Background: an optimization exercise with open tools, aiming at small area, a short achievable clock period and few clock cycles. Do not read the settings as production practice.
Function was checked by simulation only, so behaviour that the tests miss may differ from the original.
Some runs may be left out. An edit can pass the tests and still lose a function that they never use.
Power is estimated from default activity; no workload was simulated.

<file path="flow/design.v">
module mips_pipeline (
    input  wire        clk,
    input  wire        reset,
    output wire [31:0] imem_addr,
    input  wire [31:0] imem_rdata,
    output wire [31:0] dmem_addr,
    output wire [31:0] dmem_wdata,
    output wire        dmem_we,
    output wire        dmem_re,
    input  wire [31:0] dmem_rdata
);
reg  [9:0]  pc;
reg  [31:0] x_a;         
reg  [31:0] x_b;         
reg  [31:0] x_sd;        
reg  [4:0]  x_sh;        
reg  [9:0]  x_target;    
reg  [4:0]  x_dst;
reg         x_inv;
reg         x_sum, x_and, x_or, x_nor, x_slt, x_sll, x_srl;
reg         x_wr_alu, x_wr_ld, x_load, x_store, x_br;
reg  [31:0] m_res;       
reg  [31:0] m_addr;      
reg  [31:0] m_wdata;
reg  [4:0]  m_dst;
reg         m_regwrite;  
reg         m_load;      
reg         m_re, m_we;
wire [31:0] ins = imem_rdata;
wire [5:0]  op  = ins[31:26];
wire [4:0]  rs  = ins[25:21];
wire [4:0]  rt  = ins[20:16];
wire [4:0]  rd  = ins[15:11];
wire [5:0]  fn  = ins[5:0];
wire f_r    = (op == 6'h00);
wire f_radd = f_r & (fn == 6'h20);
wire f_rsub = f_r & (fn == 6'h22);
wire f_rand = f_r & (fn == 6'h24);
wire f_ror  = f_r & (fn == 6'h25);
wire f_rnor = f_r & (fn == 6'h27);
wire f_rslt = f_r & (fn == 6'h2a);
wire f_rsll = f_r & (fn == 6'h00);
wire f_rsrl = f_r & (fn == 6'h02);
wire f_addi = (op == 6'h08);
wire f_andi = (op == 6'h0c);
wire f_ori  = (op == 6'h0d);
wire f_slti = (op == 6'h0a);
wire f_lw   = (op == 6'h23);
wire f_sw   = (op == 6'h2b);
wire f_beq  = (op == 6'h04);
wire f_same = (rs == rt);
wire f_bc   = f_beq & ~f_same;               
wire f_ialu   = f_addi | f_andi | f_ori | f_slti;
wire f_rknown = f_radd | f_rsub | f_rand | f_ror | f_rnor | f_rslt | f_rsll | f_rsrl;
wire [4:0] f_dst = f_r ? rd : rt;
wire f_nz     = (f_dst != 5'd0);
wire f_wr_alu = (f_rknown | f_ialu) & f_nz;
wire f_wr_ld  = f_lw & f_nz;
wire stall = x_wr_ld & ((x_dst == rs) | (x_dst == rt));
wire [9:0] pc1      = pc + 10'd1;
wire [9:0] f_target = pc1 + ins[9:0];
wire       x_taken;
wire [9:0] pc_next  = x_taken ? x_target :
                      stall   ? pc :
                      (f_beq & f_same) ? f_target : pc1;
always @(posedge clk or posedge reset)
  if (reset) pc <= 10'd0;
  else       pc <= pc_next;
assign imem_addr = {20'd0, pc, 2'b00};
wire [31:0] m_val = m_load ? dmem_rdata : m_res;
wire [31:0] rf [0:31];
assign rf[0] = 32'd0;
genvar gi;
generate
  for (gi = 1; gi < 32; gi = gi + 1) begin : g_rf
    reg [31:0] r;
    always @(posedge clk)
      if (m_regwrite && (m_dst == gi)) r <= m_val;
    assign rf[gi] = r;
  end
endgenerate
wire [31:0] res;
wire fwd_a = x_wr_alu & (x_dst == rs);
wire fwd_b = x_wr_alu & (x_dst == rt);
wire byp_a = m_regwrite & (m_dst == rs);
wire byp_b = m_regwrite & (m_dst == rt);
reg [31:0] rf_a, rf_b;
integer k;
always @(*) begin
  rf_a = 32'd0;
  rf_b = 32'd0;
  for (k = 1; k < 32; k = k + 1) begin
    rf_a = rf_a | ({32{rs == k}} & rf[k]);
    rf_b = rf_b | ({32{rt == k}} & rf[k]);
  end
end
wire [31:0] rd_a = fwd_a ? res : byp_a ? m_val : rf_a;
wire [31:0] rd_b = fwd_b ? res : byp_b ? m_val : rf_b;
wire f_inv = f_rsub | f_rslt | f_slti;      
always @(posedge clk) begin
  x_a      <= rd_a;
  x_b      <= (f_r | f_beq ? rd_b : {{16{ins[15]}}, ins[15:0]}) ^ {32{f_inv}};
  x_sd     <= rd_b;
  x_sh     <= ins[10:6];
  x_target <= f_target;
  x_dst    <= f_dst;
  x_inv    <= f_inv;
  x_sum    <= f_radd | f_rsub | f_addi | f_lw | f_sw;
  x_and    <= f_rand | f_andi;
  x_or     <= f_ror | f_ori;
  x_nor    <= f_rnor;
  x_slt    <= f_rslt | f_slti;
  x_sll    <= f_rsll;
  x_srl    <= f_rsrl;
end
wire f_ok = ~x_taken & ~stall;
always @(posedge clk or posedge reset)
  if (reset) begin
    x_wr_alu <= 1'b0;
    x_wr_ld  <= 1'b0;
    x_load   <= 1'b0;
    x_store  <= 1'b0;
    x_br     <= 1'b0;
  end else begin
    x_wr_alu <= f_wr_alu & f_ok;
    x_wr_ld  <= f_wr_ld & f_ok;
    x_load   <= f_lw & f_ok;
    x_store  <= f_sw & f_ok;
    x_br     <= f_bc & f_ok;
  end
wire [31:0] a = x_a;
wire [31:0] b = x_b;
wire [31:0] p0 = a ^ b;
wire [31:0] g0 = a & b;
reg  [31:0] gk, pk, gn, pn;
integer j, d;
always @(*) begin
  gk = g0; pk = p0;
  gk[0] = g0[0] | (p0[0] & x_inv);
  for (d = 1; d < 32; d = d * 2) begin
    gn = gk; pn = pk;
    for (j = d; j < 32; j = j + 1) begin
      gn[j] = gk[j] | (pk[j] & gk[j-d]);
      pn[j] = pk[j] & pk[j-d];
    end
    gk = gn; pk = pn;
  end
end
wire [31:0] c   = {gk[30:0], x_inv};
wire [31:0] sum = p0 ^ c;
wire        lt  = (a[31] == b[31]) ? a[31] : ~c[31];
function [31:0] rev(input [31:0] v);
  integer i;
  for (i = 0; i < 32; i = i + 1) rev[i] = v[31-i];
endfunction
wire [31:0] shin = x_sll ? rev(x_b) : x_b;
wire [31:0] shr  = shin >> x_sh;
reg [31:0] r;
always @(*) begin
  r = 32'd0;
  if (x_sum) r = r | sum;
  if (x_and) r = r | (a & b);
  if (x_or)  r = r | (a | b);
  if (x_nor) r = r | ~(a | b);
  if (x_slt) r = r | {31'd0, lt};
  if (x_sll) r = r | rev(shr);
  if (x_srl) r = r | shr;
end
assign res = r;
assign x_taken = x_br & (x_a == x_b);
always @(posedge clk) begin
  m_res   <= res;
  m_addr  <= sum;
  m_wdata <= x_sd;
  m_dst   <= x_dst;
end
always @(posedge clk or posedge reset)
  if (reset) begin
    m_regwrite <= 1'b0;
    m_load     <= 1'b0;
    m_re       <= 1'b0;
    m_we       <= 1'b0;
  end else begin
    m_regwrite <= x_wr_alu | x_wr_ld;
    m_load     <= x_wr_ld;
    m_re       <= x_load;
    m_we       <= x_store;
  end
assign dmem_addr  = m_addr;
assign dmem_wdata = m_wdata;
assign dmem_we    = m_we;
assign dmem_re    = m_re;
endmodule
</file>
<file path="flow/run.sh">
#!/bin/bash
# synth_recipe.tcl (not shown) runs the flow's synth.tcl, then flattens the netlist and writes it again
# the make line also repeats each setting of config.mk as NAME=value (left out here)
make -C /OpenROAD-flow-scripts/flow DESIGN_CONFIG=/design/flow/config.mk WORK_HOME=/design/flow/orfs CLKGATE_MAP_FILE= SYNTH_SCRIPT=/design/flow/synth_recipe.tcl finish
</file>
<file path="flow/config.mk">
export PLATFORM = sky130hd
export DESIGN_NAME = mips_pipeline
export DESIGN_NICKNAME = mips_pipeline
export VERILOG_FILES = /design/flow/design.v
export SDC_FILE = /design/flow/constraint.sdc
export NUM_CORES = 8
export LEC_CHECK = 0
export CAP_MARGIN = 20
export CORE_MARGIN = 2
export CORE_UTILIZATION = 40
export SETUP_SLACK_MARGIN = 4.4
export SLEW_MARGIN = 20
export TNS_END_PERCENT = 20
</file>
<file path="flow/constraint.sdc">
create_clock -name core_clock -period 7.5 [get_ports {clk}]
set_input_delay 1.5000 -clock core_clock [delete_from_list [all_inputs] [get_ports {clk}]]
set_output_delay 1.5000 -clock core_clock [all_outputs]
set_load 0.01 [all_outputs]
</file>
==> run_1/clock_wires.png <==
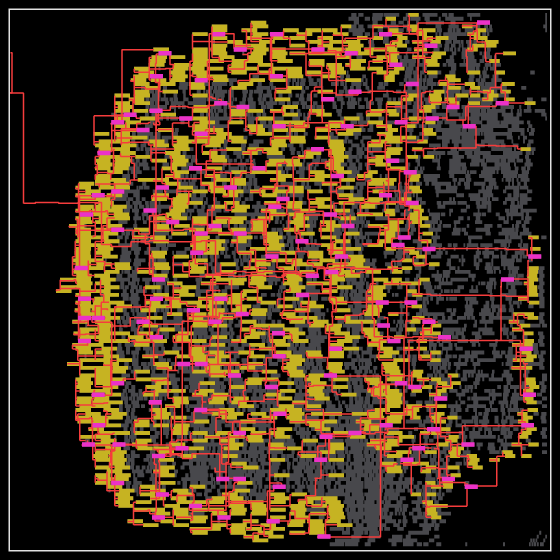
[clock-net drivers] magenta | count: 131
[clock wires] red | length: 15100 µm
[flip-flops] yellow | count: 1236
routed clock nets: 132
clk latency of the worst-skew pair: 800 ps
Clock Skew: 37.1 ps

==> run_1/ff_map.png <==
Scale bar: 100 µm. Other sequential cells in the stronger grey, the rest of the logic in the fainter grey.
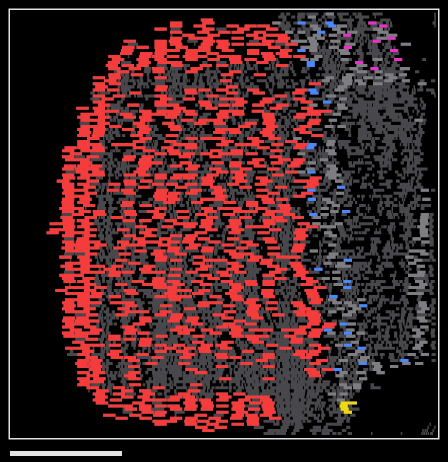
[x_target] magenta | sequential cells: 10 | where: top right
[x_sd] blue | sequential cells: 32 | where: a vertical strip on the right
[m_dst] yellow | sequential cells: 5 | where: bottom right
[g_rf.r] red | sequential cells: 992
not coloured: 197
fraction of area in registers: 46.5%
register area: 0.0349 mm²
Final Util: 52.4%
sequential-cell power consumption: 7.88 mW

==> run_1/gates.png <==
Scale bar: 100 µm.
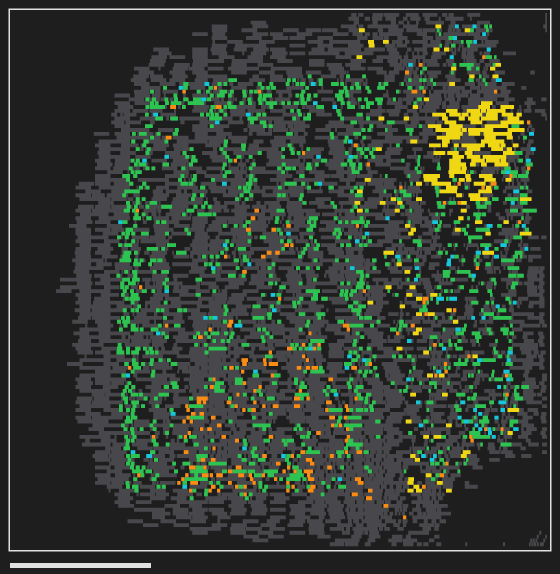
[mux cells] yellow | cells: 192 | most used: mux2_2
[aoi and oai cells] green | cells: 1263 | most used: a22oi_1 | where: all over the die
[non-inverting ao/oa cells] cyan | cells: 114 | most used: a22o_1
[and/or cells] orange | cells: 213 | most used: and3_1
fraction of area in multi-input gates: 32.3%
commonest non-fill, non-tap cell in the layout: edfxtp_1
final std cells w/o fill: 7266

-- run 1: timing repair --
item	4_1_cts	5_1_grt
pin swaps	221	95
gates resized for setup	655	235
setup endpoints to repair	233	335
setup buffers	369	59
hold buffers	0	0
gates cloned	36	4
-- run 1: metrics by stage --
stage / utilization, % / cells / power (mW)
floorplan: - / 4661 / 9.29
global placement: 43.4 / 6533 / 10.4
detailed placement: 43.4 / 6534 / 10.4
CTS: 51.2 / 7174 / 17.4
global route: 52.4 / 7248 / 18.1
finish: 52.4 / 7266 / 17.8
-- run 1: cell usage in the layout, fill, tap and decap left out, drive strengths merged, types with 56 or more instances in the layout --
| cell | instances |
|---|---|
| clkbuf | 161 |
| a221oi | 57 |
| nor2 | 224 |
| buf | 639 |
| xnor2 | 62 |
| mux2 | 74 |
| inv | 122 |
| mux4 | 62 |
| and2 | 56 |
| nor4 | 64 |
| dfxtp | 225 |
| nand2 | 408 |
| nand3 | 157 |
| ha | 74 |
| and3 | 116 |
| o21ai | 114 |
| a21oi | 94 |
| a222oi | 63 |
| mux2i | 56 |
| edfxtp | 992 |
| a22oi | 764 |
| clkdlybuf4s50 | 116 |
-- run 1: cell families after synthesis --
group	share of synthesized area, %
AO/OA/AOI/OAI	17.9
XOR/XNOR	1.42
adder cells (fa/ha/maj)	1.72
AND/OR/NAND/NOR	9.89
buffers and inverters	3.49
multiplexers	5.02
other	0.00653
flip-flops	60.5
-- run 1: worst register-to-register path: cells and delay by family, from the launching register on --
kind | cells | cell delay (ps)
flops | 1 | 490
compound gates | 3 | 930
simple gates | 3 | 780
fa+ha+maj | 1 | 470
buf+inv | 1 | 80
mux | 1 | 260
xor+xnor | 1 | 200
-- run 1: report_power, final --
part / total [mW] / switching, mW / internal [mW]
clock network: 6.82 / 2.90 / 3.92
logic: 3.06 / 1.79 / 1.27
registers: 7.88 / 0.211 / 7.67
total: 17.8 / 4.90 / 12.9
-- run 1: flip-flops by register name, summed over array words and instances, names as in the netlist, 10 cells and up --
| signal | count |
|---|---|
| x_a | 32 |
| m_res | 32 |
| x_target | 10 |
| x_sd | 32 |
| m_wdata | 32 |
| g_rf.r | 992 |
| pc | 10 |
| m_addr | 32 |
| x_b | 32 |
-- run 1: worst paths after layout --
path | startpoint | end | cells past startpoint | slack, ps
max in group asynchronous | reset | m_load | 3 | 6060
hold reg to reg | x_sd[10] | m_wdata[10] | 0 | 330
min in group asynchronous | reset | pc[9] | 3 | 1120
setup / recovery | imem_rdata[20] | x_b[16] | 11 | 4030
hold / removal | x_sd[10] | m_wdata[10] | 0 | 330
setup reg to reg | x_b[22] | x_a[31] | 10 | 4200
-- run 1: area by class of cell --
type | instances | area (µm²) | share of cell area, %
well taps | 1903 | 2380 | 3.18
multi-input cells | 2967 | 24200 | 32.3
clock inverters | 80 | 915 | 1.22
diodes | 29 | 72.6 | 0.0968
flip-flops and latches | 1236 | 34900 | 46.5
repair inverters | 2 | 27.5 | 0.0367
inverters | 112 | 440 | 0.587
clock buffers | 155 | 3510 | 4.68
repair buffers | 782 | 8540 | 11.4
-- run 1: per-layer routing --
metal  vias up  share of wire (%)
met3      2545                 18
met5         -               0.28
met2      6534                 39
met1     25700                 30
met4        22                 13
li1      19700                  -
==> summary.md, run 1 <==
| Metric | Value |
|---|---|
| Number of distinct library cells after synthesis | `slightly below 100` |
| Run status | `complete, no violations` |
| Crit path launch type | `input pin` |
| Root Buffer | `clkbuf_16` |
| Post-Syn Area per Cell | `around 12 µm²` |
| Setup TNS | `0 ps` |
| Sequential share of the synthesized area | `between 60% and 70%` |
| Pleak | `27.8 nW` |
| CTS tree | `done` |
| EDFF count, synth | `approximately 990` |
| Design area | `approximately 0.075 mm²` |
| Min Tclk post-route | `between 3000 and 4000 ps` |
| Vias/cell | `about 7.5` |
| Unrepaired setup endpoints after global routing | `true` |
| Area delta synth->final | `30.5%` |
| GRT Residual Overflow | `0` |
| Final Wtd Congestion | `roughly 1.1` |
| Die Area | `about 0.15 mm²` |
| Clock Path Buffers | `3` |
| CTS Sinks | `between 1000 and 1500` |
| Final WL | `around 320 mm` |
| Antenna violations before repair | `21` |
| Required @ worst endpoint | `slightly above 8000 ps` |
| PnR worst setup slack | `4030 ps` |
| Most frequent CP cell | `o21ai_2` |
| Num CTS Buffers | `~130` |
| Final Cycle Share | `between 40% and 50%` |
| Number of DRC markers in iteration 0 | `12300` |
| Post-Syn Area | `around 0.057 mm²` |
| Die X | `383 µm` |
| Fin. max-slew vios | `0` |
| Relative slew slack | `approximately 15%` |
| Worst path cell trace | `buf_16 > and3b_2 > buf_12 > and2_4 > a2111oi_2 > nand3_2 > nor4_4 > a211o_1 > o21ai_2 > o21ai_2 > xnor2_1` |
| Die Y-Extent | `approximately 380 µm` |
| #FFs+latches synth | `roughly 1200` |
| Pwr dens | `around 240 mW/mm²` |
| Post-route ant nets | `0` |
| IO Pins | `around 160` |
| Max frequency | `0.288 GHz` |
| CP max FO | `11` |
| Synth Instances | `approximately 4600` |
| NumNets Final | `5375` |
| Fin. Hold Viols | `0` |
| Kind of end point of the critical path | `flop` |
| Drt pass-1 iters | `17` |
| Worst path slowest cell | `a2111oi_2` |
| Area post-placement | `a little over 0.06 mm²` |
| DRC errors left | `0` |
| Bufs and invs on worst path | `2` |
| Synth top area share | `between 50 and 60%` |
| Gr busiest metal | `met2` |
| Hold Slack | `roughly 330 ps` |
| Post-synth top area cell | `edfxtp_1` |
| Synth area leaders | `edfxtp_1, a22oi_1, dfxtp_1` |
| Worst slew pin tran | `around 1300 ps` |
| GR Util met3 | `a little under a quarter` |
| Via Count | `54500` |
| Final Setup Violations | `0` |
| Peak VDD IR | `around 0.22 mV` |
| Vias in the first global route | `between 50000 and 60000` |
| GRT Total Usage | `approximately 43%` |
| CORE AREA | `0.143 mm²` |
| M1 GR Usage | `between 40 and 50%` |
| Maxcap violations | `0` |
| Worst hold-check path type | `reg -> reg` |
| Clock transition at path regs | `around 70 ps` |
| Largest net degree at the start of global routing | `52` |
| Ys flop type | `edfxtp_1` |
| Yosys synthesis warning count | `1` |
| Fraction of layout cells with a size suffix above 1 | `between 20 and 30%` |
| Worst setup path class | `in -> reg` |
| Top cells by count, synth | `edfxtp_1, a22oi_1, nand2_1` |
| Most common cell in the synthesized netlist | `edfxtp_1` |
| Top delay family on crit path | `simple AND/OR/NAND/NOR gates` |
| Worst EP arrival | `approximately 4200 ps` |
| Hpwl dp | `177 mm` |
| Number of fill cells | `11800` |
| Row Count | `around 140` |
| Worst path max stage delay | `roughly 510 ps` |
| # H-tree levels | `4` |
| Grt met2 use | `between 50% and 60%` |
| Port Buffers | `between 100 and 150` |
| Initial core utilization | `40.1%` |
| First-pass GRT wire length | `about 430 mm` |
| Place WS | `about 1500 ps` |
| Asr flop ratio synth | `1.54%` |
| Average wire per standard cell | `44.6 µm` |
Testbench counts for the RTL of run 1, summed over its fixed seeds: cycles 23,348.
## Run 2: what changed since run 1
==> flow/flow/run.sh (new file) <==
#!/bin/bash
# Standard layout, with the ports buffered by buf_4 cells instead of the
# default delay-cell buffers.
set -e
export BUFFER_PORTS_ARGS="-buffer_cell sky130_fd_sc_hd__buf_4"
bash standard.sh > standard.log 2>&1
==> flow/standard.sh (new file) <==
#!/bin/bash
# synth_recipe.tcl (not shown) runs the flow's synth.tcl, then flattens the netlist and writes it again
# the make line also repeats each setting of config.mk as NAME=value (left out here)
make -C /OpenROAD-flow-scripts/flow DESIGN_CONFIG=/design/flow/config.mk WORK_HOME=/design/flow/orfs CLKGATE_MAP_FILE= SYNTH_SCRIPT=/design/flow/synth_recipe.tcl "${@:-finish}"
--- a/flow/config.mk
+++ b/flow/config.mk
@@ -10,3 +10,3 @@
 export CORE_UTILIZATION = 40
-export SETUP_SLACK_MARGIN = 4.4
+export SETUP_SLACK_MARGIN = 4.6
 export SLEW_MARGIN = 20
removed: flow/run.sh
==> run_2/gates.png <==
Scale bar: 100 µm.
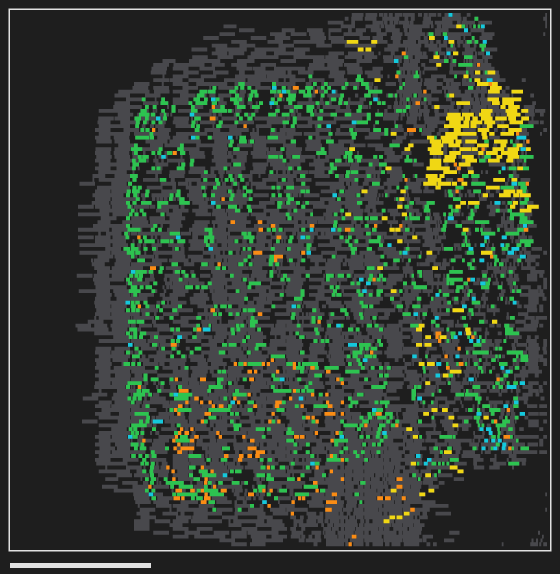
final std cells w/o fill: 7329
fraction of area in multi-input gates: 32.6%

==> run_2/m2.png <==
Scale bar: 100 µm.
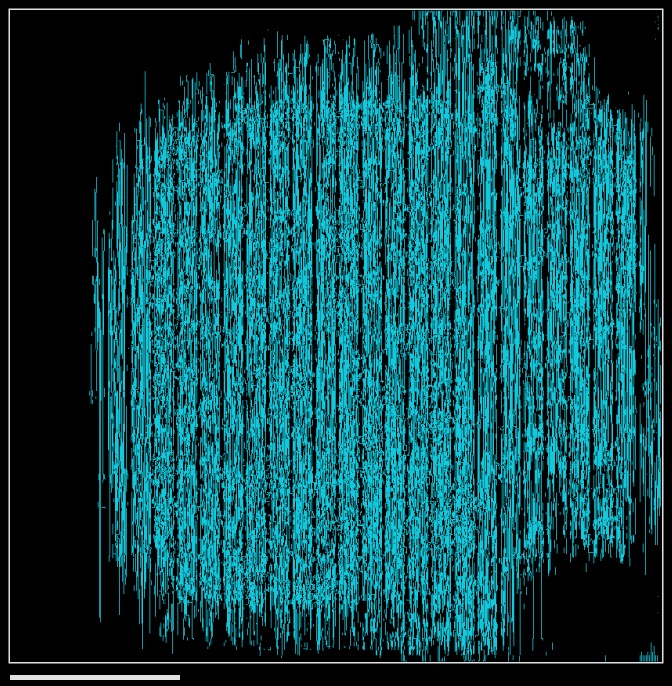
main direction: vertical
share of all routed wire: 39%
longest straight run: 182 µm
wire length on this layer: 127 mm
nets with wire on the layer: 4765
Via Count: 55100
grt met2 use: 59.3%
final WL: 324 mm

==> run 2 against run 1 <==
Compared with the run above: via count grew 1.3%; combinational power is 4% higher; non-clock buffer count rose by 56; still clean; critical path type unchanged.
==> summary.md, run 2 <==
| Metric | Value |
|---|---|
| First-pass GRT wire length | `between 400 and 500 mm` |
| Vias in the first global route | `~50000` |
| Final Setup Violations | `0` |
| Clock Power Share | `about two fifths` |
| Sequential share of the synthesized area | `around three fifths` |
| GRT Residual Overflow | `0` |
| Worst path max stage delay | `about 550 ps` |
| Number of fill cells | `approximately 12000` |
| Design area | `0.0762 mm²` |
| Die Area | `0.147 mm²` |
| CP max FO | `12` |
| Area of the multi-input gates | `~0.025 mm²` |
| Fin. Hold Viols | `0` |
| Clk latency of the worst-skew pair | `840 ps` |
| Critical path endpoint | `x_b[22]` |
| Maxcap violations | `0` |
| Post-Syn Area per Cell | `12.4 µm²` |
| Kind of end point of the critical path | `flop` |
| NetSw | `approximately 5.0 mW` |
| Port Buffers | `~140` |
| Bufs and invs on worst path | `3` |
| # H-tree levels | `4` |
| Clock Path Buffers | `3` |
| IO Pins | `around 160` |
| Post-Syn Area | `0.0574 mm²` |
| Required @ worst endpoint | `~8000 ps` |
| R2R Path Start | `m_regwrite` |
| Drt pass-1 iters | `21` |
| #FFs+latches synth | `around 1200` |
| Relative slew slack | `a little under a fifth` |
| Setup TNS | `0 ps` |
| CTS Sinks | `around 1200` |
| Crit path launch type | `input pin` |
| Top cells by count, synth | `edfxtp_1, a22oi_1, nand2_1` |
| Worst path slowest cell | `nor4_4` |
| Register area | `around 0.035 mm²` |
| CTS tree | `done` |
| Pleak | `~28 nW` |
| GRT Total Usage | `between 40% and 50%` |
| Row Count | `~140` |
| Number of distinct library cells after synthesis | `slightly below 100` |
| Reg power frac | `44.0%` |
| Levels on crit path | `12` |
| CORE AREA | `approximately 0.14 mm²` |
| Design Power | `17.9 mW` |
| Max frequency | `between 0.2 and 0.3 GHz` |
| Area post-placement | `between 0.06 and 0.07 mm²` |
| Die X | `~380 µm` |
| Reg2Reg Depth | `4` |
| EDFF count, synth | `992` |
| Average wire per standard cell | `roughly 44 µm` |
| Root Buffer | `clkbuf_16` |
| Final Cycle Share | `45.8%` |
| Number of DRC markers in iteration 0 | `approximately 13000` |
| Synth Instances | `4640` |
| Min Tclk post-route | `approximately 3400 ps` |
| Pwr dens | `between 200 and 250 mW/mm²` |
| Clock Skew | `roughly 42 ps` |
| Most common cell in the synthesized netlist | `edfxtp_1` |
| Crit. Startpoint | `imem_rdata[18]` |
| Die Y-Extent | `approximately 380 µm` |
| Top reg by flops | `g_rf.r` |
| Run status | `complete, no violations` |
| Dpl cells | `between 6000 and 7000` |
| Post-route ant nets | `0` |
| Antenna violations before repair | `27` |
| FF-to-FF setup slack | `roughly 4200 ps` |
| Worst EP arrival | `approximately 4200 ps` |
| Commonest non-fill, non-tap cell in the layout | `edfxtp_1` |
| Worst slew pin tran | `between 1000 and 1500 ps` |
| Combinational power share | `approximately 18%` |
| Synth top area share | `51.9%` |
| Ys flop type | `edfxtp_1` |
| Final Wtd Congestion | `~1.0` |
| NumNets Final | `roughly 5400` |
| Hpwl dp | `~170 mm` |
| Peak VDD IR | `between 0.2 and 0.25 mV` |
| Top delay family on crit path | `simple AND/OR/NAND/NOR gates` |
| Unrepaired setup endpoints after global routing | `true` |
| Switching share of power | `27.8%` |
| Worst path cell trace | `buf_16 > buf_4 > and3_2 > and3_1 > a2111oi_4 > nand3_2 > nor4_4 > buf_4 > a211o_1 > o21ai_2 > o21ai_2 > xnor2_1` |
| Vias/cell | `approximately 7.5` |
| Worst hold-check path type | `reg -> reg` |
| Asr flop ratio synth | `~1.5%` |
| Clock transition at path regs | `~60 ps` |
| Worst setup path class | `in -> reg` |
| Area delta synth->final | `32.6%` |
| Internal | `between 10 and 15 mW` |
| Largest net degree at the start of global routing | `60` |
| Post-synth top area cell | `edfxtp_1` |
| Largest register FFs | `between 900 and 1000` |
| Final Util | `between 50% and 60%` |
| Fin. max-slew vios | `0` |
| Reg2reg end | `g_rf[4].r[7]` |
| Initial core utilization | `roughly two fifths` |
| Synth area leaders | `edfxtp_1, a22oi_1, dfxtp_1` |
| DRC errors left | `0` |
| Commonest cells after routing, fill and taps aside | `edfxtp_1, a22oi_1, buf_4` |
| Fraction of layout cells with a size suffix above 1 | `about a third` |
| Num CTS Buffers | `approximately 130` |
| Yosys synthesis warning count | `1` |
[run 2: cell counts after synthesis]
Identical to the previous run, type by type.
[run 2: final cells by class]
cell class                 instances  area share (%)
antenna                           33           0.108
clock buffer                     172            4.84
clock inverter                    67           0.990
inverter                         112           0.590
multi-input combinational       2968            32.6
sequential                      1236            45.8
tap                             1903            3.13
timing repair buffer             838            12.0
[run 2: worst min-delay path by stage]
stage                  start           to  slack, ps  cells past startpoint
floorplan            x_sd[0]   m_wdata[0]        310                      0
global placement     x_sd[6]   m_wdata[6]        310                      0
detailed placement  x_sd[10]  m_wdata[10]        310                      0
CTS                 x_sd[10]  m_wdata[10]        330                      0
global route         x_sd[5]   m_wdata[5]        340                      0
finish              x_sd[10]  m_wdata[10]        330                      0
[run 2: per-stage QoR]
stage          hold WS (ps)  worst slack, ps
2_1_floorplan           310             3850
3_3_place_gp            313             1970
3_5_place_dp            312             2000
4_1_cts                 327             4320
5_1_grt                 340             4150
6_report                327             4070
[run 2: cell families (layout without fill, tap and decap cells)]
kind of cell	Yosys count	count (layout)	synth area share (%)
compound gates	1377	1377	17.9
xor+xnor	93	93	1.42
fa+ha+maj	77	77	1.72
buf+inv	474	1189	3.49
flops	1236	1236	60.5
mux	192	192	5.02
other cells	1	55	0.00653
simple gates	1190	1207	9.89
[run 2: timing repair]
| item | 4_1_cts | 5_1_grt |
|---|---|---|
| hold buffers | 0 | 0 |
| pin swaps | 211 | 152 |
| gates resized for setup | 648 | 277 |
| buffers inserted | 368 | 147 |
| cloned | 30 | 11 |
| setup endpoints to repair | 253 | 243 |
[run 2: per-layer routing]
metal / global-route usage (%) / up-vias / wire [µm] / part of all wire (%)
li1: - / 19800 / - / -
met1: 46.1 / 26100 / 97600 / 30
met2: 59.3 / 6657 / 127000 / 39
met3: 22.7 / 2564 / 56000 / 17
met4: 37.2 / 46 / 42300 / 13
met5: 2.91 / - / 1020 / 0.32
[run 2: power groups by stage]
stage	Clock, mW	Combinational, mW	Sequential (mW)
final	6.84	3.19	7.89
after detailed placement	0	2.27	8.04
after CTS	6.77	2.78	7.88
after floorplan	0	1.30	7.99
after global placement	0	2.26	8.03
after global routing	7.05	3.27	7.90
## Run 3: what changed since run 2
--- a/flow/design.v
+++ b/flow/design.v
@@ -98,2 +98,12 @@
 wire [31:0] rd_b = fwd_b ? res : byp_b ? m_val : rf_b;
+wire f_useb  = f_r | f_beq;
+wire s_fwd_p = f_useb & fwd_b & ~f_inv;
+wire s_fwd_n = f_useb & fwd_b &  f_inv;
+wire s_byp   = f_useb & ~fwd_b & byp_b;
+wire s_rf_p  = f_useb & ~fwd_b & ~byp_b & ~f_inv;
+wire s_rf_n  = f_useb & ~fwd_b & ~byp_b &  f_inv;
+wire [31:0] f_immx = {{16{ins[15]}}, ins[15:0]} ^ {32{f_inv}};
+wire [31:0] f_bop = ({32{s_fwd_p}} & res) | ({32{s_fwd_n}} & ~res) |
+                    ({32{s_rf_p}} & rf_b) | ({32{s_rf_n}} & ~rf_b) |
+                    ({32{s_byp}} & (m_val ^ {32{f_inv}})) | ({32{~f_useb}} & f_immx);
 wire f_inv = f_rsub | f_rslt | f_slti;      
@@ -101,3 +111,3 @@
   x_a      <= rd_a;
-  x_b      <= (f_r | f_beq ? rd_b : {{16{ins[15]}}, ins[15:0]}) ^ {32{f_inv}};
+  x_b      <= f_bop;
   x_sd     <= rd_b;
--- a/flow/config.mk
+++ b/flow/config.mk
@@ -10,2 +10,4 @@
 export CORE_UTILIZATION = 40
+export CTS_CLUSTER_DIAMETER = 60
+export CTS_CLUSTER_SIZE = 30
 export SETUP_SLACK_MARGIN = 4.6
==> run_3/ff_map.png <==
Scale bar: 100 µm. Other sequential cells in the stronger grey, the rest of the logic in the fainter grey.
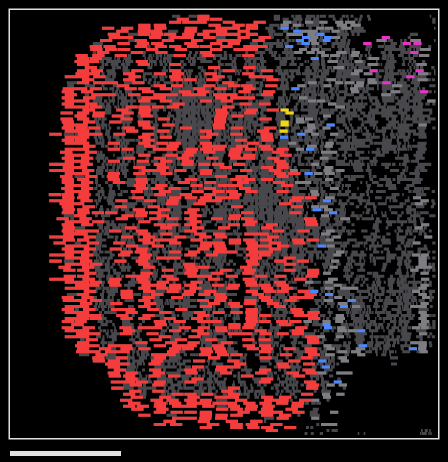
[m_dst] yellow | sequential cells: 5
[x_sd] blue | sequential cells: 32 | where: a vertical strip on the right
[x_target] magenta | sequential cells: 10 | where: top right
[g_rf.r] red | sequential cells: 992
not coloured: 197

==> run_3/critical_path.png <==
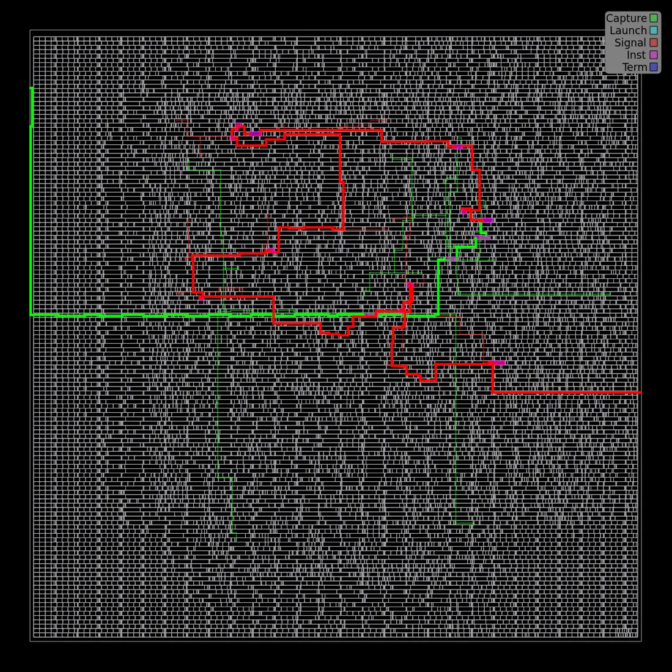
PnR worst setup slack: 4140 ps
Final Util: 52.4%
setup TNS: 0 ps
min Tclk post-route: 3360 ps
final std cells w/o fill: 7233

==> run 3 against run 2 <==
Compared with the run above: first-iteration DRC count decreased by 5.5%; hold slack got worse by 11 ps; utilization decreased by 0.86 points; critical endpoint is now x_b[31]; largest power group unchanged.
==> summary.md, run 3 <==
| Metric | Value |
|---|---|
| Crit path launch type | `input pin` |
| Post-route ant nets | `0` |
| Unrepaired setup endpoints after global routing | `true` |
| Largest net degree at the start of global routing | `65` |
| Top delay family on crit path | `simple AND/OR/NAND/NOR gates` |
| Clock transition at path regs | `around 100 ps` |
| Commonest non-fill, non-tap cell in the layout | `edfxtp_1` |
| Fin. max-slew vios | `0` |
| Hold Slack | `around 320 ps` |
| Post-synthesis compound-gate area fraction | `18.1%` |
| Clock Skew | `slightly above 60 ps` |
| Main combinational cell family by area after synthesis | `compound AO/OA/AOI/OAI gates` |
| Clock Path Buffers | `3` |
| Design area | `0.0753 mm²` |
| Required @ worst endpoint | `between 8000 and 9000 ps` |
| Vias/cell | `approximately 7.5` |
| #FFs+latches synth | `between 1000 and 1500` |
| FF-to-FF setup slack | `approximately 4200 ps` |
| Synth Instances | `about 4700` |
| CTS tree | `done` |
| Synth top area share | `between 50% and 60%` |
| Via Count | `about 54000` |
| First-pass GRT wire length | `about 400 mm` |
| Commonest cells after routing, fill and taps aside | `edfxtp_1, a22oi_1, buf_4` |
| EDFF count, synth | `992` |
| Reg2reg end | `x_b[12]` |
| Asr flop ratio synth | `between 1.5 and 2%` |
| Root Buffer | `clkbuf_16` |
| Synth Area in Simple Gates | `slightly above 10%` |
| Kind of end point of the critical path | `flop` |
| Fin. Hold Viols | `0` |
| CTS Sinks | `roughly 1200` |
| Post-Syn Area | `0.0581 mm²` |
| Antenna violations before repair | `18` |
| Top cells by count, synth | `edfxtp_1, a22oi_1, nand2_1` |
| Peak VDD IR | `0.186 mV` |
| Reg2Reg Depth | `10` |
| Worst slew pin tran | `approximately 1200 ps` |
| Levels on crit path | `11` |
| Fraction of layout cells with a size suffix above 1 | `a little under a third` |
| Relative slew slack | `between 15 and 20%` |
| Initial core utilization | `between 40% and 50%` |
| Yosys synthesis warning count | `1` |
| Synth Area in XOR/XNOR | `roughly 1.5%` |
| Worst EP arrival | `about 4000 ps` |
| Area delta synth->final | `29.7%` |
| Final Setup Violations | `0` |
| Final Cycle Share | `around 45%` |
| Ys flop type | `edfxtp_1` |
| Number of fill cells | `roughly 12000` |
| Vias in the first global route | `around 48000` |
| HP Start | `x_sd[18]` |
| Worst path slowest cell | `or3_4` |
| IO Pins | `164` |
| Num CTS Buffers | `96` |
| CP max FO | `10` |
| Final Wtd Congestion | `between 1 and 1.5` |
| Synth area leaders | `edfxtp_1, a22oi_1, dfxtp_1` |
| Row Count | `139` |
| Hold depth | `0` |
| Die Area | `0.148 mm²` |
| GRT Residual Overflow | `0` |
| Number of distinct library cells after synthesis | `93` |
| Bufs and invs on worst path | `3` |
| Most common cell in the synthesized netlist | `edfxtp_1` |
| Port Buffers | `about 140` |
| CORE AREA | `between 0.1 and 0.15 mm²` |
| Number of DRC markers in iteration 0 | `between 10000 and 15000` |
| Clk latency of the worst-skew pair | `just under 800 ps` |
| Pwr dens | `227 mW/mm²` |
| Crit. Startpoint | `imem_rdata[18]` |
| Average wire per standard cell | `between 40 and 50 µm` |
| NumNets Final | `about 5400` |
| Register area | `approximately 0.035 mm²` |
| Worst path max stage delay | `between 400 and 500 ps` |
| Maxcap violations | `0` |
| GRT Total Usage | `approximately two fifths` |
| Run status | `complete, no violations` |
| DRC errors left | `0` |
| Cts hold-fix bufs | `0` |
| Mux share of post-synthesis cell area | `~5%` |
| Pleak | `between 20 and 30 nW` |
| Worst path cell trace | `buf_16 > or3_4 > nor2_4 > buf_4 > buf_6 > a22oi_1 > nand2_1 > nor3_2 > a31oi_4 > xnor2_2 > o221ai_1` |
| Final WL | `308 mm` |
| Area of the multi-input gates | `about 0.025 mm²` |
| Sequential share of the synthesized area | `59.9%` |
| Top reg by flops | `g_rf.r` |
| Worst hold endpoint | `m_wdata[18]` |
| Area post-placement | `a little over 0.06 mm²` |
| Worst hold-check path type | `reg -> reg` |
| Drt pass-1 iters | `13` |
| Worst setup path class | `in -> reg` |
| Post-synth top area cell | `edfxtp_1` |
| Largest register FFs | `992` |
| Die Y-Extent | `roughly 390 µm` |
| Die X | `between 300 and 400 µm` |
| # H-tree levels | `3` |
| Adder-Cell Fraction of Synth Area | `between 1.5 and 2%` |
| R2R Path Start | `x_sh[0]` |
| Hpwl dp | `171 mm` |
| Max frequency | `between 0.2 and 0.3 GHz` |
| Post-Syn Area per Cell | `12.3 µm²` |
Testbench counts for the RTL of run 3, summed over its fixed seeds: cycles 23,348.
run 3: changes by cell type in the layout (fill, tap and decap cells not counted), sizes merged, moves of 16 or more:
cell	previous run	this run
a221o	5	30
and2	54	18
and3	117	160
buf	820	726
clkbuf	182	121
inv	116	162
nand2	408	347
nand4	47	63
nor2	224	250
nor2b	8	29
run 3: cell type report:
class,instances,share of cell area (%)
Sequential cell,1236,46.3
Multi-Input combinational cell,3024,33.8
Timing Repair Buffer,750,11.0
Clock buffer,101,3.31
Tap cell,1903,3.16
Clock inverter,81,1.81
Inverter,115,0.586
Antenna cell,23,0.0764
run 3: worst max-delay path by stage:
stage | endpoint | slack, ps
after floorplan | x_a[22] | 3870
after global routing | x_b[20] | 4160
after global placement | x_b[10] | 2330
after CTS | x_b[1] | 4190
after detailed placement | x_b[10] | 2320
final | x_b[31] | 4140
run 3: layer usage:
metal	routed length (µm)	track usage (%)	up-vias
li1	-	-	19900
met1	96500	45.5	25700
met2	121000	56.2	6225
met3	53600	18.4	2170
met4	36300	29.3	18
met5	464	0.195	-
run 3: power breakdown:
| part | total, mW | switching [mW] | internal (mW) |
|---|---|---|---|
| logic | 3.12 | 1.83 | 1.29 |
| clock network | 6.09 | 3.26 | 2.84 |
| registers | 7.87 | 0.216 | 7.66 |
| total | 17.1 | 5.31 | 11.8 |
run 3: logic make-up (layout without fill, tap and decap cells):
kind of cell,after synthesis,in the layout
buffers and inverters,483,1047
adders and majority gates,77,77
muxes,200,200
and+or+nand+nor,1226,1230
other,1,45
DFF,1236,1236
xor gates and xnor gates,98,98
AOI/OAI and AO/OA,1397,1397
run 3: stage by stage:
stage | worst slack, ps | total power, mW | instances
finish | 4140 | 17.1 | 7233
global placement | 2330 | 10.3 | 6571
global route | 4160 | 17.5 | 7215
detailed placement | 2320 | 10.4 | 6571
floorplan | 3870 | 9.32 | 4739
CTS | 4190 | 16.6 | 7022
run 3: repair_timing:
item / CTS / global route
cloned: 8 / 22
endpoints found under the setup margin: 170 / 621
pin swaps: 126 / 182
gates resized for setup: 470 / 517
buffers inserted: 261 / 166
run 3: worst reg2reg max path: stages, from the launching register on:
cell and delay (ps):
dfxtp_4 420, buf_12 130, mux4_2 500, or2_4 270, a32oi_4 360, mux2i_4 150, a221o_1 340, a221o_2 450
a221o_1 380, o21ai_2 70, o221ai_2 120
## Run 4: what changed since run 3
--- a/flow/design.v
+++ b/flow/design.v
@@ -19,2 +19,3 @@
 reg         x_inv;
+reg         x_fsd;       
 reg         x_sum, x_and, x_or, x_nor, x_slt, x_sll, x_srl;
@@ -58,2 +59,3 @@
 wire f_wr_ld  = f_lw & f_nz;
+wire f_inv    = f_rsub | f_rslt | f_slti;    
 wire stall = x_wr_ld & ((x_dst == rs) | (x_dst == rt));
@@ -97,3 +99,2 @@
 wire [31:0] rd_a = fwd_a ? res : byp_a ? m_val : rf_a;
-wire [31:0] rd_b = fwd_b ? res : byp_b ? m_val : rf_b;
 wire f_useb  = f_r | f_beq;
@@ -108,3 +109,2 @@
                     ({32{s_byp}} & (m_val ^ {32{f_inv}})) | ({32{~f_useb}} & f_immx);
-wire f_inv = f_rsub | f_rslt | f_slti;      
 always @(posedge clk) begin
@@ -112,3 +112,4 @@
   x_b      <= f_bop;
-  x_sd     <= rd_b;
+  x_sd     <= byp_b ? m_val : rf_b;
+  x_fsd    <= fwd_b;
   x_sh     <= ins[10:6];
@@ -183,3 +184,3 @@
   m_addr  <= sum;
-  m_wdata <= x_sd;
+  m_wdata <= x_fsd ? m_res : x_sd;
   m_dst   <= x_dst;
==> run_4/ff_map.png <==
Scale bar: 100 µm. Other sequential cells in the stronger grey, the rest of the logic in the fainter grey.
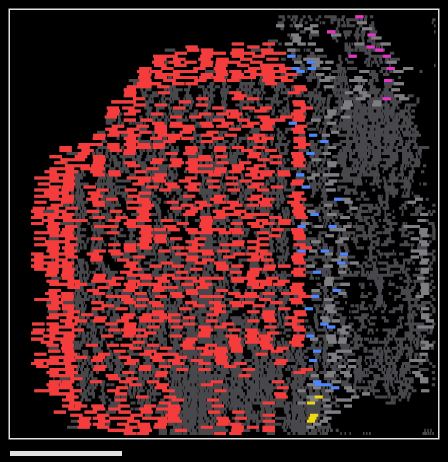
sequential-cell power consumption: 7.85 mW
register area: 0.0349 mm²
fraction of area in registers: 45.6%

==> run_4/m2.png <==
Scale bar: 100 µm.
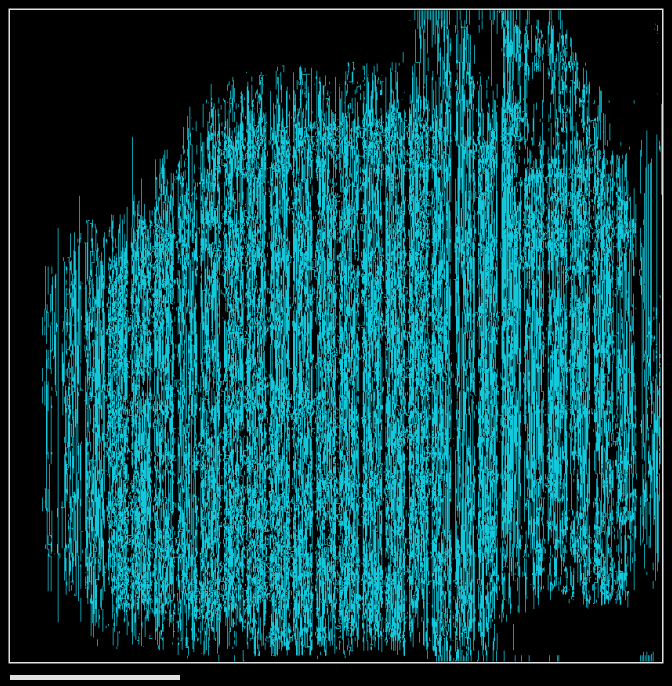
share of all routed wire: 40%
longest straight run: 231 µm
wire length on this layer: 128 mm
nets with wire on the layer: 4778
main direction: vertical
final WL: 322 mm
grt met2 use: 59.2%
Via Count: 54500

==> run 4 against run 3 <==
Compared with the run above: still clean on timing, DRC and antenna; setup slack lost 88 ps; sequential share of layout area decreased by 0.67 points; first-iteration DRC count is 0.57% lower; sequential cell count increased by 1; clock power fell by 1%; final cell count is 1.5% higher; via count up 0.95%; critical path type unchanged; critical endpoint is now x_b[28].
==> summary.md, run 4 <==
| Metric | Value |
|---|---|
| Run status | `complete, no violations` |
| Most frequent CP cell | `buf_12` |
| Most common cell in the synthesized netlist | `edfxtp_1` |
| CTS Sinks | `around 1200` |
| Clock transition at path regs | `around 70 ps` |
| Worst path max stage delay | `about 540 ps` |
| Antenna violations before repair | `20` |
| Design Power | `17.0 mW` |
| Pwr dens | `222 mW/mm²` |
| Post-Syn Area per Cell | `12.4 µm²` |
| Worst EP arrival | `slightly above 4000 ps` |
| Final Cycle Share | `between 40% and 50%` |
| Largest net degree at the start of global routing | `48` |
| Levels on crit path | `14` |
| Worst slew pin tran | `1250 ps` |
| #FFs+latches synth | `about 1200` |
| Die Y-Extent | `383 µm` |
| Initial core utilization | `about two fifths` |
| Fin. max-slew vios | `0` |
| Relative slew slack | `between 10% and 20%` |
| Adder-Cell Fraction of Synth Area | `1.72%` |
| Top reg by flops | `g_rf.r` |
| Fraction of layout cells with a size suffix above 1 | `a little over a third` |
| Main combinational cell family by area after synthesis | `compound AO/OA/AOI/OAI gates` |
| Cts hold-fix bufs | `0` |
| Reg power frac | `between 40% and 50%` |
| Min Tclk post-route | `about 3400 ps` |
| Num CTS Buffers | `104` |
| Die Area | `~0.15 mm²` |
| Internal | `~12 mW` |
| Worst setup path class | `in -> reg` |
| Number of DRC markers in iteration 0 | `about 12000` |
| Post-Syn Area | `0.0574 mm²` |
| Final Setup Violations | `0` |
| Bufs and invs on worst path | `6` |
| NetSw | `~5.2 mW` |
| Post-synthesis compound-gate area fraction | `around 18%` |
| Final Util | `a little over half` |
| Kind of end point of the critical path | `flop` |
| CTS tree | `done` |
| Mux share of post-synthesis cell area | `around 5.3%` |
| Row Count | `about 140` |
| Peak VDD IR | `~0.19 mV` |
| First-pass GRT wire length | `around 420 mm` |
| Combinational power share | `roughly 18%` |
| Die X | `roughly 380 µm` |
| Synth top area share | `just over 50%` |
| Yosys synthesis warning count | `1` |
| Pleak | `about 28 nW` |
| Max frequency | `0.290 GHz` |
| Vias/cell | `between 7 and 8` |
| Worst hold-check path type | `reg -> reg` |
| Hold depth | `0` |
| Hold Slack | `~400 ps` |
| Fin. Hold Viols | `0` |
| CP max FO | `9` |
| Ys flop type | `edfxtp_1` |
| NumNets Final | `about 5500` |
| Synth Instances | `around 4600` |
| Post-route ant nets | `0` |
| EDFF count, synth | `~990` |
| FF-to-FF setup slack | `4180 ps` |
| Number of distinct library cells after synthesis | `95` |
| GRT Residual Overflow | `0` |
| Maxcap violations | `0` |
| Required @ worst endpoint | `between 8000 and 9000 ps` |
| Clock Power Share | `approximately 36%` |
| Final Wtd Congestion | `~1.0` |
| Setup TNS | `0 ps` |
| Top delay family on crit path | `simple AND/OR/NAND/NOR gates` |
| Synth area leaders | `edfxtp_1, a22oi_1, dfxtp_1` |
| Commonest non-fill, non-tap cell in the layout | `edfxtp_1` |
| Clock Path Buffers | `3` |
| Post-synth top area cell | `edfxtp_1` |
| Asr flop ratio synth | `roughly 1.5%` |
| Reg2Reg Depth | `13` |
| Area delta synth->final | `33.4%` |
| GRT Total Usage | `42.0%` |
| CORE AREA | `0.142 mm²` |
| Synth Area in Simple Gates | `a little under a tenth` |
| Clk latency of the worst-skew pair | `800 ps` |
| Crit path launch type | `input pin` |
| Place WS | `between 1500 and 2000 ps` |
| Drt pass-1 iters | `14` |
| Root Buffer | `clkbuf_16` |
| Switching share of power | `between 30% and 40%` |
| Average wire per standard cell | `43.9 µm` |
| Port Buffers | `141` |
| PnR worst setup slack | `between 4000 and 5000 ps` |
| Commonest cells after routing, fill and taps aside | `edfxtp_1, a22oi_1, buf_4` |
| Hpwl dp | `~180 mm` |
| Sequential share of the synthesized area | `roughly 61%` |
| Worst path slowest cell | `nor3_4` |
| IO Pins | `roughly 160` |
| Synth Area in XOR/XNOR | `~1.6%` |
| Largest register FFs | `992` |
| DRC errors left | `0` |
| Top cells by count, synth | `edfxtp_1, a22oi_1, nand2_1` |
| Clock Skew | `around 62 ps` |
| Vias in the first global route | `between 50000 and 60000` |
| Unrepaired setup endpoints after global routing | `true` |
| # H-tree levels | `3` |
| Worst path cell trace | `buf_16 > buf_12 > nand3b_1 > buf_4 > nor2_4 > buf_12 > buf_12 > buf_4 > a221oi_2 > nand4_1 > nor3_4 > a21oi_2 > xnor2_1 > o221ai_1` |
Testbench counts for the RTL of run 4, summed over its fixed seeds: cycles 23,348.
[run 4: cell types whose count changed after synthesis, sizes merged, moves of 21 or more]
cell	previous run	this run
and3	160	60
mux4	70	49
a2111oi	43	8
clkbuf	284	260
nor4	69	46
a31oi	19	42
a22oi	754	822
nand3	165	113
nor3	43	77
mux2	71	121
nand2	347	386
[run 4: power by group through the flow]
stage / clock network, mW / logic [mW] / registers, mW
after floorplan: 0 / 1.20 / 7.98
after global placement: 0 / 2.18 / 8.01
after detailed placement: 0 / 2.18 / 8.02
after CTS: 6.01 / 2.72 / 7.84
after global routing: 6.28 / 3.14 / 7.87
final: 6.03 / 3.08 / 7.85
[run 4: metrics by stage]
stage                     instance area [µm²]  instances
after global placement                  61800       6505
after global routing                    76500       7315
final                                   76500       7339
after CTS                               73200       7140
after detailed placement                61800       6505
after floorplan                         58900       4648
[run 4: repair_timing]
item | 4_1_cts | 5_1_grt
pin swaps | 203 | 201
setup endpoints to repair | 225 | 689
resized for setup | 659 | 371
cloned | 20 | 2
setup buffers | 418 | 172
[run 4: final cells by class]
| type | count | area, µm² |
|---|---|---|
| inverter | 116 | 470 |
| fill | 11600 | 65400 |
| antenna | 25 | 62.6 |
| clock buffer | 111 | 2690 |
| timing repair inverter | 2 | 10.0 |
| clock inverter | 86 | 1120 |
| multi-input combinational | 2953 | 25000 |
| sequential | 1237 | 34900 |
| timing repair buffer | 919 | 9930 |
| tap | 1890 | 2360 |
[run 4: final timing paths]
check                          startpoint      end
setup / recovery           imem_rdata[20]  x_b[28]
hold / removal                    x_store     m_we
setup reg to reg                  x_sh[0]  x_b[23]
hold reg to reg                   x_store     m_we
max in group asynchronous           reset   m_load
min in group asynchronous           reset    pc[0]
[run 4: kinds of logic (layout without fill, tap and decap cells)]
group	after synthesis	count (layout)
adders and majority gates	77	77
DFF	1237	1237
muxes	224	224
other	1	47
and+or+nand+nor	1117	1123
buffers and inverters	464	1234
xor gates and xnor gates	102	102
AOI/OAI and AO/OA	1405	1405
[run 4: worst register-to-register path, delay by kind of cell (launching register included)]
family                 cells  cell delay, ps
AOI/OAI and AO/OA          5            1330
buffers and inverters      4             510
DFF                        1             370
muxes                      3             920
and+or+nand+nor            1              70
[run 4: layer usage]
layer / vias to the layer above / track usage [%] / wire length, µm
met5: - / 3.14 / 498
met4: 26 / 38.4 / 40900
met2: 6535 / 59.2 / 128000
met1: 25600 / 45.8 / 97300
li1: 19900 / - / -
met3: 2444 / 20.9 / 55300
## Run 5: what changed since run 4
--- a/flow/config.mk
+++ b/flow/config.mk
@@ -7,2 +7,3 @@
 export LEC_CHECK = 0
+export ABC_AREA = 1
 export CAP_MARGIN = 20
@@ -12,3 +13,3 @@
 export CTS_CLUSTER_SIZE = 30
-export SETUP_SLACK_MARGIN = 4.6
+export SETUP_SLACK_MARGIN = 4.8
 export SLEW_MARGIN = 20
==> run_5/clock_wires.png <==
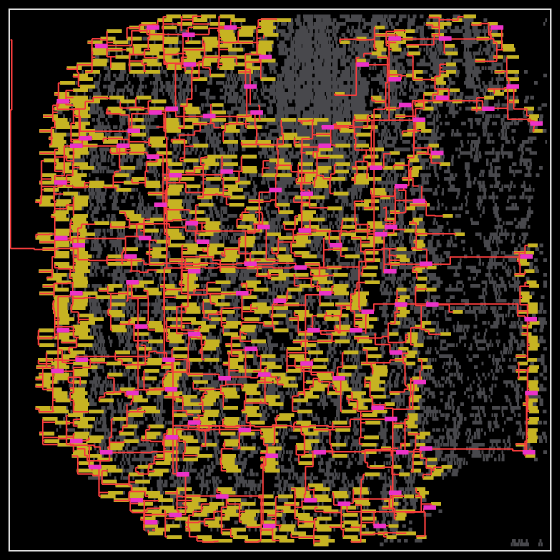
[flip-flops] yellow | count: 1237
[clock-net drivers] magenta | count: 108
[clock wires] red | length: 15200 µm
routed clock nets: 109
clk latency of the worst-skew pair: 820 ps
Clock Skew: 64.1 ps
clk pwr: 6.41 mW
Clock Power Share: 37.2%

==> run_5/gates.png <==
Scale bar: 100 µm.
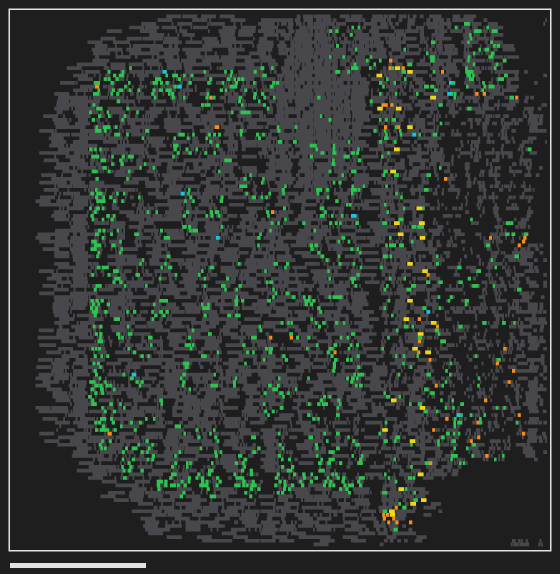
fraction of area in multi-input gates: 31.4%
commonest non-fill, non-tap cell in the layout: nand2_1
final std cells w/o fill: 9710

==> run 5 against run 4 <==
Compared with the run above: now fails the layout checks on capacitance limit, slew limit; sequential power hardly changed; sequential share of layout area is 0.83 points lower; hold slack worse by 38 ps; area after synthesis is 8.1% higher; critical path depth is 1 higher; critical path type unchanged.
==> summary.md, run 5 <==
| Metric | Value |
|---|---|
| Worst hold-check path type | `reg -> reg` |
| Reg2reg end | `g_rf[21].r[4]` |
| Layout check failures | `capacitance limit, slew limit` |
| CTS tree | `done` |
| Clock Path Buffers | `3` |
| Required @ worst endpoint | `8150 ps` |
| Internal | `11.7 mW` |
| Sequential share of the synthesized area | `between 50% and 60%` |
| Clock transition at path regs | `~70 ps` |
| Synth Instances | `6996` |
| NetSw | `5.48 mW` |
| Max frequency | `0.325 GHz` |
| Root Buffer | `clkbuf_16` |
| Area delta synth->final | `25.4%` |
| Switching share of power | `between 30% and 40%` |
| # H-tree levels | `3` |
| #FFs+latches synth | `1237` |
| Final Cycle Share | `41.1%` |
| Hold Slack | `354 ps` |
| Register area | `0.0348 mm²` |
| EDFF count, synth | `between 900 and 1000` |
| Area post-placement | `about 0.066 mm²` |
| GRT Total Usage | `between 40 and 50%` |
| Setup TNS | `0 ps` |
| Number of distinct library cells after synthesis | `between 50 and 60` |
| Relative slew slack | `-7.51%` |
| IO Pins | `approximately 160` |
| First-pass GRT wire length | `roughly 480 mm` |
| Final Setup Violations | `0` |
| Synth top area share | `48.0%` |
| Run status | `failed layout checks` |
| Drt pass-1 iters | `23` |
| Crit. Startpoint | `imem_rdata[19]` |
| DRC errors left | `0` |
| Pleak | `between 30 and 40 nW` |
| Post-route ant nets | `0` |
| HP Start | `x_load` |
| Maxcap violations | `1` |
| Most common cell in the synthesized netlist | `nand2_1` |
| GRT Residual Overflow | `0` |
| Asr flop ratio synth | `under 10%` |
| Hold depth | `0` |
| Area of the multi-input gates | `between 0.02 and 0.025 mm²` |
| Largest net degree at the start of global routing | `66` |
| Worst path max stage delay | `~260 ps` |
| Die Area | `about 0.16 mm²` |
| Reg power frac | `45.7%` |
| Antenna violations before repair | `39` |
| Combinational power share | `17.0%` |
| Die Y-Extent | `roughly 400 µm` |
| Final Wtd Congestion | `between 1 and 1.5` |
| Peak VDD IR | `about 0.18 mV` |
| Vias in the first global route | `56200` |
| Kind of end point of the critical path | `flop` |
| Number of fill cells | `14000` |
| Hpwl dp | `213 mm` |
| R2R Path Start | `m_dst[2]` |
| Worst hold endpoint | `m_re` |
| Post-Syn Area per Cell | `between 8 and 9 µm²` |
| Commonest cells after routing, fill and taps aside | `nand2_1, edfxtp_1, inv_1` |
| Worst slew pin tran | `1600 ps` |
| Fin. max-slew vios | `6` |
| Top cells by count, synth | `nand2_1, edfxtp_1, inv_1` |
| NumNets Final | `~7700` |
| Yosys synthesis warning count | `1` |
| Reg2Reg Depth | `5` |
| Design area | `~0.078 mm²` |
| CP max FO | `10` |
| Crit path launch type | `input pin` |
| Top reg by flops | `g_rf.r` |
| Largest register FFs | `between 900 and 1000` |
| Final WL | `about 370 mm` |
| Average wire per standard cell | `approximately 38 µm` |
-- run 5: cell types whose count changed in the layout (fill, tap and decap cells not counted), sizes merged, moves of 54 or more --
| cell | before | now |
|---|---|---|
| nand2 | 386 | 1676 |
| nand3 | 115 | 573 |
| and3 | 60 | 2 |
| a22oi | 822 | 38 |
| buf | 915 | 653 |
| clkinvlp | 15 | 75 |
| o21ai | 95 | 414 |
| mux2i | 54 | 0 |
| mux2 | 121 | 32 |
| xnor2 | 71 | 8 |
| a222oi | 66 | 0 |
| nor2 | 257 | 759 |
| inv | 160 | 982 |
| o22ai | 6 | 414 |
-- run 5: cell families after synthesis --
logic type	count (synthesis)	synth area share (%)
buffers and inverters	1279	8.49
adders and majority gates	77	1.59
AOI/OAI and AO/OA	1094	10.4
DFF	1237	56.1
other	1	0.00605
muxes	32	0.581
xor gates and xnor gates	32	0.452
and+or+nand+nor	3244	22.4
-- run 5: final cells by class --
cell class              instances  area share (%)
inverters                     976            5.29
repair buffers                663            9.64
multi-input cells            4509            31.4
clock buffers                 113            3.57
flip-flops and latches       1237            44.8
well taps                    2044            3.29
clock inverters                93            1.65
repair inverters               28           0.236
diodes                         47           0.151
-- run 5: power groups by stage --
stage	combinational, mW	sequential, mW	clock [mW]
after floorplan	1.29	8.01	0
after global placement	2.38	8.02	0
after detailed placement	2.39	8.03	0
after CTS	2.73	7.87	6.36
after global routing	3.03	7.89	6.61
final	2.93	7.88	6.41
-- run 5: what timing repair did --
item	in CTS	in global routing
buffers inserted	311	49
resized for setup	754	64
endpoints found under the setup margin	1121	623
gates cloned	46	5
pin swaps	115	26
-- run 5: how the worst max path moves through the flow --
| stage | slack (ps) | end |
|---|---|---|
| 2_1_floorplan | 4570 | x_b[29] |
| 6_report | 4420 | x_b[8] |
| 3_3_place_gp | 2800 | x_b[0] |
| 5_1_grt | 4480 | x_b[18] |
| 3_5_place_dp | 2800 | x_b[1] |
| 4_1_cts | 4540 | imem_addr[6] |
-- run 5: through the flow --
step                util, %  setup WS, ps  total power [mW]  std cells
finish                 50.5          4420              17.2       9710
global route           50.4          4480              17.5       9673
CTS                    49.9          4540              17.0       9608
detailed placement     42.8          2800              10.4       9045
global placement       42.8          2800              10.4       9044
floorplan                 -          4570              9.30       7017
-- run 5: critical path, delay by kind of cell --
kind            cells  cell delay (ps)
buf+inv             3              420
simple gates       11             1600
compound gates      1              170
-- run 5: routing by layer --
layer | global-route usage [%] | wire [µm] | vias up
li1 | - | - | 24800
met1 | 51.2 | 118000 | 29600
met2 | 62.5 | 145000 | 6745
met3 | 23.1 | 63500 | 2338
met4 | 38.9 | 43700 | 42
met5 | 3.69 | 989 | -
## Run 6: what changed since run 5
--- a/flow/design.v
+++ b/flow/design.v
@@ -12,2 +12,3 @@
 reg  [9:0]  pc;
+reg  [9:0]  pc_o;        
 reg  [31:0] x_a;         
@@ -26,2 +27,3 @@
 reg  [4:0]  m_dst;
+reg  [31:1] m_we_oh;     
 reg         m_regwrite;  
@@ -70,3 +72,5 @@
   else       pc <= pc_next;
-assign imem_addr = {20'd0, pc, 2'b00};
+always @(posedge clk)
+  pc_o <= reset ? 10'd0 : pc_next;
+assign imem_addr = {20'd0, pc_o, 2'b00};
 wire [31:0] m_val = m_load ? dmem_rdata : m_res;
@@ -79,3 +83,3 @@
     always @(posedge clk)
-      if (m_regwrite && (m_dst == gi)) r <= m_val;
+      if (m_we_oh[gi]) r <= m_val;
     assign rf[gi] = r;
@@ -190,2 +194,3 @@
     m_regwrite <= 1'b0;
+    m_we_oh    <= 31'd0;
     m_load     <= 1'b0;
@@ -195,2 +200,3 @@
     m_regwrite <= x_wr_alu | x_wr_ld;
+    for (k = 1; k < 32; k = k + 1) m_we_oh[k] <= (x_wr_alu | x_wr_ld) & (x_dst == k);
     m_load     <= x_wr_ld;
==> run_6/clock_wires.png <==
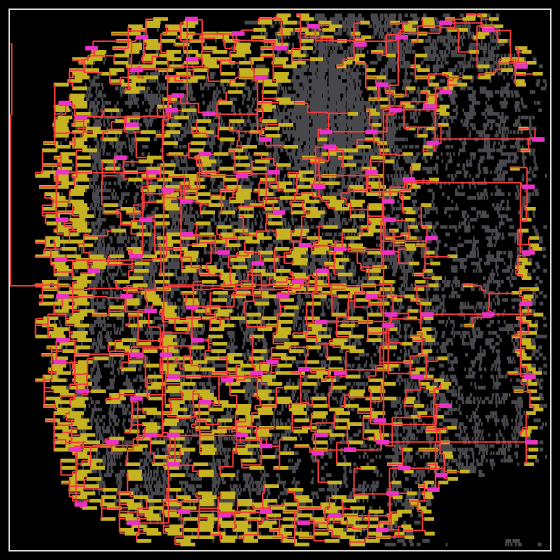
[clock-net drivers] magenta | count: 114
[flip-flops] yellow | count: 1278
[clock wires] red | length: 16600 µm
routed clock nets: 115
flops lie: all over the die
Clock Power Share: 37.6%
clk pwr: 6.62 mW

==> run_6/m2.png <==
Scale bar: 100 µm.
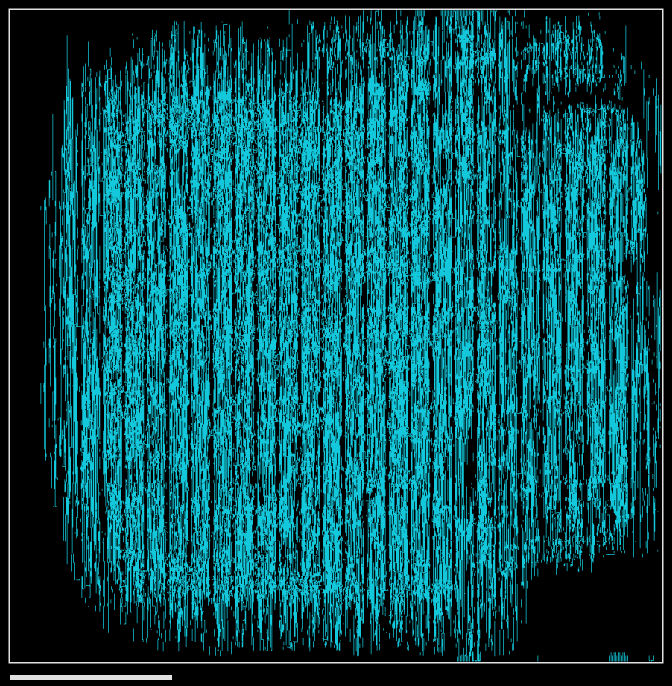
wire length on this layer: 148 mm
share of all routed wire: 40%
nets with wire on the layer: 6130
main direction: vertical

==> run 6 against run 5 <==
Compared with the run above: clock power grew 3.3%; synthesized cell count grew 2.8%; clock skew shrank 17 ps; die area grew 2.4%; area after synthesis grew 2.4%; wire length shrank 0.19%; sequential share of layout area grew 1.6 points; critical endpoint is now x_a[28]; still fails the layout checks on capacitance limit, slew limit; via count shrank 0.34%; sequential cell count grew 41; final cell count grew 0.84%.
==> summary.md, run 6 <==
| Metric | Value |
|---|---|
| Worst path slowest cell | `nand4_1` |
| Crit path launch type | `input pin` |
| GRT Residual Overflow | `0` |
| Largest register FFs | `992` |
| Clk latency of the worst-skew pair | `~810 ps` |
| Peak VDD IR | `0.202 mV` |
| Average wire per standard cell | `37.8 µm` |
| Max frequency | `roughly 0.32 GHz` |
| Sequential share of the synthesized area | `a little under three fifths` |
| DRC errors left | `0` |
| Die Y-Extent | `~400 µm` |
| Layout check failures | `capacitance limit, slew limit` |
| Number of DRC markers in iteration 0 | `12500` |
| Clock Skew | `47.1 ps` |
| Asr flop ratio synth | `slightly below 4%` |
| Initial core utilization | `about 40%` |
| IO Pins | `164` |
| Area delta synth->final | `21.9%` |
| Bufs and invs on worst path | `5` |
| Hpwl dp | `214 mm` |
| Commonest non-fill, non-tap cell in the layout | `nand2_1` |
| Pwr dens | `~230 mW/mm²` |
| Post-Syn Area | `about 0.064 mm²` |
| Maxcap violations | `3` |
| NumNets Final | `just under 8000` |
| Clock transition at path regs | `70 ps` |
| Worst setup path class | `in -> reg` |
| Via Count | `63300` |
| Crit. Startpoint | `imem_rdata[24]` |
| CP max FO | `20` |
| Cts hold-fix bufs | `0` |
| PnR worst setup slack | `between 4000 and 5000 ps` |
| # H-tree levels | `3` |
| Fin. Hold Viols | `0` |
| Port Buffers | `141` |
| Post-route ant nets | `0` |
| Fin. max-slew vios | `18` |
| Yosys synthesis warning count | `1` |
| Final std cells w/o fill | `9792` |
| Synth Instances | `between 7000 and 8000` |
| Final WL | `~370 mm` |
| Fraction of layout cells with a size suffix above 1 | `~17%` |
| Worst path cell trace | `buf_8 > inv_4 > nand2_4 > nor2_4 > nand2_2 > buf_8 > o22ai_1 > inv_1 > nand4_1 > inv_1 > nand4_1 > nand3_2 > nand2_1` |
| Worst hold-check path type | `reg -> reg` |
| Place WS | `roughly 2600 ps` |
| Row Count | `146` |
| Vias in the first global route | `about 56000` |
| Post-Syn Area per Cell | `~9 µm²` |
| Top reg by flops | `g_rf.r` |
| Drt pass-1 iters | `13` |
| Worst path max stage delay | `around 520 ps` |
| Top cells by count, synth | `nand2_1, edfxtp_1, inv_1` |
| First-pass GRT wire length | `a little under 500 mm` |
| CTS tree | `done` |
| Clock Path Buffers | `3` |
| EDFF count, synth | `992` |
| Number of distinct library cells after synthesis | `56` |
| Unrepaired setup endpoints after global routing | `true` |
| R2R Path Start | `m_load` |
| #FFs+latches synth | `about 1300` |
| Run status | `failed layout checks` |
| Vias/cell | `approximately 6.5` |
| Pleak | `~32 nW` |
| Worst EP arrival | `3780 ps` |
| Hold Slack | `roughly 350 ps` |
| Post-synth top area cell | `edfxtp_1` |
| Synth area leaders | `edfxtp_1, nand2_1, dfxtp_1` |
| Antenna violations before repair | `42` |
Testbench counts for the RTL of run 6, summed over its fixed seeds: cycles 23,348.
run 6: logic make-up (layout without fill, tap and decap cells):
kind of cell / Yosys count / count (layout) / synth area share (%)
muxes: 32 / 32 / 0.567
adders and majority gates: 77 / 77 / 1.55
AOI/OAI and AO/OA: 1046 / 1046 / 9.60
DFF: 1278 / 1278 / 56.3
other: 1 / 70 / 0.00590
buffers and inverters: 1275 / 1726 / 8.35
and+or+nand+nor: 3455 / 3460 / 23.2
xor gates and xnor gates: 31 / 31 / 0.428
run 6: area by class of cell:
| cell class | instances | area share [%] |
|---|---|---|
| Sequential cell | 1278 | 46.4 |
| Multi-Input combinational cell | 4668 | 31.5 |
| Timing Repair Buffer | 528 | 7.88 |
| Inverter | 966 | 5.31 |
| Clock buffer | 124 | 3.79 |
| Tap cell | 2072 | 3.35 |
| Clock inverter | 94 | 1.58 |
| Antenna cell | 48 | 0.155 |
| Timing Repair inverter | 14 | 0.108 |
run 6: worst reg2reg max path, stage by stage (launching register included):
cell,delay (ps)
dfrtp_1,380
buf_6,200
o21ai_0,1500
clkinvlp_4,390
buf_4,320
run 6: through the flow:
stage	utilization [%]	instance area (µm²)	total power, mW
2_1_floorplan	-	64500	9.58
3_3_place_gp	42.5	67100	10.7
3_5_place_dp	42.5	67100	10.7
4_1_cts	48.3	76400	17.4
5_1_grt	48.9	77300	18.0
6_report	49.0	77400	17.6
run 6: metal layers:
| metal | vias up | global-route usage, % | routed length [µm] |
|---|---|---|---|
| met2 | 6358 | 61.7 | 148000 |
| met4 | 24 | 37.9 | 40700 |
| met1 | 29900 | 50.7 | 120000 |
| met3 | 2008 | 19.6 | 60200 |
| met5 | - | 2.47 | 810 |
| li1 | 25000 | - | - |
run 6: final timing paths:
check / depth (start not counted) / endpoint / slack (ps)
min in group asynchronous: 2 / pc[2] / 680
worst max-delay path: 13 / x_a[28] / 4360
max in group asynchronous: 3 / m_we_oh[17] / 5920
worst min register to register: 0 / m_we / 350
worst max register to register: 4 / g_rf[16].r[30] / 4430
worst min-delay path: 0 / m_we / 350
run 6: report_power, final:
group          leakage, nW  switching [mW]  internal [mW]  total, mW
logic                 18.5            1.99          0.916       2.91
registers             11.8           0.181           7.90       8.08
clock network         1.99            3.40           3.22       6.62
run 6: repair_timing:
action | 4_1_cts | 5_1_grt
resized for setup | 598 | 89
pin swaps | 78 | 29
endpoints found under the setup margin | 704 | 678
gates cloned | 27 | 9
setup buffers | 206 | 38
## Run 7: what changed since run 6
--- a/flow/design.v
+++ b/flow/design.v
@@ -24,3 +24,2 @@
 reg  [31:0] m_res;       
-reg  [31:0] m_addr;      
 reg  [31:0] m_wdata;
@@ -187,3 +186,2 @@
   m_res   <= res;
-  m_addr  <= sum;
   m_wdata <= x_fsd ? m_res : x_sd;
@@ -205,3 +203,3 @@
   end
-assign dmem_addr  = m_addr;
+assign dmem_addr  = m_res;
 assign dmem_wdata = m_wdata;
==> flow/flow/run.sh (replaced) <==
#!/bin/bash
# Standard layout, with the ports buffered by buf_4 cells instead of the
# default delay-cell buffers, and without gate cloning in timing repair
# (a clone can overload its driver after the last design repair).
set -e
export BUFFER_PORTS_ARGS="-buffer_cell sky130_fd_sc_hd__buf_4"
export SKIP_GATE_CLONING=1
bash standard.sh > standard.log 2>&1
==> run_7/critical_path.png <==
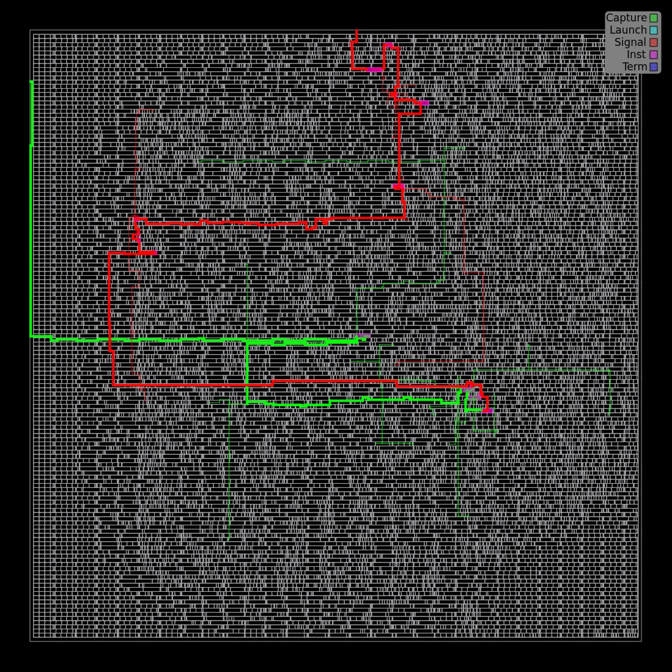
PnR worst setup slack: 4290 ps
Final Util: 51.1%
final std cells w/o fill: 9896
min Tclk post-route: 3210 ps

==> run_7/gates.png <==
Scale bar: 100 µm.
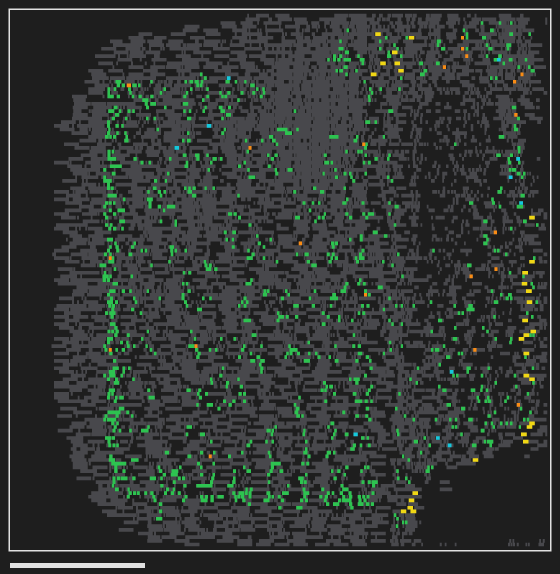
[and/or cells] orange | cells: 21 | most used: or2_2
[mux cells] yellow | cells: 30 | most used: mux2_2
[aoi and oai cells] green | cells: 1076 | most used: o22ai_1 | where: all over the die
[non-inverting ao/oa cells] cyan | cells: 11 | most used: o21a_1

==> run 7 against run 6 <==
Compared with the run above: now clean on timing, DRC and antenna; die area decreased by 1.2%; global-route usage rose by 1.0 points; critical path depth is 2 lower; maximum frequency is 2.2% lower; sequential cell count shrank 32; largest cell class unchanged; largest power group unchanged.
==> summary.md, run 7 <==
| Metric | Value |
|---|---|
| Synth top area share | `between 40% and 50%` |
| Area delta synth->final | `27.0%` |
| Fin. Hold Viols | `0` |
| Die X | `400 µm` |
| Synth area leaders | `edfxtp_1, nand2_1, dfxtp_1` |
| Worst slew pin tran | `between 1000 and 1500 ps` |
| Final Wtd Congestion | `~1.0` |
| Average wire per standard cell | `between 30 and 40 µm` |
| Fraction of layout cells with a size suffix above 1 | `20.4%` |
| Asr flop ratio synth | `4.01%` |
| Largest register FFs | `between 900 and 1000` |
| EDFF count, synth | `992` |
| Antenna violations before repair | `52` |
| Number of distinct library cells after synthesis | `between 50 and 60` |
| Required @ worst endpoint | `a little over 8000 ps` |
| Row Count | `between 100 and 150` |
| Vias/cell | `6.61` |
| Number of DRC markers in iteration 0 | `13900` |
| Clock Path Buffers | `3` |
| Drt pass-1 iters | `22` |
| CP max FO | `11` |
| Initial core utilization | `around 40%` |
| Kind of end point of the critical path | `flop` |
| # H-tree levels | `3` |
| Commonest non-fill, non-tap cell in the layout | `nand2_1` |
| Post-Syn Area per Cell | `approximately 9 µm²` |
| Grt met2 use | `~62%` |
| Yosys synthesis warning count | `1` |
| Hpwl dp | `approximately 210 mm` |
| Vias in the first global route | `57300` |
| GRT Residual Overflow | `0` |
| Clk latency of the worst-skew pair | `840 ps` |
| Final WL | `~380 mm` |
| Sequential share of the synthesized area | `around 56%` |
| DRC errors left | `0` |
| Commonest cells after routing, fill and taps aside | `nand2_1, edfxtp_1, inv_1` |
| Post-route ant nets | `0` |
| GR Util met3 | `between 20 and 25%` |
| Synth Instances | `~7100` |
| Fin. max-slew vios | `0` |
| Max frequency | `~0.31 GHz` |
| Ys flop type | `edfxtp_1` |
| GRT Total Usage | `45.0%` |
| CTS tree | `done` |
| Clock Skew | `64.7 ps` |
| Worst EP arrival | `3960 ps` |
| Final Setup Violations | `0` |
| Gr busiest metal | `met2` |
| Pwr dens | `roughly 210 mW/mm²` |
| Root Buffer | `clkbuf_16` |
| Hold Slack | `between 300 and 400 ps` |
| M1 GR Usage | `50.7%` |
| Peak VDD IR | `roughly 0.19 mV` |
| First-pass GRT wire length | `485 mm` |
| Final Cycle Share | `~43%` |
| Maxcap violations | `0` |
| Worst setup path class | `in -> reg` |
| Post-Syn Area | `~0.063 mm²` |
| Cts hold-fix bufs | `0` |
| Run status | `complete, no violations` |
| Clock transition at path regs | `70 ps` |
| NumNets Final | `7802` |
| Via Count | `approximately 65000` |
| Number of fill cells | `around 14000` |
| Unrepaired setup endpoints after global routing | `true` |
| IO Pins | `about 160` |
| CTS Sinks | `1246` |
| FF-to-FF setup slack | `4680 ps` |
| CORE AREA | `roughly 0.16 mm²` |
| Die Y-Extent | `400 µm` |
| Post-synth top area cell | `edfxtp_1` |
| Worst hold-check path type | `reg -> reg` |
| Largest net degree at the start of global routing | `67` |
| Pleak | `between 30 and 40 nW` |
| Setup TNS | `0 ps` |
| Most common cell in the synthesized netlist | `nand2_1` |
| Port Buffers | `about 140` |
| Num CTS Buffers | `110` |
| Top cells by count, synth | `nand2_1, inv_1, edfxtp_1` |
| Relative slew slack | `17.2%` |
| #FFs+latches synth | `around 1200` |
| Crit path launch type | `input pin` |
Testbench counts for the RTL of run 7, summed over its fixed seeds: cycles 23,348.
run 7: changes by cell type in the layout (fill, tap and decap cells not counted), moves of 26 or more:
cell,before,now
buf_12,101,179
buf_4,340,440
dfxtp_1,210,164
diode_2,48,81
inv_1,879,956
nand2_1,1747,1554
nand3_2,39,65
nor2_1,686,658
o21ai_0,389,316
o22ai_1,318,420
or2_2,49,11
run 7: layer usage:
layer  up-vias  part of all wire [%]
met3      2582                    17
li1      25200                     -
met5         -                  0.27
met4        45                    12
met2      7148                    39
met1     30400                    32
run 7: worst paths after layout:
kind,depth (start not counted),endpoint,from
min in group asynchronous,2,m_re,reset
max in group asynchronous,3,m_we_oh[24],reset
max,11,x_a[3],imem_rdata[22]
min,0,m_we,x_store
max reg2reg,13,x_a[17],x_a[10]
min reg2reg,0,m_we,x_store
run 7: through the flow:
stage               power, mW  setup WS [ps]  std cells  area, µm²  util (%)
floorplan                9.22           4550       7118      63200         -
global placement         10.1           2580       9129      66000      42.3
detailed placement       10.1           2570       9131      66100      42.4
CTS                      16.6           4590       9701      77000      49.4
global route             17.4           4490       9826      79500      50.9
finish                   17.0           4290       9896      79700      51.1
run 7: cells by family after synthesis:
| kind of cell | share of synthesized area, % |
|---|---|
| and+or+nand+nor | 22.3 |
| buffers and inverters | 9.11 |
| DFF | 56.0 |
| AOI/OAI and AO/OA | 10.2 |
| adders and majority gates | 1.57 |
| muxes | 0.539 |
| xor gates and xnor gates | 0.293 |
| other | 0.00598 |
run 7: timing repair:
action / in CTS / in global routing
setup buffers: 360 / 113
gates cloned: 0 / 0
setup endpoints to repair: 821 / 396
gates resized for setup: 742 / 295
pin swaps: 123 / 146
endpoints found under the hold margin: 0 / 0
run 7: layout make-up:
cell class / count / area (µm²) / area share, %
antenna: 81 / 203 / 0.254
clock buffer: 117 / 2840 / 3.57
clock inverter: 93 / 1150 / 1.45
inverter: 1057 / 4450 / 5.59
multi-input combinational: 4500 / 24100 / 30.3
sequential: 1246 / 35300 / 44.3
tap: 2058 / 2570 / 3.23
timing repair buffer: 744 / 9000 / 11.3
run 7: report_power, final:
group,internal (mW),switching [mW]
logic,0.927,1.90
clock network,3.06,3.31
registers,7.66,0.186
run 7: critical path: stages:
cell and delay (ps):
buf_16 130, inv_8 50, nor2_1 350, nand3_4 300
buf_12 260, o22ai_1 190, nor2_1 70, nand4_1 100
nand3b_1 660, nand2_1 150, nand2_1 120
## Run 8: what changed since run 7
==> flow/flow/run.sh (replaced) <==
#!/bin/bash
# Standard layout with three changes:
#  - ports buffered by buf_4 cells instead of the default delay-cell buffers;
#  - no gate cloning in timing repair (a clone can overload its driver after
#    the last design repair);
#  - timing repair aims at a setup margin of 4.8 ns up to clock tree synthesis
#    and 4.65 ns after global routing.
set -e
export BUFFER_PORTS_ARGS="-buffer_cell sky130_fd_sc_hd__buf_4"
export SKIP_GATE_CLONING=1
SETUP_SLACK_MARGIN=4.8 bash standard.sh cts > standard_cts.log 2>&1
SETUP_SLACK_MARGIN=4.65 bash standard.sh > standard_finish.log 2>&1
--- a/flow/config.mk
+++ b/flow/config.mk
@@ -13,3 +13,2 @@
 export CTS_CLUSTER_SIZE = 30
-export SETUP_SLACK_MARGIN = 4.8
 export SLEW_MARGIN = 20
==> run_8/ff_map.png <==
Scale bar: 100 µm. Other sequential cells in the stronger grey, the rest of the logic in the fainter grey.
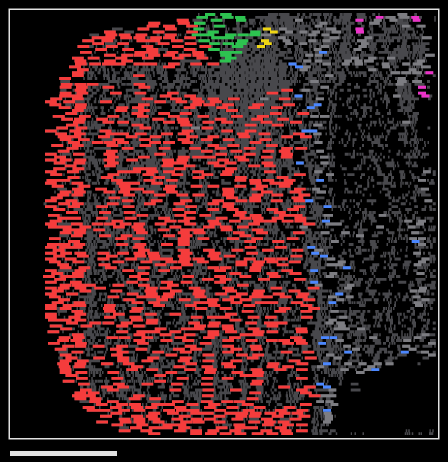
register area: 0.0353 mm²
fraction of area in registers: 45.3%
Final Util: 50.0%

==> run_8/critical_path.png <==
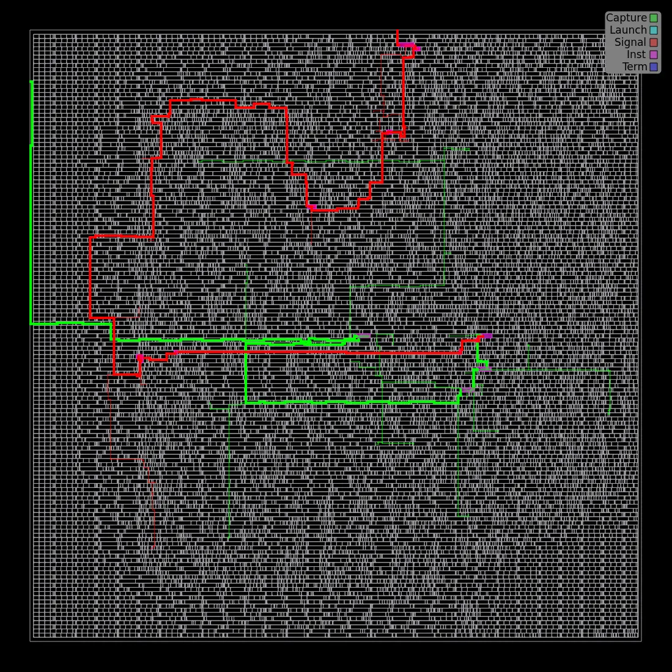
min Tclk post-route: 3040 ps
final std cells w/o fill: 9798
PnR worst setup slack: 4460 ps

==> run 8 against run 7 <==
Compared with the run above: still clean on timing, DRC and antenna; maximum frequency up 5.7%; sequential share of layout area grew 0.95 points; utilization down 1.1 points; via count decreased by 1.8%; die area is the same; non-clock buffer count fell by 74; cell area decreased by 2.1%; global-route usage unchanged; sequential power barely moved; critical path depth fell by 2; synthesized cell count stayed put; critical endpoint is now x_a[9]; largest cell class unchanged; largest power group unchanged; highest routed layer unchanged.
==> summary.md, run 8 <==
| Metric | Value |
|---|---|
| Largest register FFs | `approximately 1000` |
| Vias/cell | `roughly 6.6` |
| Gr busiest metal | `met2` |
| Fraction of layout cells with a size suffix above 1 | `between 10% and 20%` |
| Post-Syn Area | `approximately 0.063 mm²` |
| Hold Slack | `roughly 360 ps` |
| Die Y-Extent | `approximately 400 µm` |
| IO Pins | `164` |
| #FFs+latches synth | `1246` |
| Worst slew pin tran | `approximately 1200 ps` |
| CP max FO | `11` |
| Final Wtd Congestion | `between 1 and 1.5` |
| Worst hold-check path type | `reg -> reg` |
| Average wire per standard cell | `approximately 38 µm` |
| # H-tree levels | `3` |
| Run status | `complete, no violations` |
| EDFF count, synth | `around 990` |
| Drt pass-1 iters | `15` |
| Commonest non-fill, non-tap cell in the layout | `nand2_1` |
| Required @ worst endpoint | `about 8000 ps` |
| Pwr dens | `roughly 220 mW/mm²` |
| Synth area leaders | `edfxtp_1, nand2_1, dfxtp_1` |
| Setup TNS | `0 ps` |
| Peak VDD IR | `0.185 mV` |
| Post-synth top area cell | `edfxtp_1` |
| Top cells by count, synth | `nand2_1, inv_1, edfxtp_1` |
| Bufs and invs on worst path | `3` |
| Final WL | `around 370 mm` |
| Relative slew slack | `roughly 18%` |
| Fin. Hold Viols | `0` |
| Top delay family on crit path | `simple AND/OR/NAND/NOR gates` |
| Num CTS Buffers | `110` |
| Worst setup path class | `in -> reg` |
| Crit path launch type | `input pin` |
| Sequential share of the synthesized area | `56.0%` |
| Row Count | `around 150` |
| CORE AREA | `approximately 0.16 mm²` |
| Most frequent CP cell | `nand2_1` |
| First-pass GRT wire length | `around 480 mm` |
| Root Buffer | `clkbuf_16` |
| Worst path cell trace | `buf_16 > buf_6 > nand3_2 > buf_8 > o22ai_1 > nor4_2 > nand4_1 > nand2_1 > nand2_1` |
| Ys flop type | `edfxtp_1` |
| Via Count | `approximately 64000` |
| Area delta synth->final | `24.3%` |
| Clock Skew | `about 76 ps` |
| Worst path max stage delay | `about 540 ps` |
| CTS tree | `done` |
| Pleak | `approximately 33 nW` |
| GRT Total Usage | `between 40% and 50%` |
| Vias in the first global route | `57300` |
| Unrepaired setup endpoints after global routing | `true` |
| Synth Instances | `just over 7000` |
| Place WS | `2570 ps` |
| NumNets Final | `7728` |
| DRC errors left | `0` |
| Fin. max-slew vios | `0` |
| Synth top area share | `between 40 and 50%` |
| Yosys synthesis warning count | `1` |
| Hpwl dp | `approximately 210 mm` |
| Die X | `400 µm` |
| Commonest cells after routing, fill and taps aside | `nand2_1, edfxtp_1, inv_1` |
| Largest net degree at the start of global routing | `67` |
| Number of distinct library cells after synthesis | `59` |
| Maxcap violations | `0` |
| Initial core utilization | `40.2%` |
| M1 GR Usage | `approximately half` |
| Clk latency of the worst-skew pair | `~850 ps` |
| Final Setup Violations | `0` |
| Max frequency | `0.329 GHz` |
| Grt met2 use | `between 60% and 70%` |
| GR Util met3 | `between 20% and 30%` |
| CTS Sinks | `~1200` |
| Most common cell in the synthesized netlist | `nand2_1` |
| Clock transition at path regs | `around 70 ps` |
| Port Buffers | `between 100 and 150` |
| Die Area | `about 0.16 mm²` |
| Antenna violations before repair | `43` |
| Number of DRC markers in iteration 0 | `13100` |
| Kind of end point of the critical path | `flop` |
| Clock Path Buffers | `3` |
| Worst path slowest cell | `nand4_1` |
| GRT Residual Overflow | `0` |
| Top reg by flops | `g_rf.r` |
| Worst EP arrival | `3730 ps` |
| Post-Syn Area per Cell | `approximately 9 µm²` |
| Asr flop ratio synth | `approximately 4%` |
| Final Cycle Share | `slightly above 40%` |
| Post-route ant nets | `0` |
run 8: cell types whose count changed in the layout (fill, tap and decap cells not counted), sizes merged:
cell / previous run / this run
diode: 81 / 57
buf: 744 / 669
clkbuf: 117 / 118
run 8: what timing repair did:
action,CTS,global route
pin swaps,123,47
endpoints found under the setup margin,821,221
setup buffers,360,39
hold buffers,0,0
resized for setup,742,100
run 8: stage by stage:
| stage | instance area [µm²] | power, mW | std cells |
|---|---|---|---|
| after CTS | 77000 | 16.6 | 9701 |
| after detailed placement | 66100 | 10.1 | 9131 |
| after global placement | 66000 | 10.1 | 9129 |
| after floorplan | 63200 | 9.22 | 7118 |
| after global routing | 77800 | 17.2 | 9747 |
| final | 78000 | 16.9 | 9798 |
run 8: final cells by class:
type                    count  area [µm²]
well taps                2058        2570
clock buffers             117        2840
fillers                 14400       78100
inverters                1057        4430
multi-input cells        4500       23600
clock inverters            93        1150
diodes                     57         143
repair buffers            670        7970
flip-flops and latches   1246       35300
run 8: metal layers:
metal | up-vias | part of all wire [%]
li1 | 25000 | -
met2 | 6826 | 39
met3 | 2342 | 17
met1 | 30000 | 32
met5 | - | 0.30
met4 | 41 | 12
run 8: path summary, 6_finish.rpt:
kind	from	end	slack [ps]	cells after the start
worst min-delay path	x_store	m_we	360	0
worst min register to register	x_store	m_we	360	0
max in group asynchronous	reset	m_we_oh[16]	5980	3
worst max register to register	m_load	x_b[14]	4600	7
min in group asynchronous	reset	m_re	630	2
worst max-delay path	imem_rdata[25]	x_a[9]	4460	9
run 8: power by group:
part / internal [mW] / switching (mW)
Sequential: 7.66 / 0.184
Clock: 3.06 / 3.30
Combinational: 0.850 / 1.83
run 8: cell families (layout without fill, tap and decap cells):
group                    count (synthesis)  in the layout  share of synthesized area, %
flip-flops                            1246           1246                          56.0
adder cells (fa/ha/maj)                 77             77                          1.57
AND/OR/NAND/NOR                       3263           3263                          22.3
buffers and inverters                 1372           1937                          9.11
other                                    1             79                       0.00598
multiplexers                            30             30                         0.539
XOR/XNOR                                21             21                         0.293
AO/OA/AOI/OAI                         1087           1087                          10.2
## Run 9: what changed since run 8
--- a/flow/design.v
+++ b/flow/design.v
@@ -24,2 +24,3 @@
 reg  [31:0] m_res;       
+reg  [31:0] m_addr;      
 reg  [31:0] m_wdata;
@@ -186,2 +187,3 @@
   m_res   <= res;
+  m_addr  <= sum;
   m_wdata <= x_fsd ? m_res : x_sd;
@@ -203,3 +205,3 @@
   end
-assign dmem_addr  = m_res;
+assign dmem_addr  = m_addr;
 assign dmem_wdata = m_wdata;
==> run_9/gates.png <==
Scale bar: 100 µm.
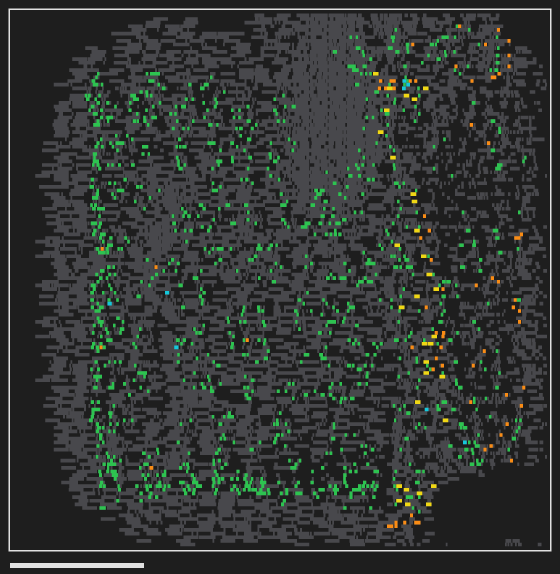
final std cells w/o fill: 9945
fraction of area in multi-input gates: 30.7%

==> run_9/critical_path.png <==
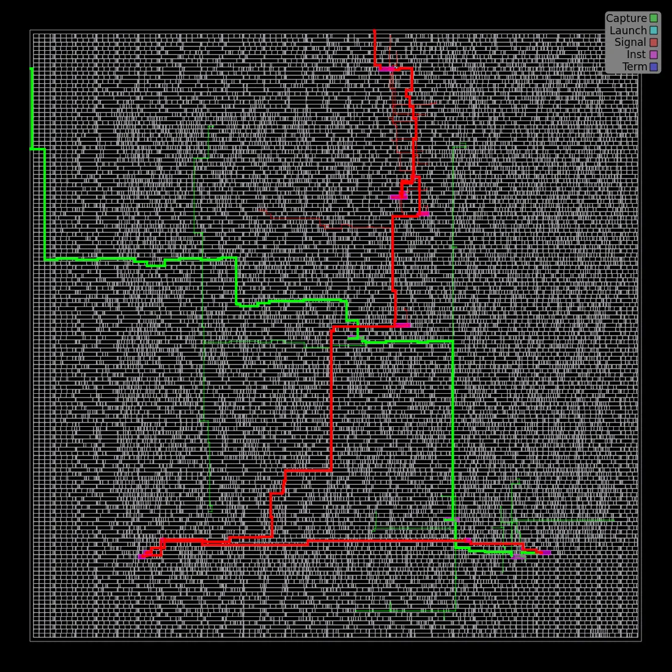
PnR worst setup slack: 4420 ps
min Tclk post-route: 3080 ps

==> run 9 against run 8 <==
Compared with the run above: cell area grew 2.2%; utilization grew 0.46 points; sequential share of layout area shrank 0.21 points; largest power group unchanged; critical path type unchanged; critical endpoint is now x_a[28].
==> summary.md, run 9 <==
| Metric | Value |
|---|---|
| Worst hold-check path type | `reg -> reg` |
| Synth top area share | `46.9%` |
| Synth Instances | `about 7200` |
| Setup TNS | `0 ps` |
| Hold Slack | `356 ps` |
| CP max FO | `11` |
| Ys flop type | `edfxtp_1` |
| CTS tree | `done` |
| EDFF count, synth | `approximately 990` |
| NetSw | `5.64 mW` |
| GRT Total Usage | `between 40 and 50%` |
| FF-to-FF setup slack | `4630 ps` |
| Port Buffers | `141` |
| Design Power | `between 15 and 20 mW` |
| Number of fill cells | `between 10000 and 15000` |
| Via Count | `approximately 65000` |
| Switching share of power | `31.8%` |
| Worst setup path class | `in -> reg` |
| Clock Power Share | `a little under two fifths` |
| Max frequency | `~0.32 GHz` |
| Worst slew pin tran | `1250 ps` |
| Final WL | `around 380 mm` |
| # H-tree levels | `3` |
| NumNets Final | `between 7000 and 8000` |
| Combinational power share | `17.2%` |
| Clock Path Buffers | `3` |
| Area delta synth->final | `25.5%` |
| Run status | `complete, no violations` |
| Largest net degree at the start of global routing | `66` |
| #FFs+latches synth | `~1300` |
| Vias in the first global route | `between 50000 and 60000` |
| Top cells by count, synth | `nand2_1, edfxtp_1, inv_1` |
| Pwr dens | `223 mW/mm²` |
| Root Buffer | `clkbuf_16` |
| Post-synth top area cell | `edfxtp_1` |
| Most common cell in the synthesized netlist | `nand2_1` |
| Number of distinct library cells after synthesis | `56` |
| Top reg by flops | `g_rf.r` |
| Critical path endpoint | `x_a[28]` |
| Hpwl dp | `roughly 210 mm` |
| Worst EP arrival | `approximately 3700 ps` |
| Reg power frac | `between 40% and 50%` |
| Final Setup Violations | `0` |
| Vias/cell | `6.50` |
| Post-Syn Area per Cell | `between 8 and 9 µm²` |
| Unrepaired setup endpoints after global routing | `true` |
| Most frequent CP cell | `buf_16` |
| Commonest non-fill, non-tap cell in the layout | `nand2_1` |
| Largest register FFs | `slightly below 1000` |
| Die X | `approximately 400 µm` |
| Pleak | `around 33 nW` |
| Worst path max stage delay | `roughly 600 ps` |
| Row Count | `between 100 and 150` |
| Maxcap violations | `0` |
| Required @ worst endpoint | `about 8100 ps` |
| Asr flop ratio synth | `under 10%` |
| Drt pass-1 iters | `14` |
| Number of DRC markers in iteration 0 | `about 13000` |
| Clock Skew | `about 61 ps` |
| Relative slew slack | `about 17%` |
| Sequential share of the synthesized area | `between 50 and 60%` |
| Reg2reg end | `x_a[14]` |
Testbench counts for the RTL of run 9, summed over its fixed seeds: cycles 23,348.
run 9: what timing repair did:
item / CTS / global route
pin swaps: 97 / 45
gates resized for setup: 691 / 123
setup endpoints to repair: 704 / 95
setup buffers: 338 / 96
run 9: logic make-up (layout without fill, tap and decap cells):
kind of cell | count (synthesis) | count (layout) | share of synthesized area [%]
simple gates | 3455 | 3455 | 23.2
flops | 1278 | 1278 | 56.3
fa+ha+maj | 77 | 77 | 1.55
xor+xnor | 31 | 31 | 0.428
other cells | 1 | 74 | 0.00590
compound gates | 1046 | 1046 | 9.60
buf+inv | 1275 | 1880 | 8.35
mux | 32 | 32 | 0.567
run 9: how the worst min path moves through the flow:
stage,cells past startpoint,from,end
3_3_place_gp,0,x_load,m_re
3_5_place_dp,0,x_store,m_we
4_1_cts,0,x_store,m_we
2_1_floorplan,0,x_dst[0],m_dst[0]
6_report,0,x_load,m_re
5_1_grt,0,x_store,m_we
run 9: power groups by stage:
| stage | clock [mW] | sequential (mW) | combinational (mW) |
|---|---|---|---|
| floorplan | 0 | 8.21 | 1.37 |
| global placement | 0 | 8.23 | 2.46 |
| detailed placement | 0 | 8.23 | 2.46 |
| CTS | 6.57 | 8.07 | 2.81 |
| global route | 6.84 | 8.10 | 3.17 |
| finish | 6.61 | 8.08 | 3.05 |
run 9: cell type report:
class	instances	area (µm²)	area share, %
antenna	52	130	0.163
clock buffer	124	2930	3.68
clock inverter	94	1220	1.53
inverter	966	4240	5.32
multi-input combinational	4663	24400	30.7
sequential	1278	35900	45.0
tap	2072	2590	3.25
timing repair buffer	696	8230	10.3
run 9: metal layers:
layer  vias to the layer above  global-route usage, %  routed length (µm)
met3                      2292                   21.8               64500
met1                     30400                   51.7              123000
met2                      6623                   62.3              151000
met4                        43                   39.5               44300
met5                         -                   3.45                 973
li1                      25300                      -                   -
run 9: critical path, delay by kind of cell:
| kind | cells | cell delay [ps] |
|---|---|---|
| and+or+nand+nor | 5 | 1360 |
| buffers and inverters | 5 | 750 |
| AOI/OAI and AO/OA | 1 | 80 |
run 9: through the flow:
stage,utilization [%],cells,instance area [µm²]
floorplan,-,7216,64500
global placement,42.5,9241,67100
detailed placement,42.5,9241,67100
CTS,49.4,9797,78100
global route,50.4,9903,79600
finish,50.4,9945,79700
## Run 10: what changed since run 9
--- a/flow/design.v
+++ b/flow/design.v
@@ -24,3 +24,2 @@
 reg  [31:0] m_res;       
-reg  [31:0] m_addr;      
 reg  [31:0] m_wdata;
@@ -83,4 +82,4 @@
     always @(posedge clk)
-      if (m_we_oh[gi]) r <= m_val;
-    assign rf[gi] = r;
+      if (m_we_oh[gi]) r <= ~m_val;    
+    assign rf[gi] = ~r;
   end
@@ -187,3 +186,2 @@
   m_res   <= res;
-  m_addr  <= sum;
   m_wdata <= x_fsd ? m_res : x_sd;
@@ -205,3 +203,3 @@
   end
-assign dmem_addr  = m_addr;
+assign dmem_addr  = m_res;
 assign dmem_wdata = m_wdata;
==> run_10/clock_wires.png <==
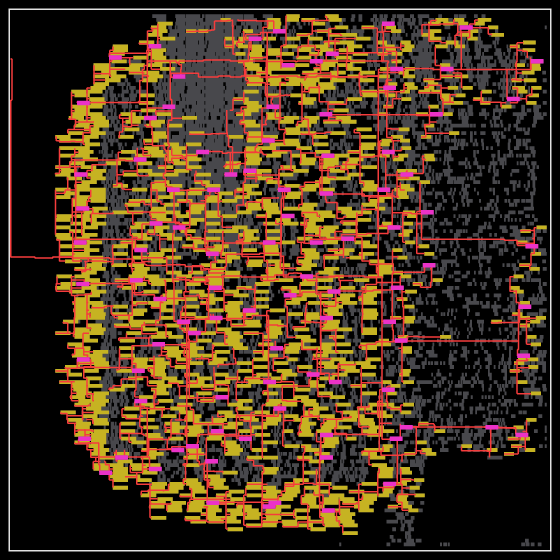
clk pwr: 5.96 mW
Clock Skew: 57.5 ps
Clock Power Share: 35.8%
clk latency of the worst-skew pair: 790 ps

==> run_10/ff_map.png <==
Scale bar: 100 µm. Other sequential cells in the stronger grey, the rest of the logic in the fainter grey.
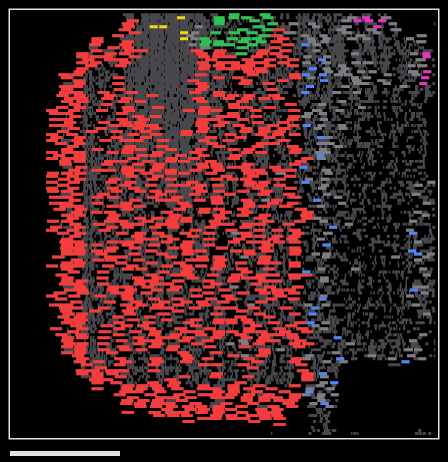
[x_sd] blue | sequential cells: 32 | where: a vertical strip on the right
[m_we_oh] green | sequential cells: 31 | where: top middle
[g_rf.r] red | sequential cells: 992
[pc_o] magenta | sequential cells: 10 | where: top right
[m_dst] yellow | sequential cells: 5 | where: top middle
not coloured: 176

==> run 10 against run 9 <==
Compared with the run above: still clean on timing, DRC and antenna; sequential power down 2.5%; clock skew down 3.4 ps; combinational power down 8.2%; utilization down 0.26 points; non-clock buffer count down 60; synthesized cell count down 14%; power down 6.3%; sequential share of layout area up 2.6 points; clock power down 9.8%; largest cell class unchanged; highest routed layer unchanged.
==> summary.md, run 10 <==
| Metric | Value |
|---|---|
| DRC errors left | `0` |
| Num CTS Buffers | `between 90 and 100` |
| CORE AREA | `~0.15 mm²` |
| GRT Total Usage | `a little over two fifths` |
| CTS Sinks | `about 1200` |
| # H-tree levels | `3` |
| CP max FO | `12` |
| Final WL | `about 340 mm` |
| Vias in the first global route | `~54000` |
| Drt pass-1 iters | `23` |
| Max frequency | `around 0.32 GHz` |
| Number of DRC markers in iteration 0 | `13300` |
| Via Count | `60600` |
| Run status | `complete, no violations` |
| Number of distinct library cells after synthesis | `52` |
| Cts hold-fix bufs | `0` |
| Top delay family on crit path | `simple AND/OR/NAND/NOR gates` |
| Hpwl dp | `184 mm` |
| Internal | `11.3 mW` |
| EDFF count, synth | `992` |
| Clock transition at path regs | `90 ps` |
| Hold Slack | `between 300 and 400 ps` |
| Largest net degree at the start of global routing | `67` |
| Worst hold-check path type | `reg -> reg` |
| Area delta synth->final | `24.6%` |
| Peak VDD IR | `0.209 mV` |
| Commonest non-fill, non-tap cell in the layout | `nand2_1` |
| Levels on crit path | `12` |
| Post-synth top area cell | `edfxtp_1` |
| Worst path max stage delay | `390 ps` |
| Die Y-Extent | `roughly 390 µm` |
| Relative slew slack | `18.4%` |
| Setup TNS | `0 ps` |
| Fin. Hold Viols | `0` |
| Top cells by count, synth | `nand2_1, edfxtp_1, nor2_1` |
| Fin. max-slew vios | `0` |
| Combinational power share | `between 10% and 20%` |
| Synth Instances | `roughly 6200` |
| First-pass GRT wire length | `roughly 450 mm` |
| Kind of end point of the critical path | `flop` |
| Worst slew pin tran | `between 1000 and 1500 ps` |
| CTS tree | `done` |
| Root Buffer | `clkbuf_16` |
| Most common cell in the synthesized netlist | `nand2_1` |
| Initial core utilization | `40.3%` |
| Pleak | `30.5 nW` |
| Die X | `~390 µm` |
| NetSw | `roughly 5.3 mW` |
| #FFs+latches synth | `between 1000 and 1500` |
| Worst EP arrival | `between 3000 and 4000 ps` |
| Die Area | `around 0.15 mm²` |
| Maxcap violations | `0` |
| Post-route ant nets | `0` |
| Design area | `around 0.074 mm²` |
| Vias/cell | `roughly 7.0` |
| Worst path slowest cell | `nand4_1` |
| Ys flop type | `edfxtp_1` |
| Commonest cells after routing, fill and taps aside | `nand2_1, edfxtp_1, nor2_1` |
| Reg power frac | `between 40% and 50%` |
| Top reg by flops | `g_rf.r` |
| IO Pins | `~160` |
| Clock Path Buffers | `3` |
| Required @ worst endpoint | `8150 ps` |
| Design Power | `between 15 and 20 mW` |
| NumNets Final | `6773` |
| Area post-placement | `0.0636 mm²` |
| Port Buffers | `between 100 and 150` |
| Final Cycle Share | `a little over two fifths` |
| Unrepaired setup endpoints after global routing | `true` |
| Final Wtd Congestion | `slightly above 1` |
| Average wire per standard cell | `~39 µm` |
| Synth area leaders | `edfxtp_1, o22ai_1, nand2_1` |
| Antenna violations before repair | `40` |
| Final Setup Violations | `0` |
| Sequential share of the synthesized area | `around three fifths` |
| Bufs and invs on worst path | `3` |
| GRT Residual Overflow | `0` |
| Min Tclk post-route | `3120 ps` |
| Yosys synthesis warning count | `1` |
| Asr flop ratio synth | `4.01%` |
| Worst setup path class | `in -> reg` |
| Pwr dens | `roughly 220 mW/mm²` |
| Worst path cell trace | `buf_12 > nand2_8 > clkinvlp_4 > nand3_4 > buf_12 > o22ai_1 > nor2_1 > nand2_1 > nor2_1 > nand4_1 > o211ai_1 > nand2_1` |
| Post-Syn Area | `roughly 0.059 mm²` |
| Hold depth | `0` |
| Switching share of power | `32.0%` |
| Largest register FFs | `just under 1000` |
| Post-Syn Area per Cell | `9.57 µm²` |
| Crit path launch type | `input pin` |
| Fraction of layout cells with a size suffix above 1 | `between 20% and 30%` |
| Row Count | `~140` |
| Synth top area share | `approximately half` |
| Reg2Reg Depth | `12` |
Testbench counts for the RTL of run 10, summed over its fixed seeds: cycles 23,348.
-- run 10: cell type report --
cell class / instances / area, µm²
inverters: 491 / 2030
repair buffers: 636 / 7020
multi-input cells: 4158 / 23400
clock inverters: 80 / 1160
diodes: 61 / 153
clock buffers: 102 / 2490
fillers: 13100 / 73500
well taps: 1930 / 2410
flip-flops and latches: 1246 / 35300
-- run 10: through the flow --
stage / worst slack (ps) / util [%] / cells
2_1_floorplan: 4580 / - / 6225
3_3_place_gp: 2540 / 43.1 / 8087
3_5_place_dp: 2560 / 43.1 / 8089
4_1_cts: 4710 / 49.2 / 8552
5_1_grt: 4470 / 50.1 / 8652
6_report: 4380 / 50.2 / 8704
-- run 10: routing by layer --
layer | up-vias | track usage, % | part of all wire (%)
met5 | - | 4.69 | 0.31
met4 | 36 | 37.3 | 12
met3 | 2494 | 21.7 | 17
met2 | 7004 | 59.4 | 39
met1 | 28100 | 49.1 | 31
li1 | 23000 | - | -
-- run 10: worst paths after layout --
| kind | slack [ps] | endpoint | from |
|---|---|---|---|
| setup / recovery | 4380 | x_a[25] | imem_rdata[23] |
| hold / removal | 350 | m_we | x_store |
| setup reg to reg | 4650 | x_b[25] | x_b[8] |
| hold reg to reg | 350 | m_we | x_store |
| max in group asynchronous | 5890 | m_we_oh[14] | reset |
| min in group asynchronous | 700 | pc[5] | reset |
-- run 10: worst register-to-register path: cells and delay by family (launching register included) --
kind	cells	cell delay, ps
buffers and inverters	2	180
AOI/OAI and AO/OA	1	260
and+or+nand+nor	8	1450
adders and majority gates	1	410
DFF	1	440
-- run 10: power by group through the flow --
| stage | registers (mW) | clock network, mW | logic (mW) |
|---|---|---|---|
| after floorplan | 7.95 | 0 | 1.45 |
| after global placement | 8.03 | 0 | 2.32 |
| after detailed placement | 8.02 | 0 | 2.33 |
| after CTS | 7.87 | 5.89 | 2.58 |
| after global routing | 7.89 | 6.14 | 2.94 |
| final | 7.88 | 5.96 | 2.80 |
-- run 10: kinds of logic after synthesis --
group | share of synthesized area (%)
other | 0.00632
and+or+nand+nor | 19.7
AOI/OAI and AO/OA | 12.6
buffers and inverters | 5.69
DFF | 59.2
adders and majority gates | 1.66
muxes | 0.759
xor gates and xnor gates | 0.413
-- run 10: what timing repair did --
item,in CTS,in global routing
setup buffers,281,90
endpoints found under the hold margin,0,0
gates resized for setup,535,75
pin swaps,129,60
setup endpoints to repair,269,91
## Run 11: what changed since run 10
--- a/flow/design.v
+++ b/flow/design.v
@@ -188,2 +188,3 @@
   m_dst   <= x_dst;
+  for (k = 1; k < 32; k = k + 1) m_we_oh[k] <= (x_wr_alu | x_wr_ld) & (x_dst == k);
 end
@@ -192,3 +193,2 @@
     m_regwrite <= 1'b0;
-    m_we_oh    <= 31'd0;
     m_load     <= 1'b0;
@@ -198,3 +198,2 @@
     m_regwrite <= x_wr_alu | x_wr_ld;
-    for (k = 1; k < 32; k = k + 1) m_we_oh[k] <= (x_wr_alu | x_wr_ld) & (x_dst == k);
     m_load     <= x_wr_ld;
--- a/flow/config.mk
+++ b/flow/config.mk
@@ -10,3 +10,3 @@
 export CORE_MARGIN = 2
-export CORE_UTILIZATION = 40
+export CORE_UTILIZATION = 45
 export CTS_CLUSTER_DIAMETER = 60
==> run_11/critical_path.png <==
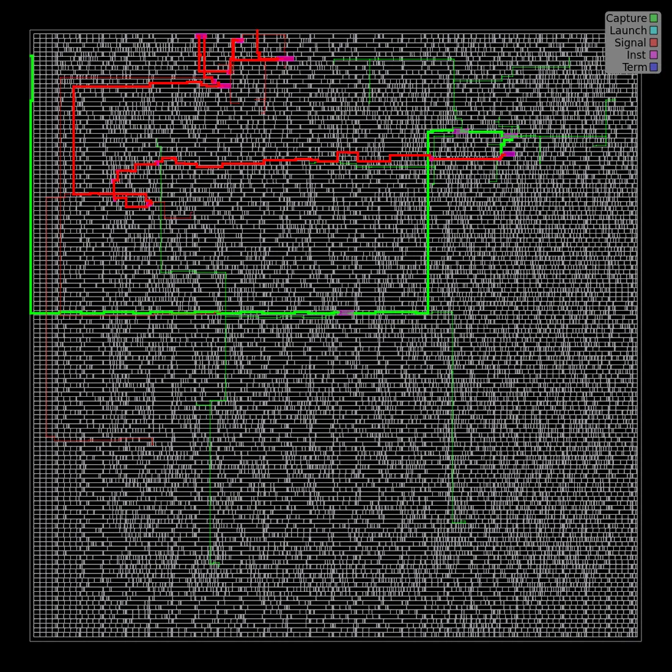
min Tclk post-route: 3160 ps
final std cells w/o fill: 8518

==> run_11/gates.png <==
Scale bar: 100 µm.
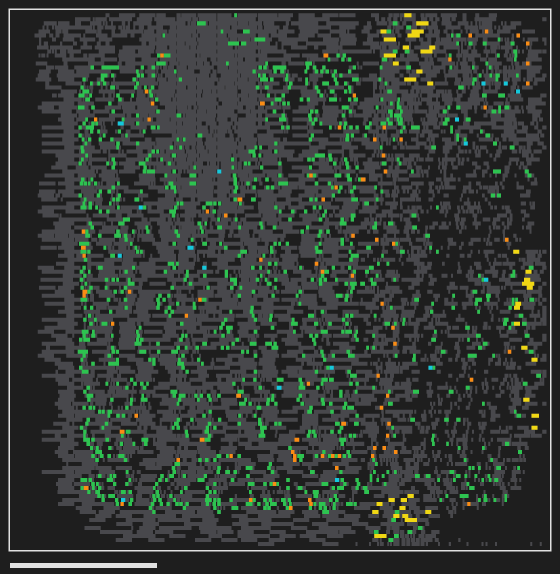
[non-inverting ao/oa cells] cyan | cells: 17 | most used: o21a_1 | where: all over the die
[mux cells] yellow | cells: 41 | most used: mux2_2
[aoi and oai cells] green | cells: 1217 | most used: o22ai_1 | where: all over the die
[and/or cells] orange | cells: 84 | most used: or2_2 | where: all over the die

==> run 11 against run 10 <==
Compared with the run above: sequential cell count did not move; wire length fell by 1.4%; hold slack improved by 1.3 ps; critical path depth rose by 2; final cell count fell by 2.1%; sequential power barely moved; critical endpoint is now x_a[15]; area after synthesis fell by 0.26%; sequential share of layout area fell by 0.31 points; global-route usage rose by 4.7 points; synthesized cell count did not move; setup slack got worse by 37 ps; clock power rose by 4.0%.
==> summary.md, run 11 <==
| Metric | Value |
|---|---|
| Run status | `complete, no violations` |
| Worst path slowest cell | `nand4_1` |
| Number of fill cells | `~11000` |
| Worst slew pin tran | `1260 ps` |
| Port Buffers | `141` |
| Most common cell in the synthesized netlist | `nand2_1` |
| GRT Total Usage | `between 40% and 50%` |
| Num CTS Buffers | `roughly 110` |
| Post-synth top area cell | `edfxtp_1` |
| Pleak | `slightly above 30 nW` |
| Largest net degree at the start of global routing | `just under 50` |
| Hold depth | `0` |
| Post-Syn Area | `0.0592 mm²` |
| Levels on crit path | `14` |
| Max frequency | `~0.32 GHz` |
| Setup TNS | `0 ps` |
| Clock Skew | `73.3 ps` |
| Kind of end point of the critical path | `flop` |
| Final Cycle Share | `between 40% and 50%` |
| Vias in the first global route | `53900` |
| Root Buffer | `clkbuf_16` |
| Worst hold-check path type | `reg -> reg` |
| Worst path cell trace | `buf_16 > inv_8 > nor2_2 > nand3_4 > clkinvlp_4 > buf_12 > nand2_1 > o21ai_0 > nor2_1 > nand2_1 > nor2_1 > nand4_1 > nand2_2 > nand2_1` |
| IO Pins | `between 150 and 200` |
| CTS tree | `done` |
| Crit path launch type | `input pin` |
| Design Power | `about 17 mW` |
| NumNets Final | `6788` |
| Fin. Hold Viols | `0` |
| CTS Sinks | `between 1000 and 1500` |
| Relative slew slack | `~16%` |
| CORE AREA | `about 0.13 mm²` |
| Via Count | `a little under 60000` |
| Synth Instances | `around 6200` |
| CP max FO | `7` |
| Peak VDD IR | `0.212 mV` |
| Hold Slack | `~360 ps` |
| Top delay family on crit path | `simple AND/OR/NAND/NOR gates` |
| Ys flop type | `edfxtp_1` |
| Number of distinct library cells after synthesis | `52` |
| Final WL | `about 340 mm` |
| Area post-placement | `roughly 0.063 mm²` |
| EDFF count, synth | `about 990` |
| Unrepaired setup endpoints after global routing | `true` |
| Top cells by count, synth | `nand2_1, edfxtp_1, nor2_1` |
| Post-Syn Area per Cell | `about 9.5 µm²` |
| Final Wtd Congestion | `~1.1` |
| Post-route ant nets | `0` |
| # H-tree levels | `3` |
| First-pass GRT wire length | `around 440 mm` |
| Worst setup path class | `in -> reg` |
| Yosys synthesis warning count | `1` |
| Hpwl dp | `~180 mm` |
| Reg2Reg Depth | `19` |
| GRT Residual Overflow | `0` |
| Average wire per standard cell | `39.5 µm` |
| Clock Path Buffers | `3` |
| Top reg by flops | `g_rf.r` |
| Worst EP arrival | `roughly 3800 ps` |
| Area delta synth->final | `25.2%` |
| Sequential share of the synthesized area | `about 59%` |
| Required @ worst endpoint | `slightly above 8000 ps` |
| #FFs+latches synth | `between 1000 and 1500` |
| Pwr dens | `around 230 mW/mm²` |
| Row Count | `roughly 130` |
| Commonest cells after routing, fill and taps aside | `nand2_1, edfxtp_1, nor2_1` |
| Clk latency of the worst-skew pair | `about 800 ps` |
| Largest register FFs | `992` |
| Number of DRC markers in iteration 0 | `approximately 12000` |
| Die Y-Extent | `approximately 370 µm` |
| DRC errors left | `0` |
| Asr flop ratio synth | `1.52%` |
| Antenna violations before repair | `28` |
| Die X | `between 300 and 400 µm` |
| Synth area leaders | `edfxtp_1, dfxtp_1, o22ai_1` |
| Maxcap violations | `0` |
| Die Area | `0.135 mm²` |
| Commonest non-fill, non-tap cell in the layout | `nand2_1` |
| Bufs and invs on worst path | `4` |
| Design area | `0.0742 mm²` |
| Final Setup Violations | `0` |
| Worst path max stage delay | `approximately 540 ps` |
| Initial core utilization | `between 40% and 50%` |
| Fin. max-slew vios | `0` |
| Fraction of layout cells with a size suffix above 1 | `a little over a fifth` |
| Clock transition at path regs | `approximately 80 ps` |
| Most frequent CP cell | `nand2_1` |
| Drt pass-1 iters | `approximately 40` |
| Synth top area share | `between 50% and 60%` |
| Vias/cell | `around 7.0` |
| Cts hold-fix bufs | `0` |
Testbench counts for the RTL of run 11, summed over its fixed seeds: cycles 23,348.
## run 11: cell types whose count changed after synthesis
cell,change
dfrtp_1,-31
dfxtp_1,+31
## run 11: final timing paths
kind | start | endpoint | slack, ps
min in group asynchronous | reset | pc[8] | 900
worst max-delay path | imem_rdata[23] | x_a[15] | 4340
worst min-delay path | x_load | m_re | 360
max in group asynchronous | reset | m_load | 6090
worst max register to register | x_a[0] | x_a[14] | 4700
worst min register to register | x_load | m_re | 360
## run 11: logic make-up (layout without fill, tap and decap cells)
family	after synthesis	after routing	share of synthesized area [%]
buf+inv	821	1334	5.70
mux	41	41	0.761
simple gates	2756	2756	19.8
fa+ha+maj	77	77	1.66
other cells	1	47	0.00633
compound gates	1234	1234	12.6
flops	1246	1246	59.0
xor+xnor	28	28	0.414
## run 11: layer usage
metal / GRT usage (%) / vias up / share of wire, %
met1: 54.6 / 27800 / 31
met4: 40.8 / 26 / 12
li1: - / 23000 / -
met3: 21.8 / 2261 / 17
met2: 68.2 / 6293 / 40
met5: 0.890 / - / 0.21
## run 11: timing repair
| item | CTS | global route |
|---|---|---|
| endpoints found under the setup margin | 252 | 88 |
| buffers inserted | 297 | 70 |
| hold endpoints to repair | 0 | 0 |
| pin swaps | 116 | 70 |
| resized for setup | 532 | 92 |
## run 11: area by class of cell
class / count / area (µm²) / area share [%]
flip-flops and latches: 1246 / 35100 / 47.4
multi-input cells: 4158 / 23500 / 31.7
repair buffers: 642 / 7340 / 9.90
clock buffers: 112 / 2720 / 3.66
well taps: 1755 / 2200 / 2.96
inverters: 491 / 2030 / 2.73
clock inverters: 89 / 1160 / 1.56
diodes: 25 / 62.6 / 0.0844
## run 11: where the power goes
group	internal, mW	total [mW]	switching, mW	leakage [nW]
clock network	3.03	6.20	3.17	1.86
logic	0.929	2.87	1.94	15.3
registers	7.68	7.86	0.186	13.5
## run 11: per-stage QoR
| step | std cells | util, % | worst slack, ps |
|---|---|---|---|
| 6_report | 8518 | 56.6 | 4340 |
| 2_1_floorplan | 6225 | - | 4580 |
| 5_1_grt | 8501 | 56.6 | 4410 |
| 3_3_place_gp | 7921 | 48.3 | 2490 |
| 4_1_cts | 8421 | 55.7 | 4690 |
| 3_5_place_dp | 7923 | 48.3 | 2570 |
## Run 12: what changed since run 11
--- a/flow/config.mk
+++ b/flow/config.mk
@@ -10,3 +10,3 @@
 export CORE_MARGIN = 2
-export CORE_UTILIZATION = 45
+export CORE_UTILIZATION = 35
 export CTS_CLUSTER_DIAMETER = 60
==> run_12/critical_path.png <==
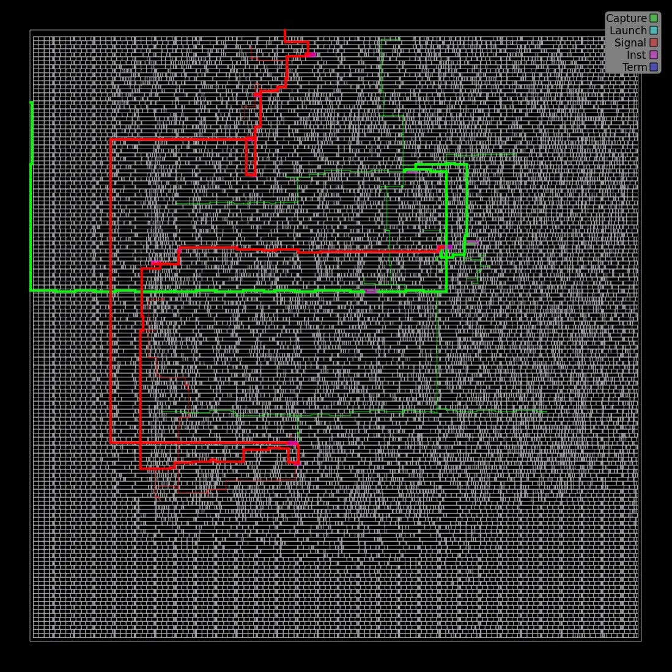
Final Util: 44.3%
min Tclk post-route: 3310 ps
PnR worst setup slack: 4190 ps
final std cells w/o fill: 8958

==> run_12/clock_wires.png <==
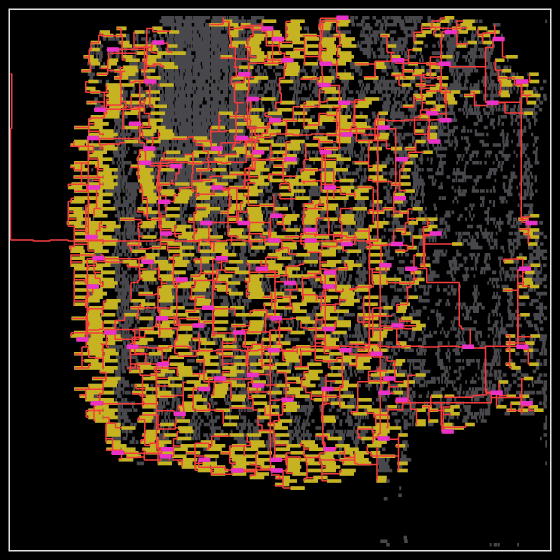
clk latency of the worst-skew pair: 840 ps
clk pwr: 6.23 mW
Clock Power Share: 36.9%
Clock Skew: 98.1 ps

==> run 12 against run 11 <==
Compared with the run above: still clean on timing, DRC and antenna; utilization down 12 points; count of clock-buffer cells in the layout up 4; clock skew up 25 ps; die area up 28%; synthesized cell count unchanged; critical path depth down 3; sequential share of layout area down 0.11 points; critical path type unchanged; critical endpoint is now x_a[19]; largest cell class unchanged.
==> summary.md, run 12 <==
| Metric | Value |
|---|---|
| Max frequency | `slightly above 0.3 GHz` |
| Hold Slack | `between 300 and 400 ps` |
| Vias in the first global route | `53600` |
| Largest net degree at the start of global routing | `52` |
| Die Y-Extent | `between 400 and 500 µm` |
| Commonest non-fill, non-tap cell in the layout | `nand2_1` |
| Pwr dens | `227 mW/mm²` |
| Synth top area share | `just over 50%` |
| Port Buffers | `between 100 and 150` |
| Most common cell in the synthesized netlist | `nand2_1` |
| IO Pins | `164` |
| Crit path launch type | `input pin` |
| #FFs+latches synth | `between 1000 and 1500` |
| Kind of end point of the critical path | `flop` |
| Worst path max stage delay | `approximately 590 ps` |
| Cts hold-fix bufs | `0` |
| Setup TNS | `0 ps` |
| Worst setup path class | `in -> reg` |
| Commonest cells after routing, fill and taps aside | `nand2_1, edfxtp_1, nor2_1` |
| Clock transition at path regs | `80 ps` |
| Worst hold-check path type | `reg -> reg` |
| Post-Syn Area | `0.0592 mm²` |
| Final WL | `338 mm` |
| Fin. Hold Viols | `0` |
| Maxcap violations | `0` |
| Number of distinct library cells after synthesis | `52` |
| Design Power | `around 17 mW` |
| # H-tree levels | `3` |
| Final Cycle Share | `around 44%` |
| Yosys synthesis warning count | `1` |
| Average wire per standard cell | `37.7 µm` |
| Via Count | `about 60000` |
| Top reg by flops | `g_rf.r` |
| Sequential share of the synthesized area | `a little under 60%` |
| CP max FO | `8` |
| GRT Residual Overflow | `0` |
| Relative slew slack | `approximately 19%` |
| First-pass GRT wire length | `between 400 and 500 mm` |
| Antenna violations before repair | `40` |
| Row Count | `150` |
| Top cells by count, synth | `nand2_1, edfxtp_1, nor2_1` |
| Area delta synth->final | `25.4%` |
| DRC errors left | `0` |
| Fin. max-slew vios | `0` |
| Worst path cell trace | `buf_12 > nand2_4 > inv_1 > nand3_4 > buf_12 > buf_6 > o22ai_1 > nor4_1 > nand4_1 > nand2_1 > nand2_1` |
| Peak VDD IR | `roughly 0.20 mV` |
| Final Setup Violations | `0` |
| Pleak | `between 30 and 40 nW` |
| CORE AREA | `0.168 mm²` |
| Number of DRC markers in iteration 0 | `around 13000` |
| Final Wtd Congestion | `about 1.0` |
| Drt pass-1 iters | `17` |
| Required @ worst endpoint | `a little over 8000 ps` |
| Num CTS Buffers | `104` |
| Unrepaired setup endpoints after global routing | `true` |
| Die X | `between 400 and 500 µm` |
| Root Buffer | `clkbuf_16` |
| Post-synth top area cell | `edfxtp_1` |
| CTS Sinks | `1246` |
| Hpwl dp | `183 mm` |
| Post-Syn Area per Cell | `9.55 µm²` |
| Synth area leaders | `edfxtp_1, dfxtp_1, o22ai_1` |
| Ys flop type | `edfxtp_1` |
| Die Area | `0.173 mm²` |
| EDFF count, synth | `992` |
| Initial core utilization | `35.3%` |
| Clock Path Buffers | `3` |
| Worst slew pin tran | `between 1000 and 1500 ps` |
| NumNets Final | `about 6800` |
| CTS tree | `done` |
| Fraction of layout cells with a size suffix above 1 | `20.5%` |
| Run status | `complete, no violations` |
| Synth Instances | `around 6200` |
| Asr flop ratio synth | `1.52%` |
| Largest register FFs | `around 990` |
| Vias/cell | `roughly 6.7` |
| GRT Total Usage | `37.7%` |
| Worst EP arrival | `between 3000 and 4000 ps` |
| Post-route ant nets | `0` |
| Worst path slowest cell | `nand4_1` |
| Place WS | `roughly 2600 ps` |
| Number of fill cells | `15300` |
==> run 12: cell families (layout without fill, tap and decap cells) <==
group / Yosys count / in the layout / share of synthesized area [%]
AO/OA/AOI/OAI: 1234 / 1234 / 12.6
AND/OR/NAND/NOR: 2756 / 2756 / 19.8
multiplexers: 41 / 41 / 0.761
other: 1 / 66 / 0.00633
adder cells (fa/ha/maj): 77 / 77 / 1.66
flip-flops: 1246 / 1246 / 59.0
XOR/XNOR: 28 / 28 / 0.414
buffers and inverters: 821 / 1306 / 5.70
==> run 12: report_power, final <==
part	internal (mW)	leakage, nW	switching, mW
logic	0.886	15.2	1.90
clock network	3.05	1.87	3.18
registers	7.68	13.5	0.192
==> run 12: per-stage QoR <==
step	instances	area, µm²	utilization, %
finish	8958	74300	44.3
detailed placement	8367	63800	38.1
CTS	8875	73400	43.8
global placement	8366	63800	38.1
global route	8925	74200	44.3
floorplan	6225	61300	-
==> run 12: worst max-delay path: cells and delay by family <==
| kind | cells | cell delay (ps) |
|---|---|---|
| buffers and inverters | 4 | 690 |
| AND/OR/NAND/NOR | 6 | 1670 |
| AO/OA/AOI/OAI | 1 | 90 |
==> run 12: path summary, 6_finish.rpt <==
check	start	to	slack, ps	cells after the start
worst min-delay path	x_load	m_re	360	0
max in group asynchronous	reset	m_load	5660	2
min in group asynchronous	reset	m_regwrite	1050	2
worst max register to register	x_b[30]	pc[0]	4630	11
worst min register to register	x_load	m_re	360	0
worst max-delay path	imem_rdata[24]	x_a[19]	4190	11
==> run 12: routing by layer <==
layer	routed length [µm]	part of all wire [%]	GRT usage [%]	vias to the layer above
met5	640	0.19	1.28	-
met4	38000	11	29.4	32
met3	59800	18	20.7	2210
met2	132000	39	51.8	6684
met1	108000	32	43.2	27900
li1	-	-	-	23000
==> run 12: layout make-up <==
class / count / area (µm²) / share of cell area [%]
antenna: 44 / 110 / 0.148
clock buffer: 116 / 2700 / 3.64
clock inverter: 82 / 1200 / 1.62
inverter: 491 / 2000 / 2.69
multi-input combinational: 4158 / 23400 / 31.5
sequential: 1246 / 35100 / 47.3
tap: 2204 / 2760 / 3.71
timing repair buffer: 617 / 7010 / 9.45
==> run 12: what timing repair did <==
item	CTS	global route
endpoints found under the setup margin	278	90
pin swaps	118	53
gates cloned	0	0
gates resized for setup	458	87
hold endpoints to repair	0	0
setup buffers	310	38

==> layout pictures side by side <==
Sequential cells grouped by signal name.
Scale bar: 100 µm. Other sequential cells in the stronger grey, the rest of the logic in the fainter grey.
panel A
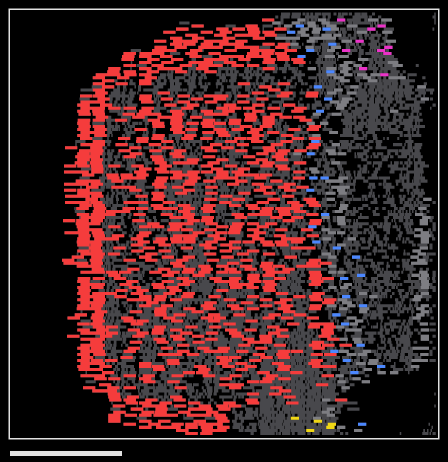
panel B
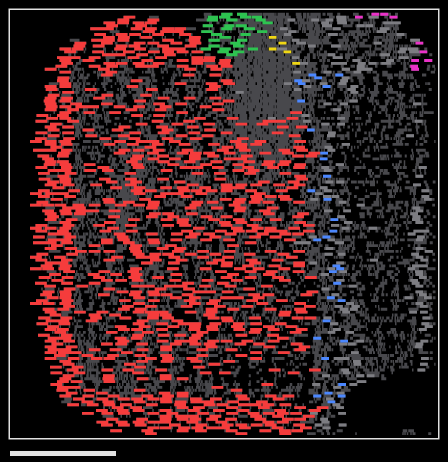
panel C
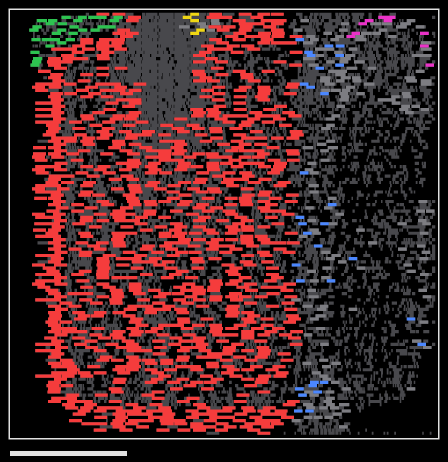
- panel C = run 11
- panel B = run 9
- panel A = run 2
Of these, fewest cells: panel A
Of these, most cells: panel B


==> notes/layouts.md <==
Pictures saved along the way, in no particular order.

Routed clock nets over the placement.
picture 1
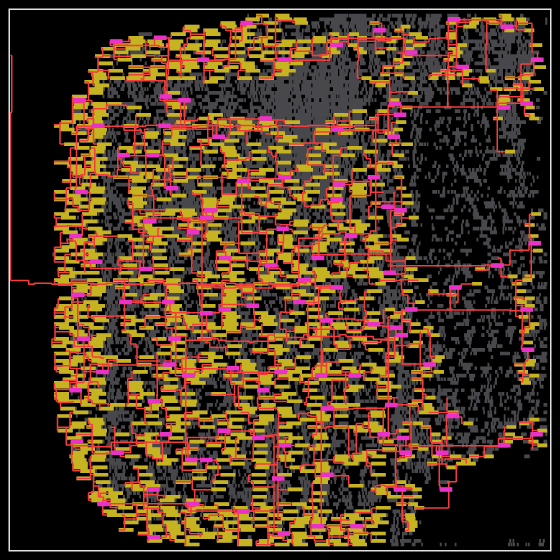
picture 2
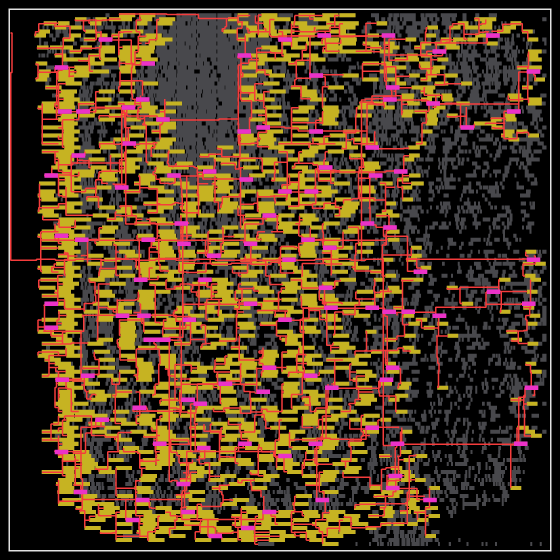
picture 3
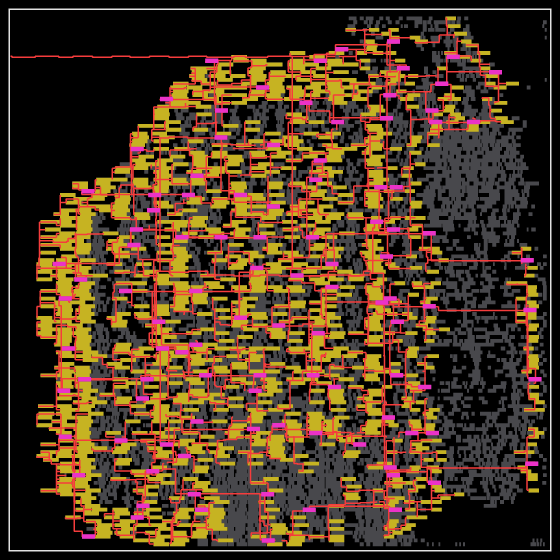
picture 3 -> run 4
picture 1 -> run 7
picture 2 -> run 11

Key to picture 1:
[clock-net drivers] magenta | count: 110
[clock wires] red | length: 15800 µm
[flip-flops] yellow | count: 1246
routed clock nets: 111

## re-timing with driven ports
In the flow no input, the clock included, has a driving cell. The finished layouts below were timed again as built, in two steps. Step 1, drivers: a clkbuf_16 drives clk and a buf_2 each remaining input, both assumed. Step 2 also shifts input and output timing later by t, the mid clock arrival at the registers, as if the neighbouring blocks saw the same clock. Slacks: ideal / step 1 / step 2; pairs: ideal / step 1.
run | shift t [ns] | slack for setup (ns) | clock arrival spread, ns
run 1 | 0.867 | 4.030 / 3.969 / 3.102 | 0.047 / 0.047
run 2 | 0.897 | 4.067 / 4.054 / 3.157 | 0.050 / 0.050
run 3 | 0.826 | 4.141 / 3.943 / 3.117 | 0.072 / 0.072
run 4 | 0.834 | 4.053 / 4.029 / 3.196 | 0.088 / 0.089
run 5 | 0.871 | 4.419 / 4.384 / 3.512 | 0.069 / 0.069
run 6 | 0.867 | 4.362 / 4.350 / 3.484 | 0.063 / 0.063
run 7 | 0.894 | 4.290 / 4.267 / 3.373 | 0.079 / 0.078
run 8 | 0.894 | 4.463 / 4.470 / 3.579 | 0.089 / 0.089
run 9 | 0.877 | 4.419 / 4.414 / 3.536 | 0.078 / 0.077
run 10 | 0.852 | 4.375 / 4.372 / 3.520 | 0.071 / 0.072
run 11 | 0.832 | 4.338 / 4.342 / 3.510 | 0.074 / 0.074
run 12 | 0.870 | 4.186 / 4.208 / 3.338 | 0.102 / 0.102
For run 3, which loses most, drivers alone change the setup slack by -0.198 ns; drivers and shift together by -1.024 ns.
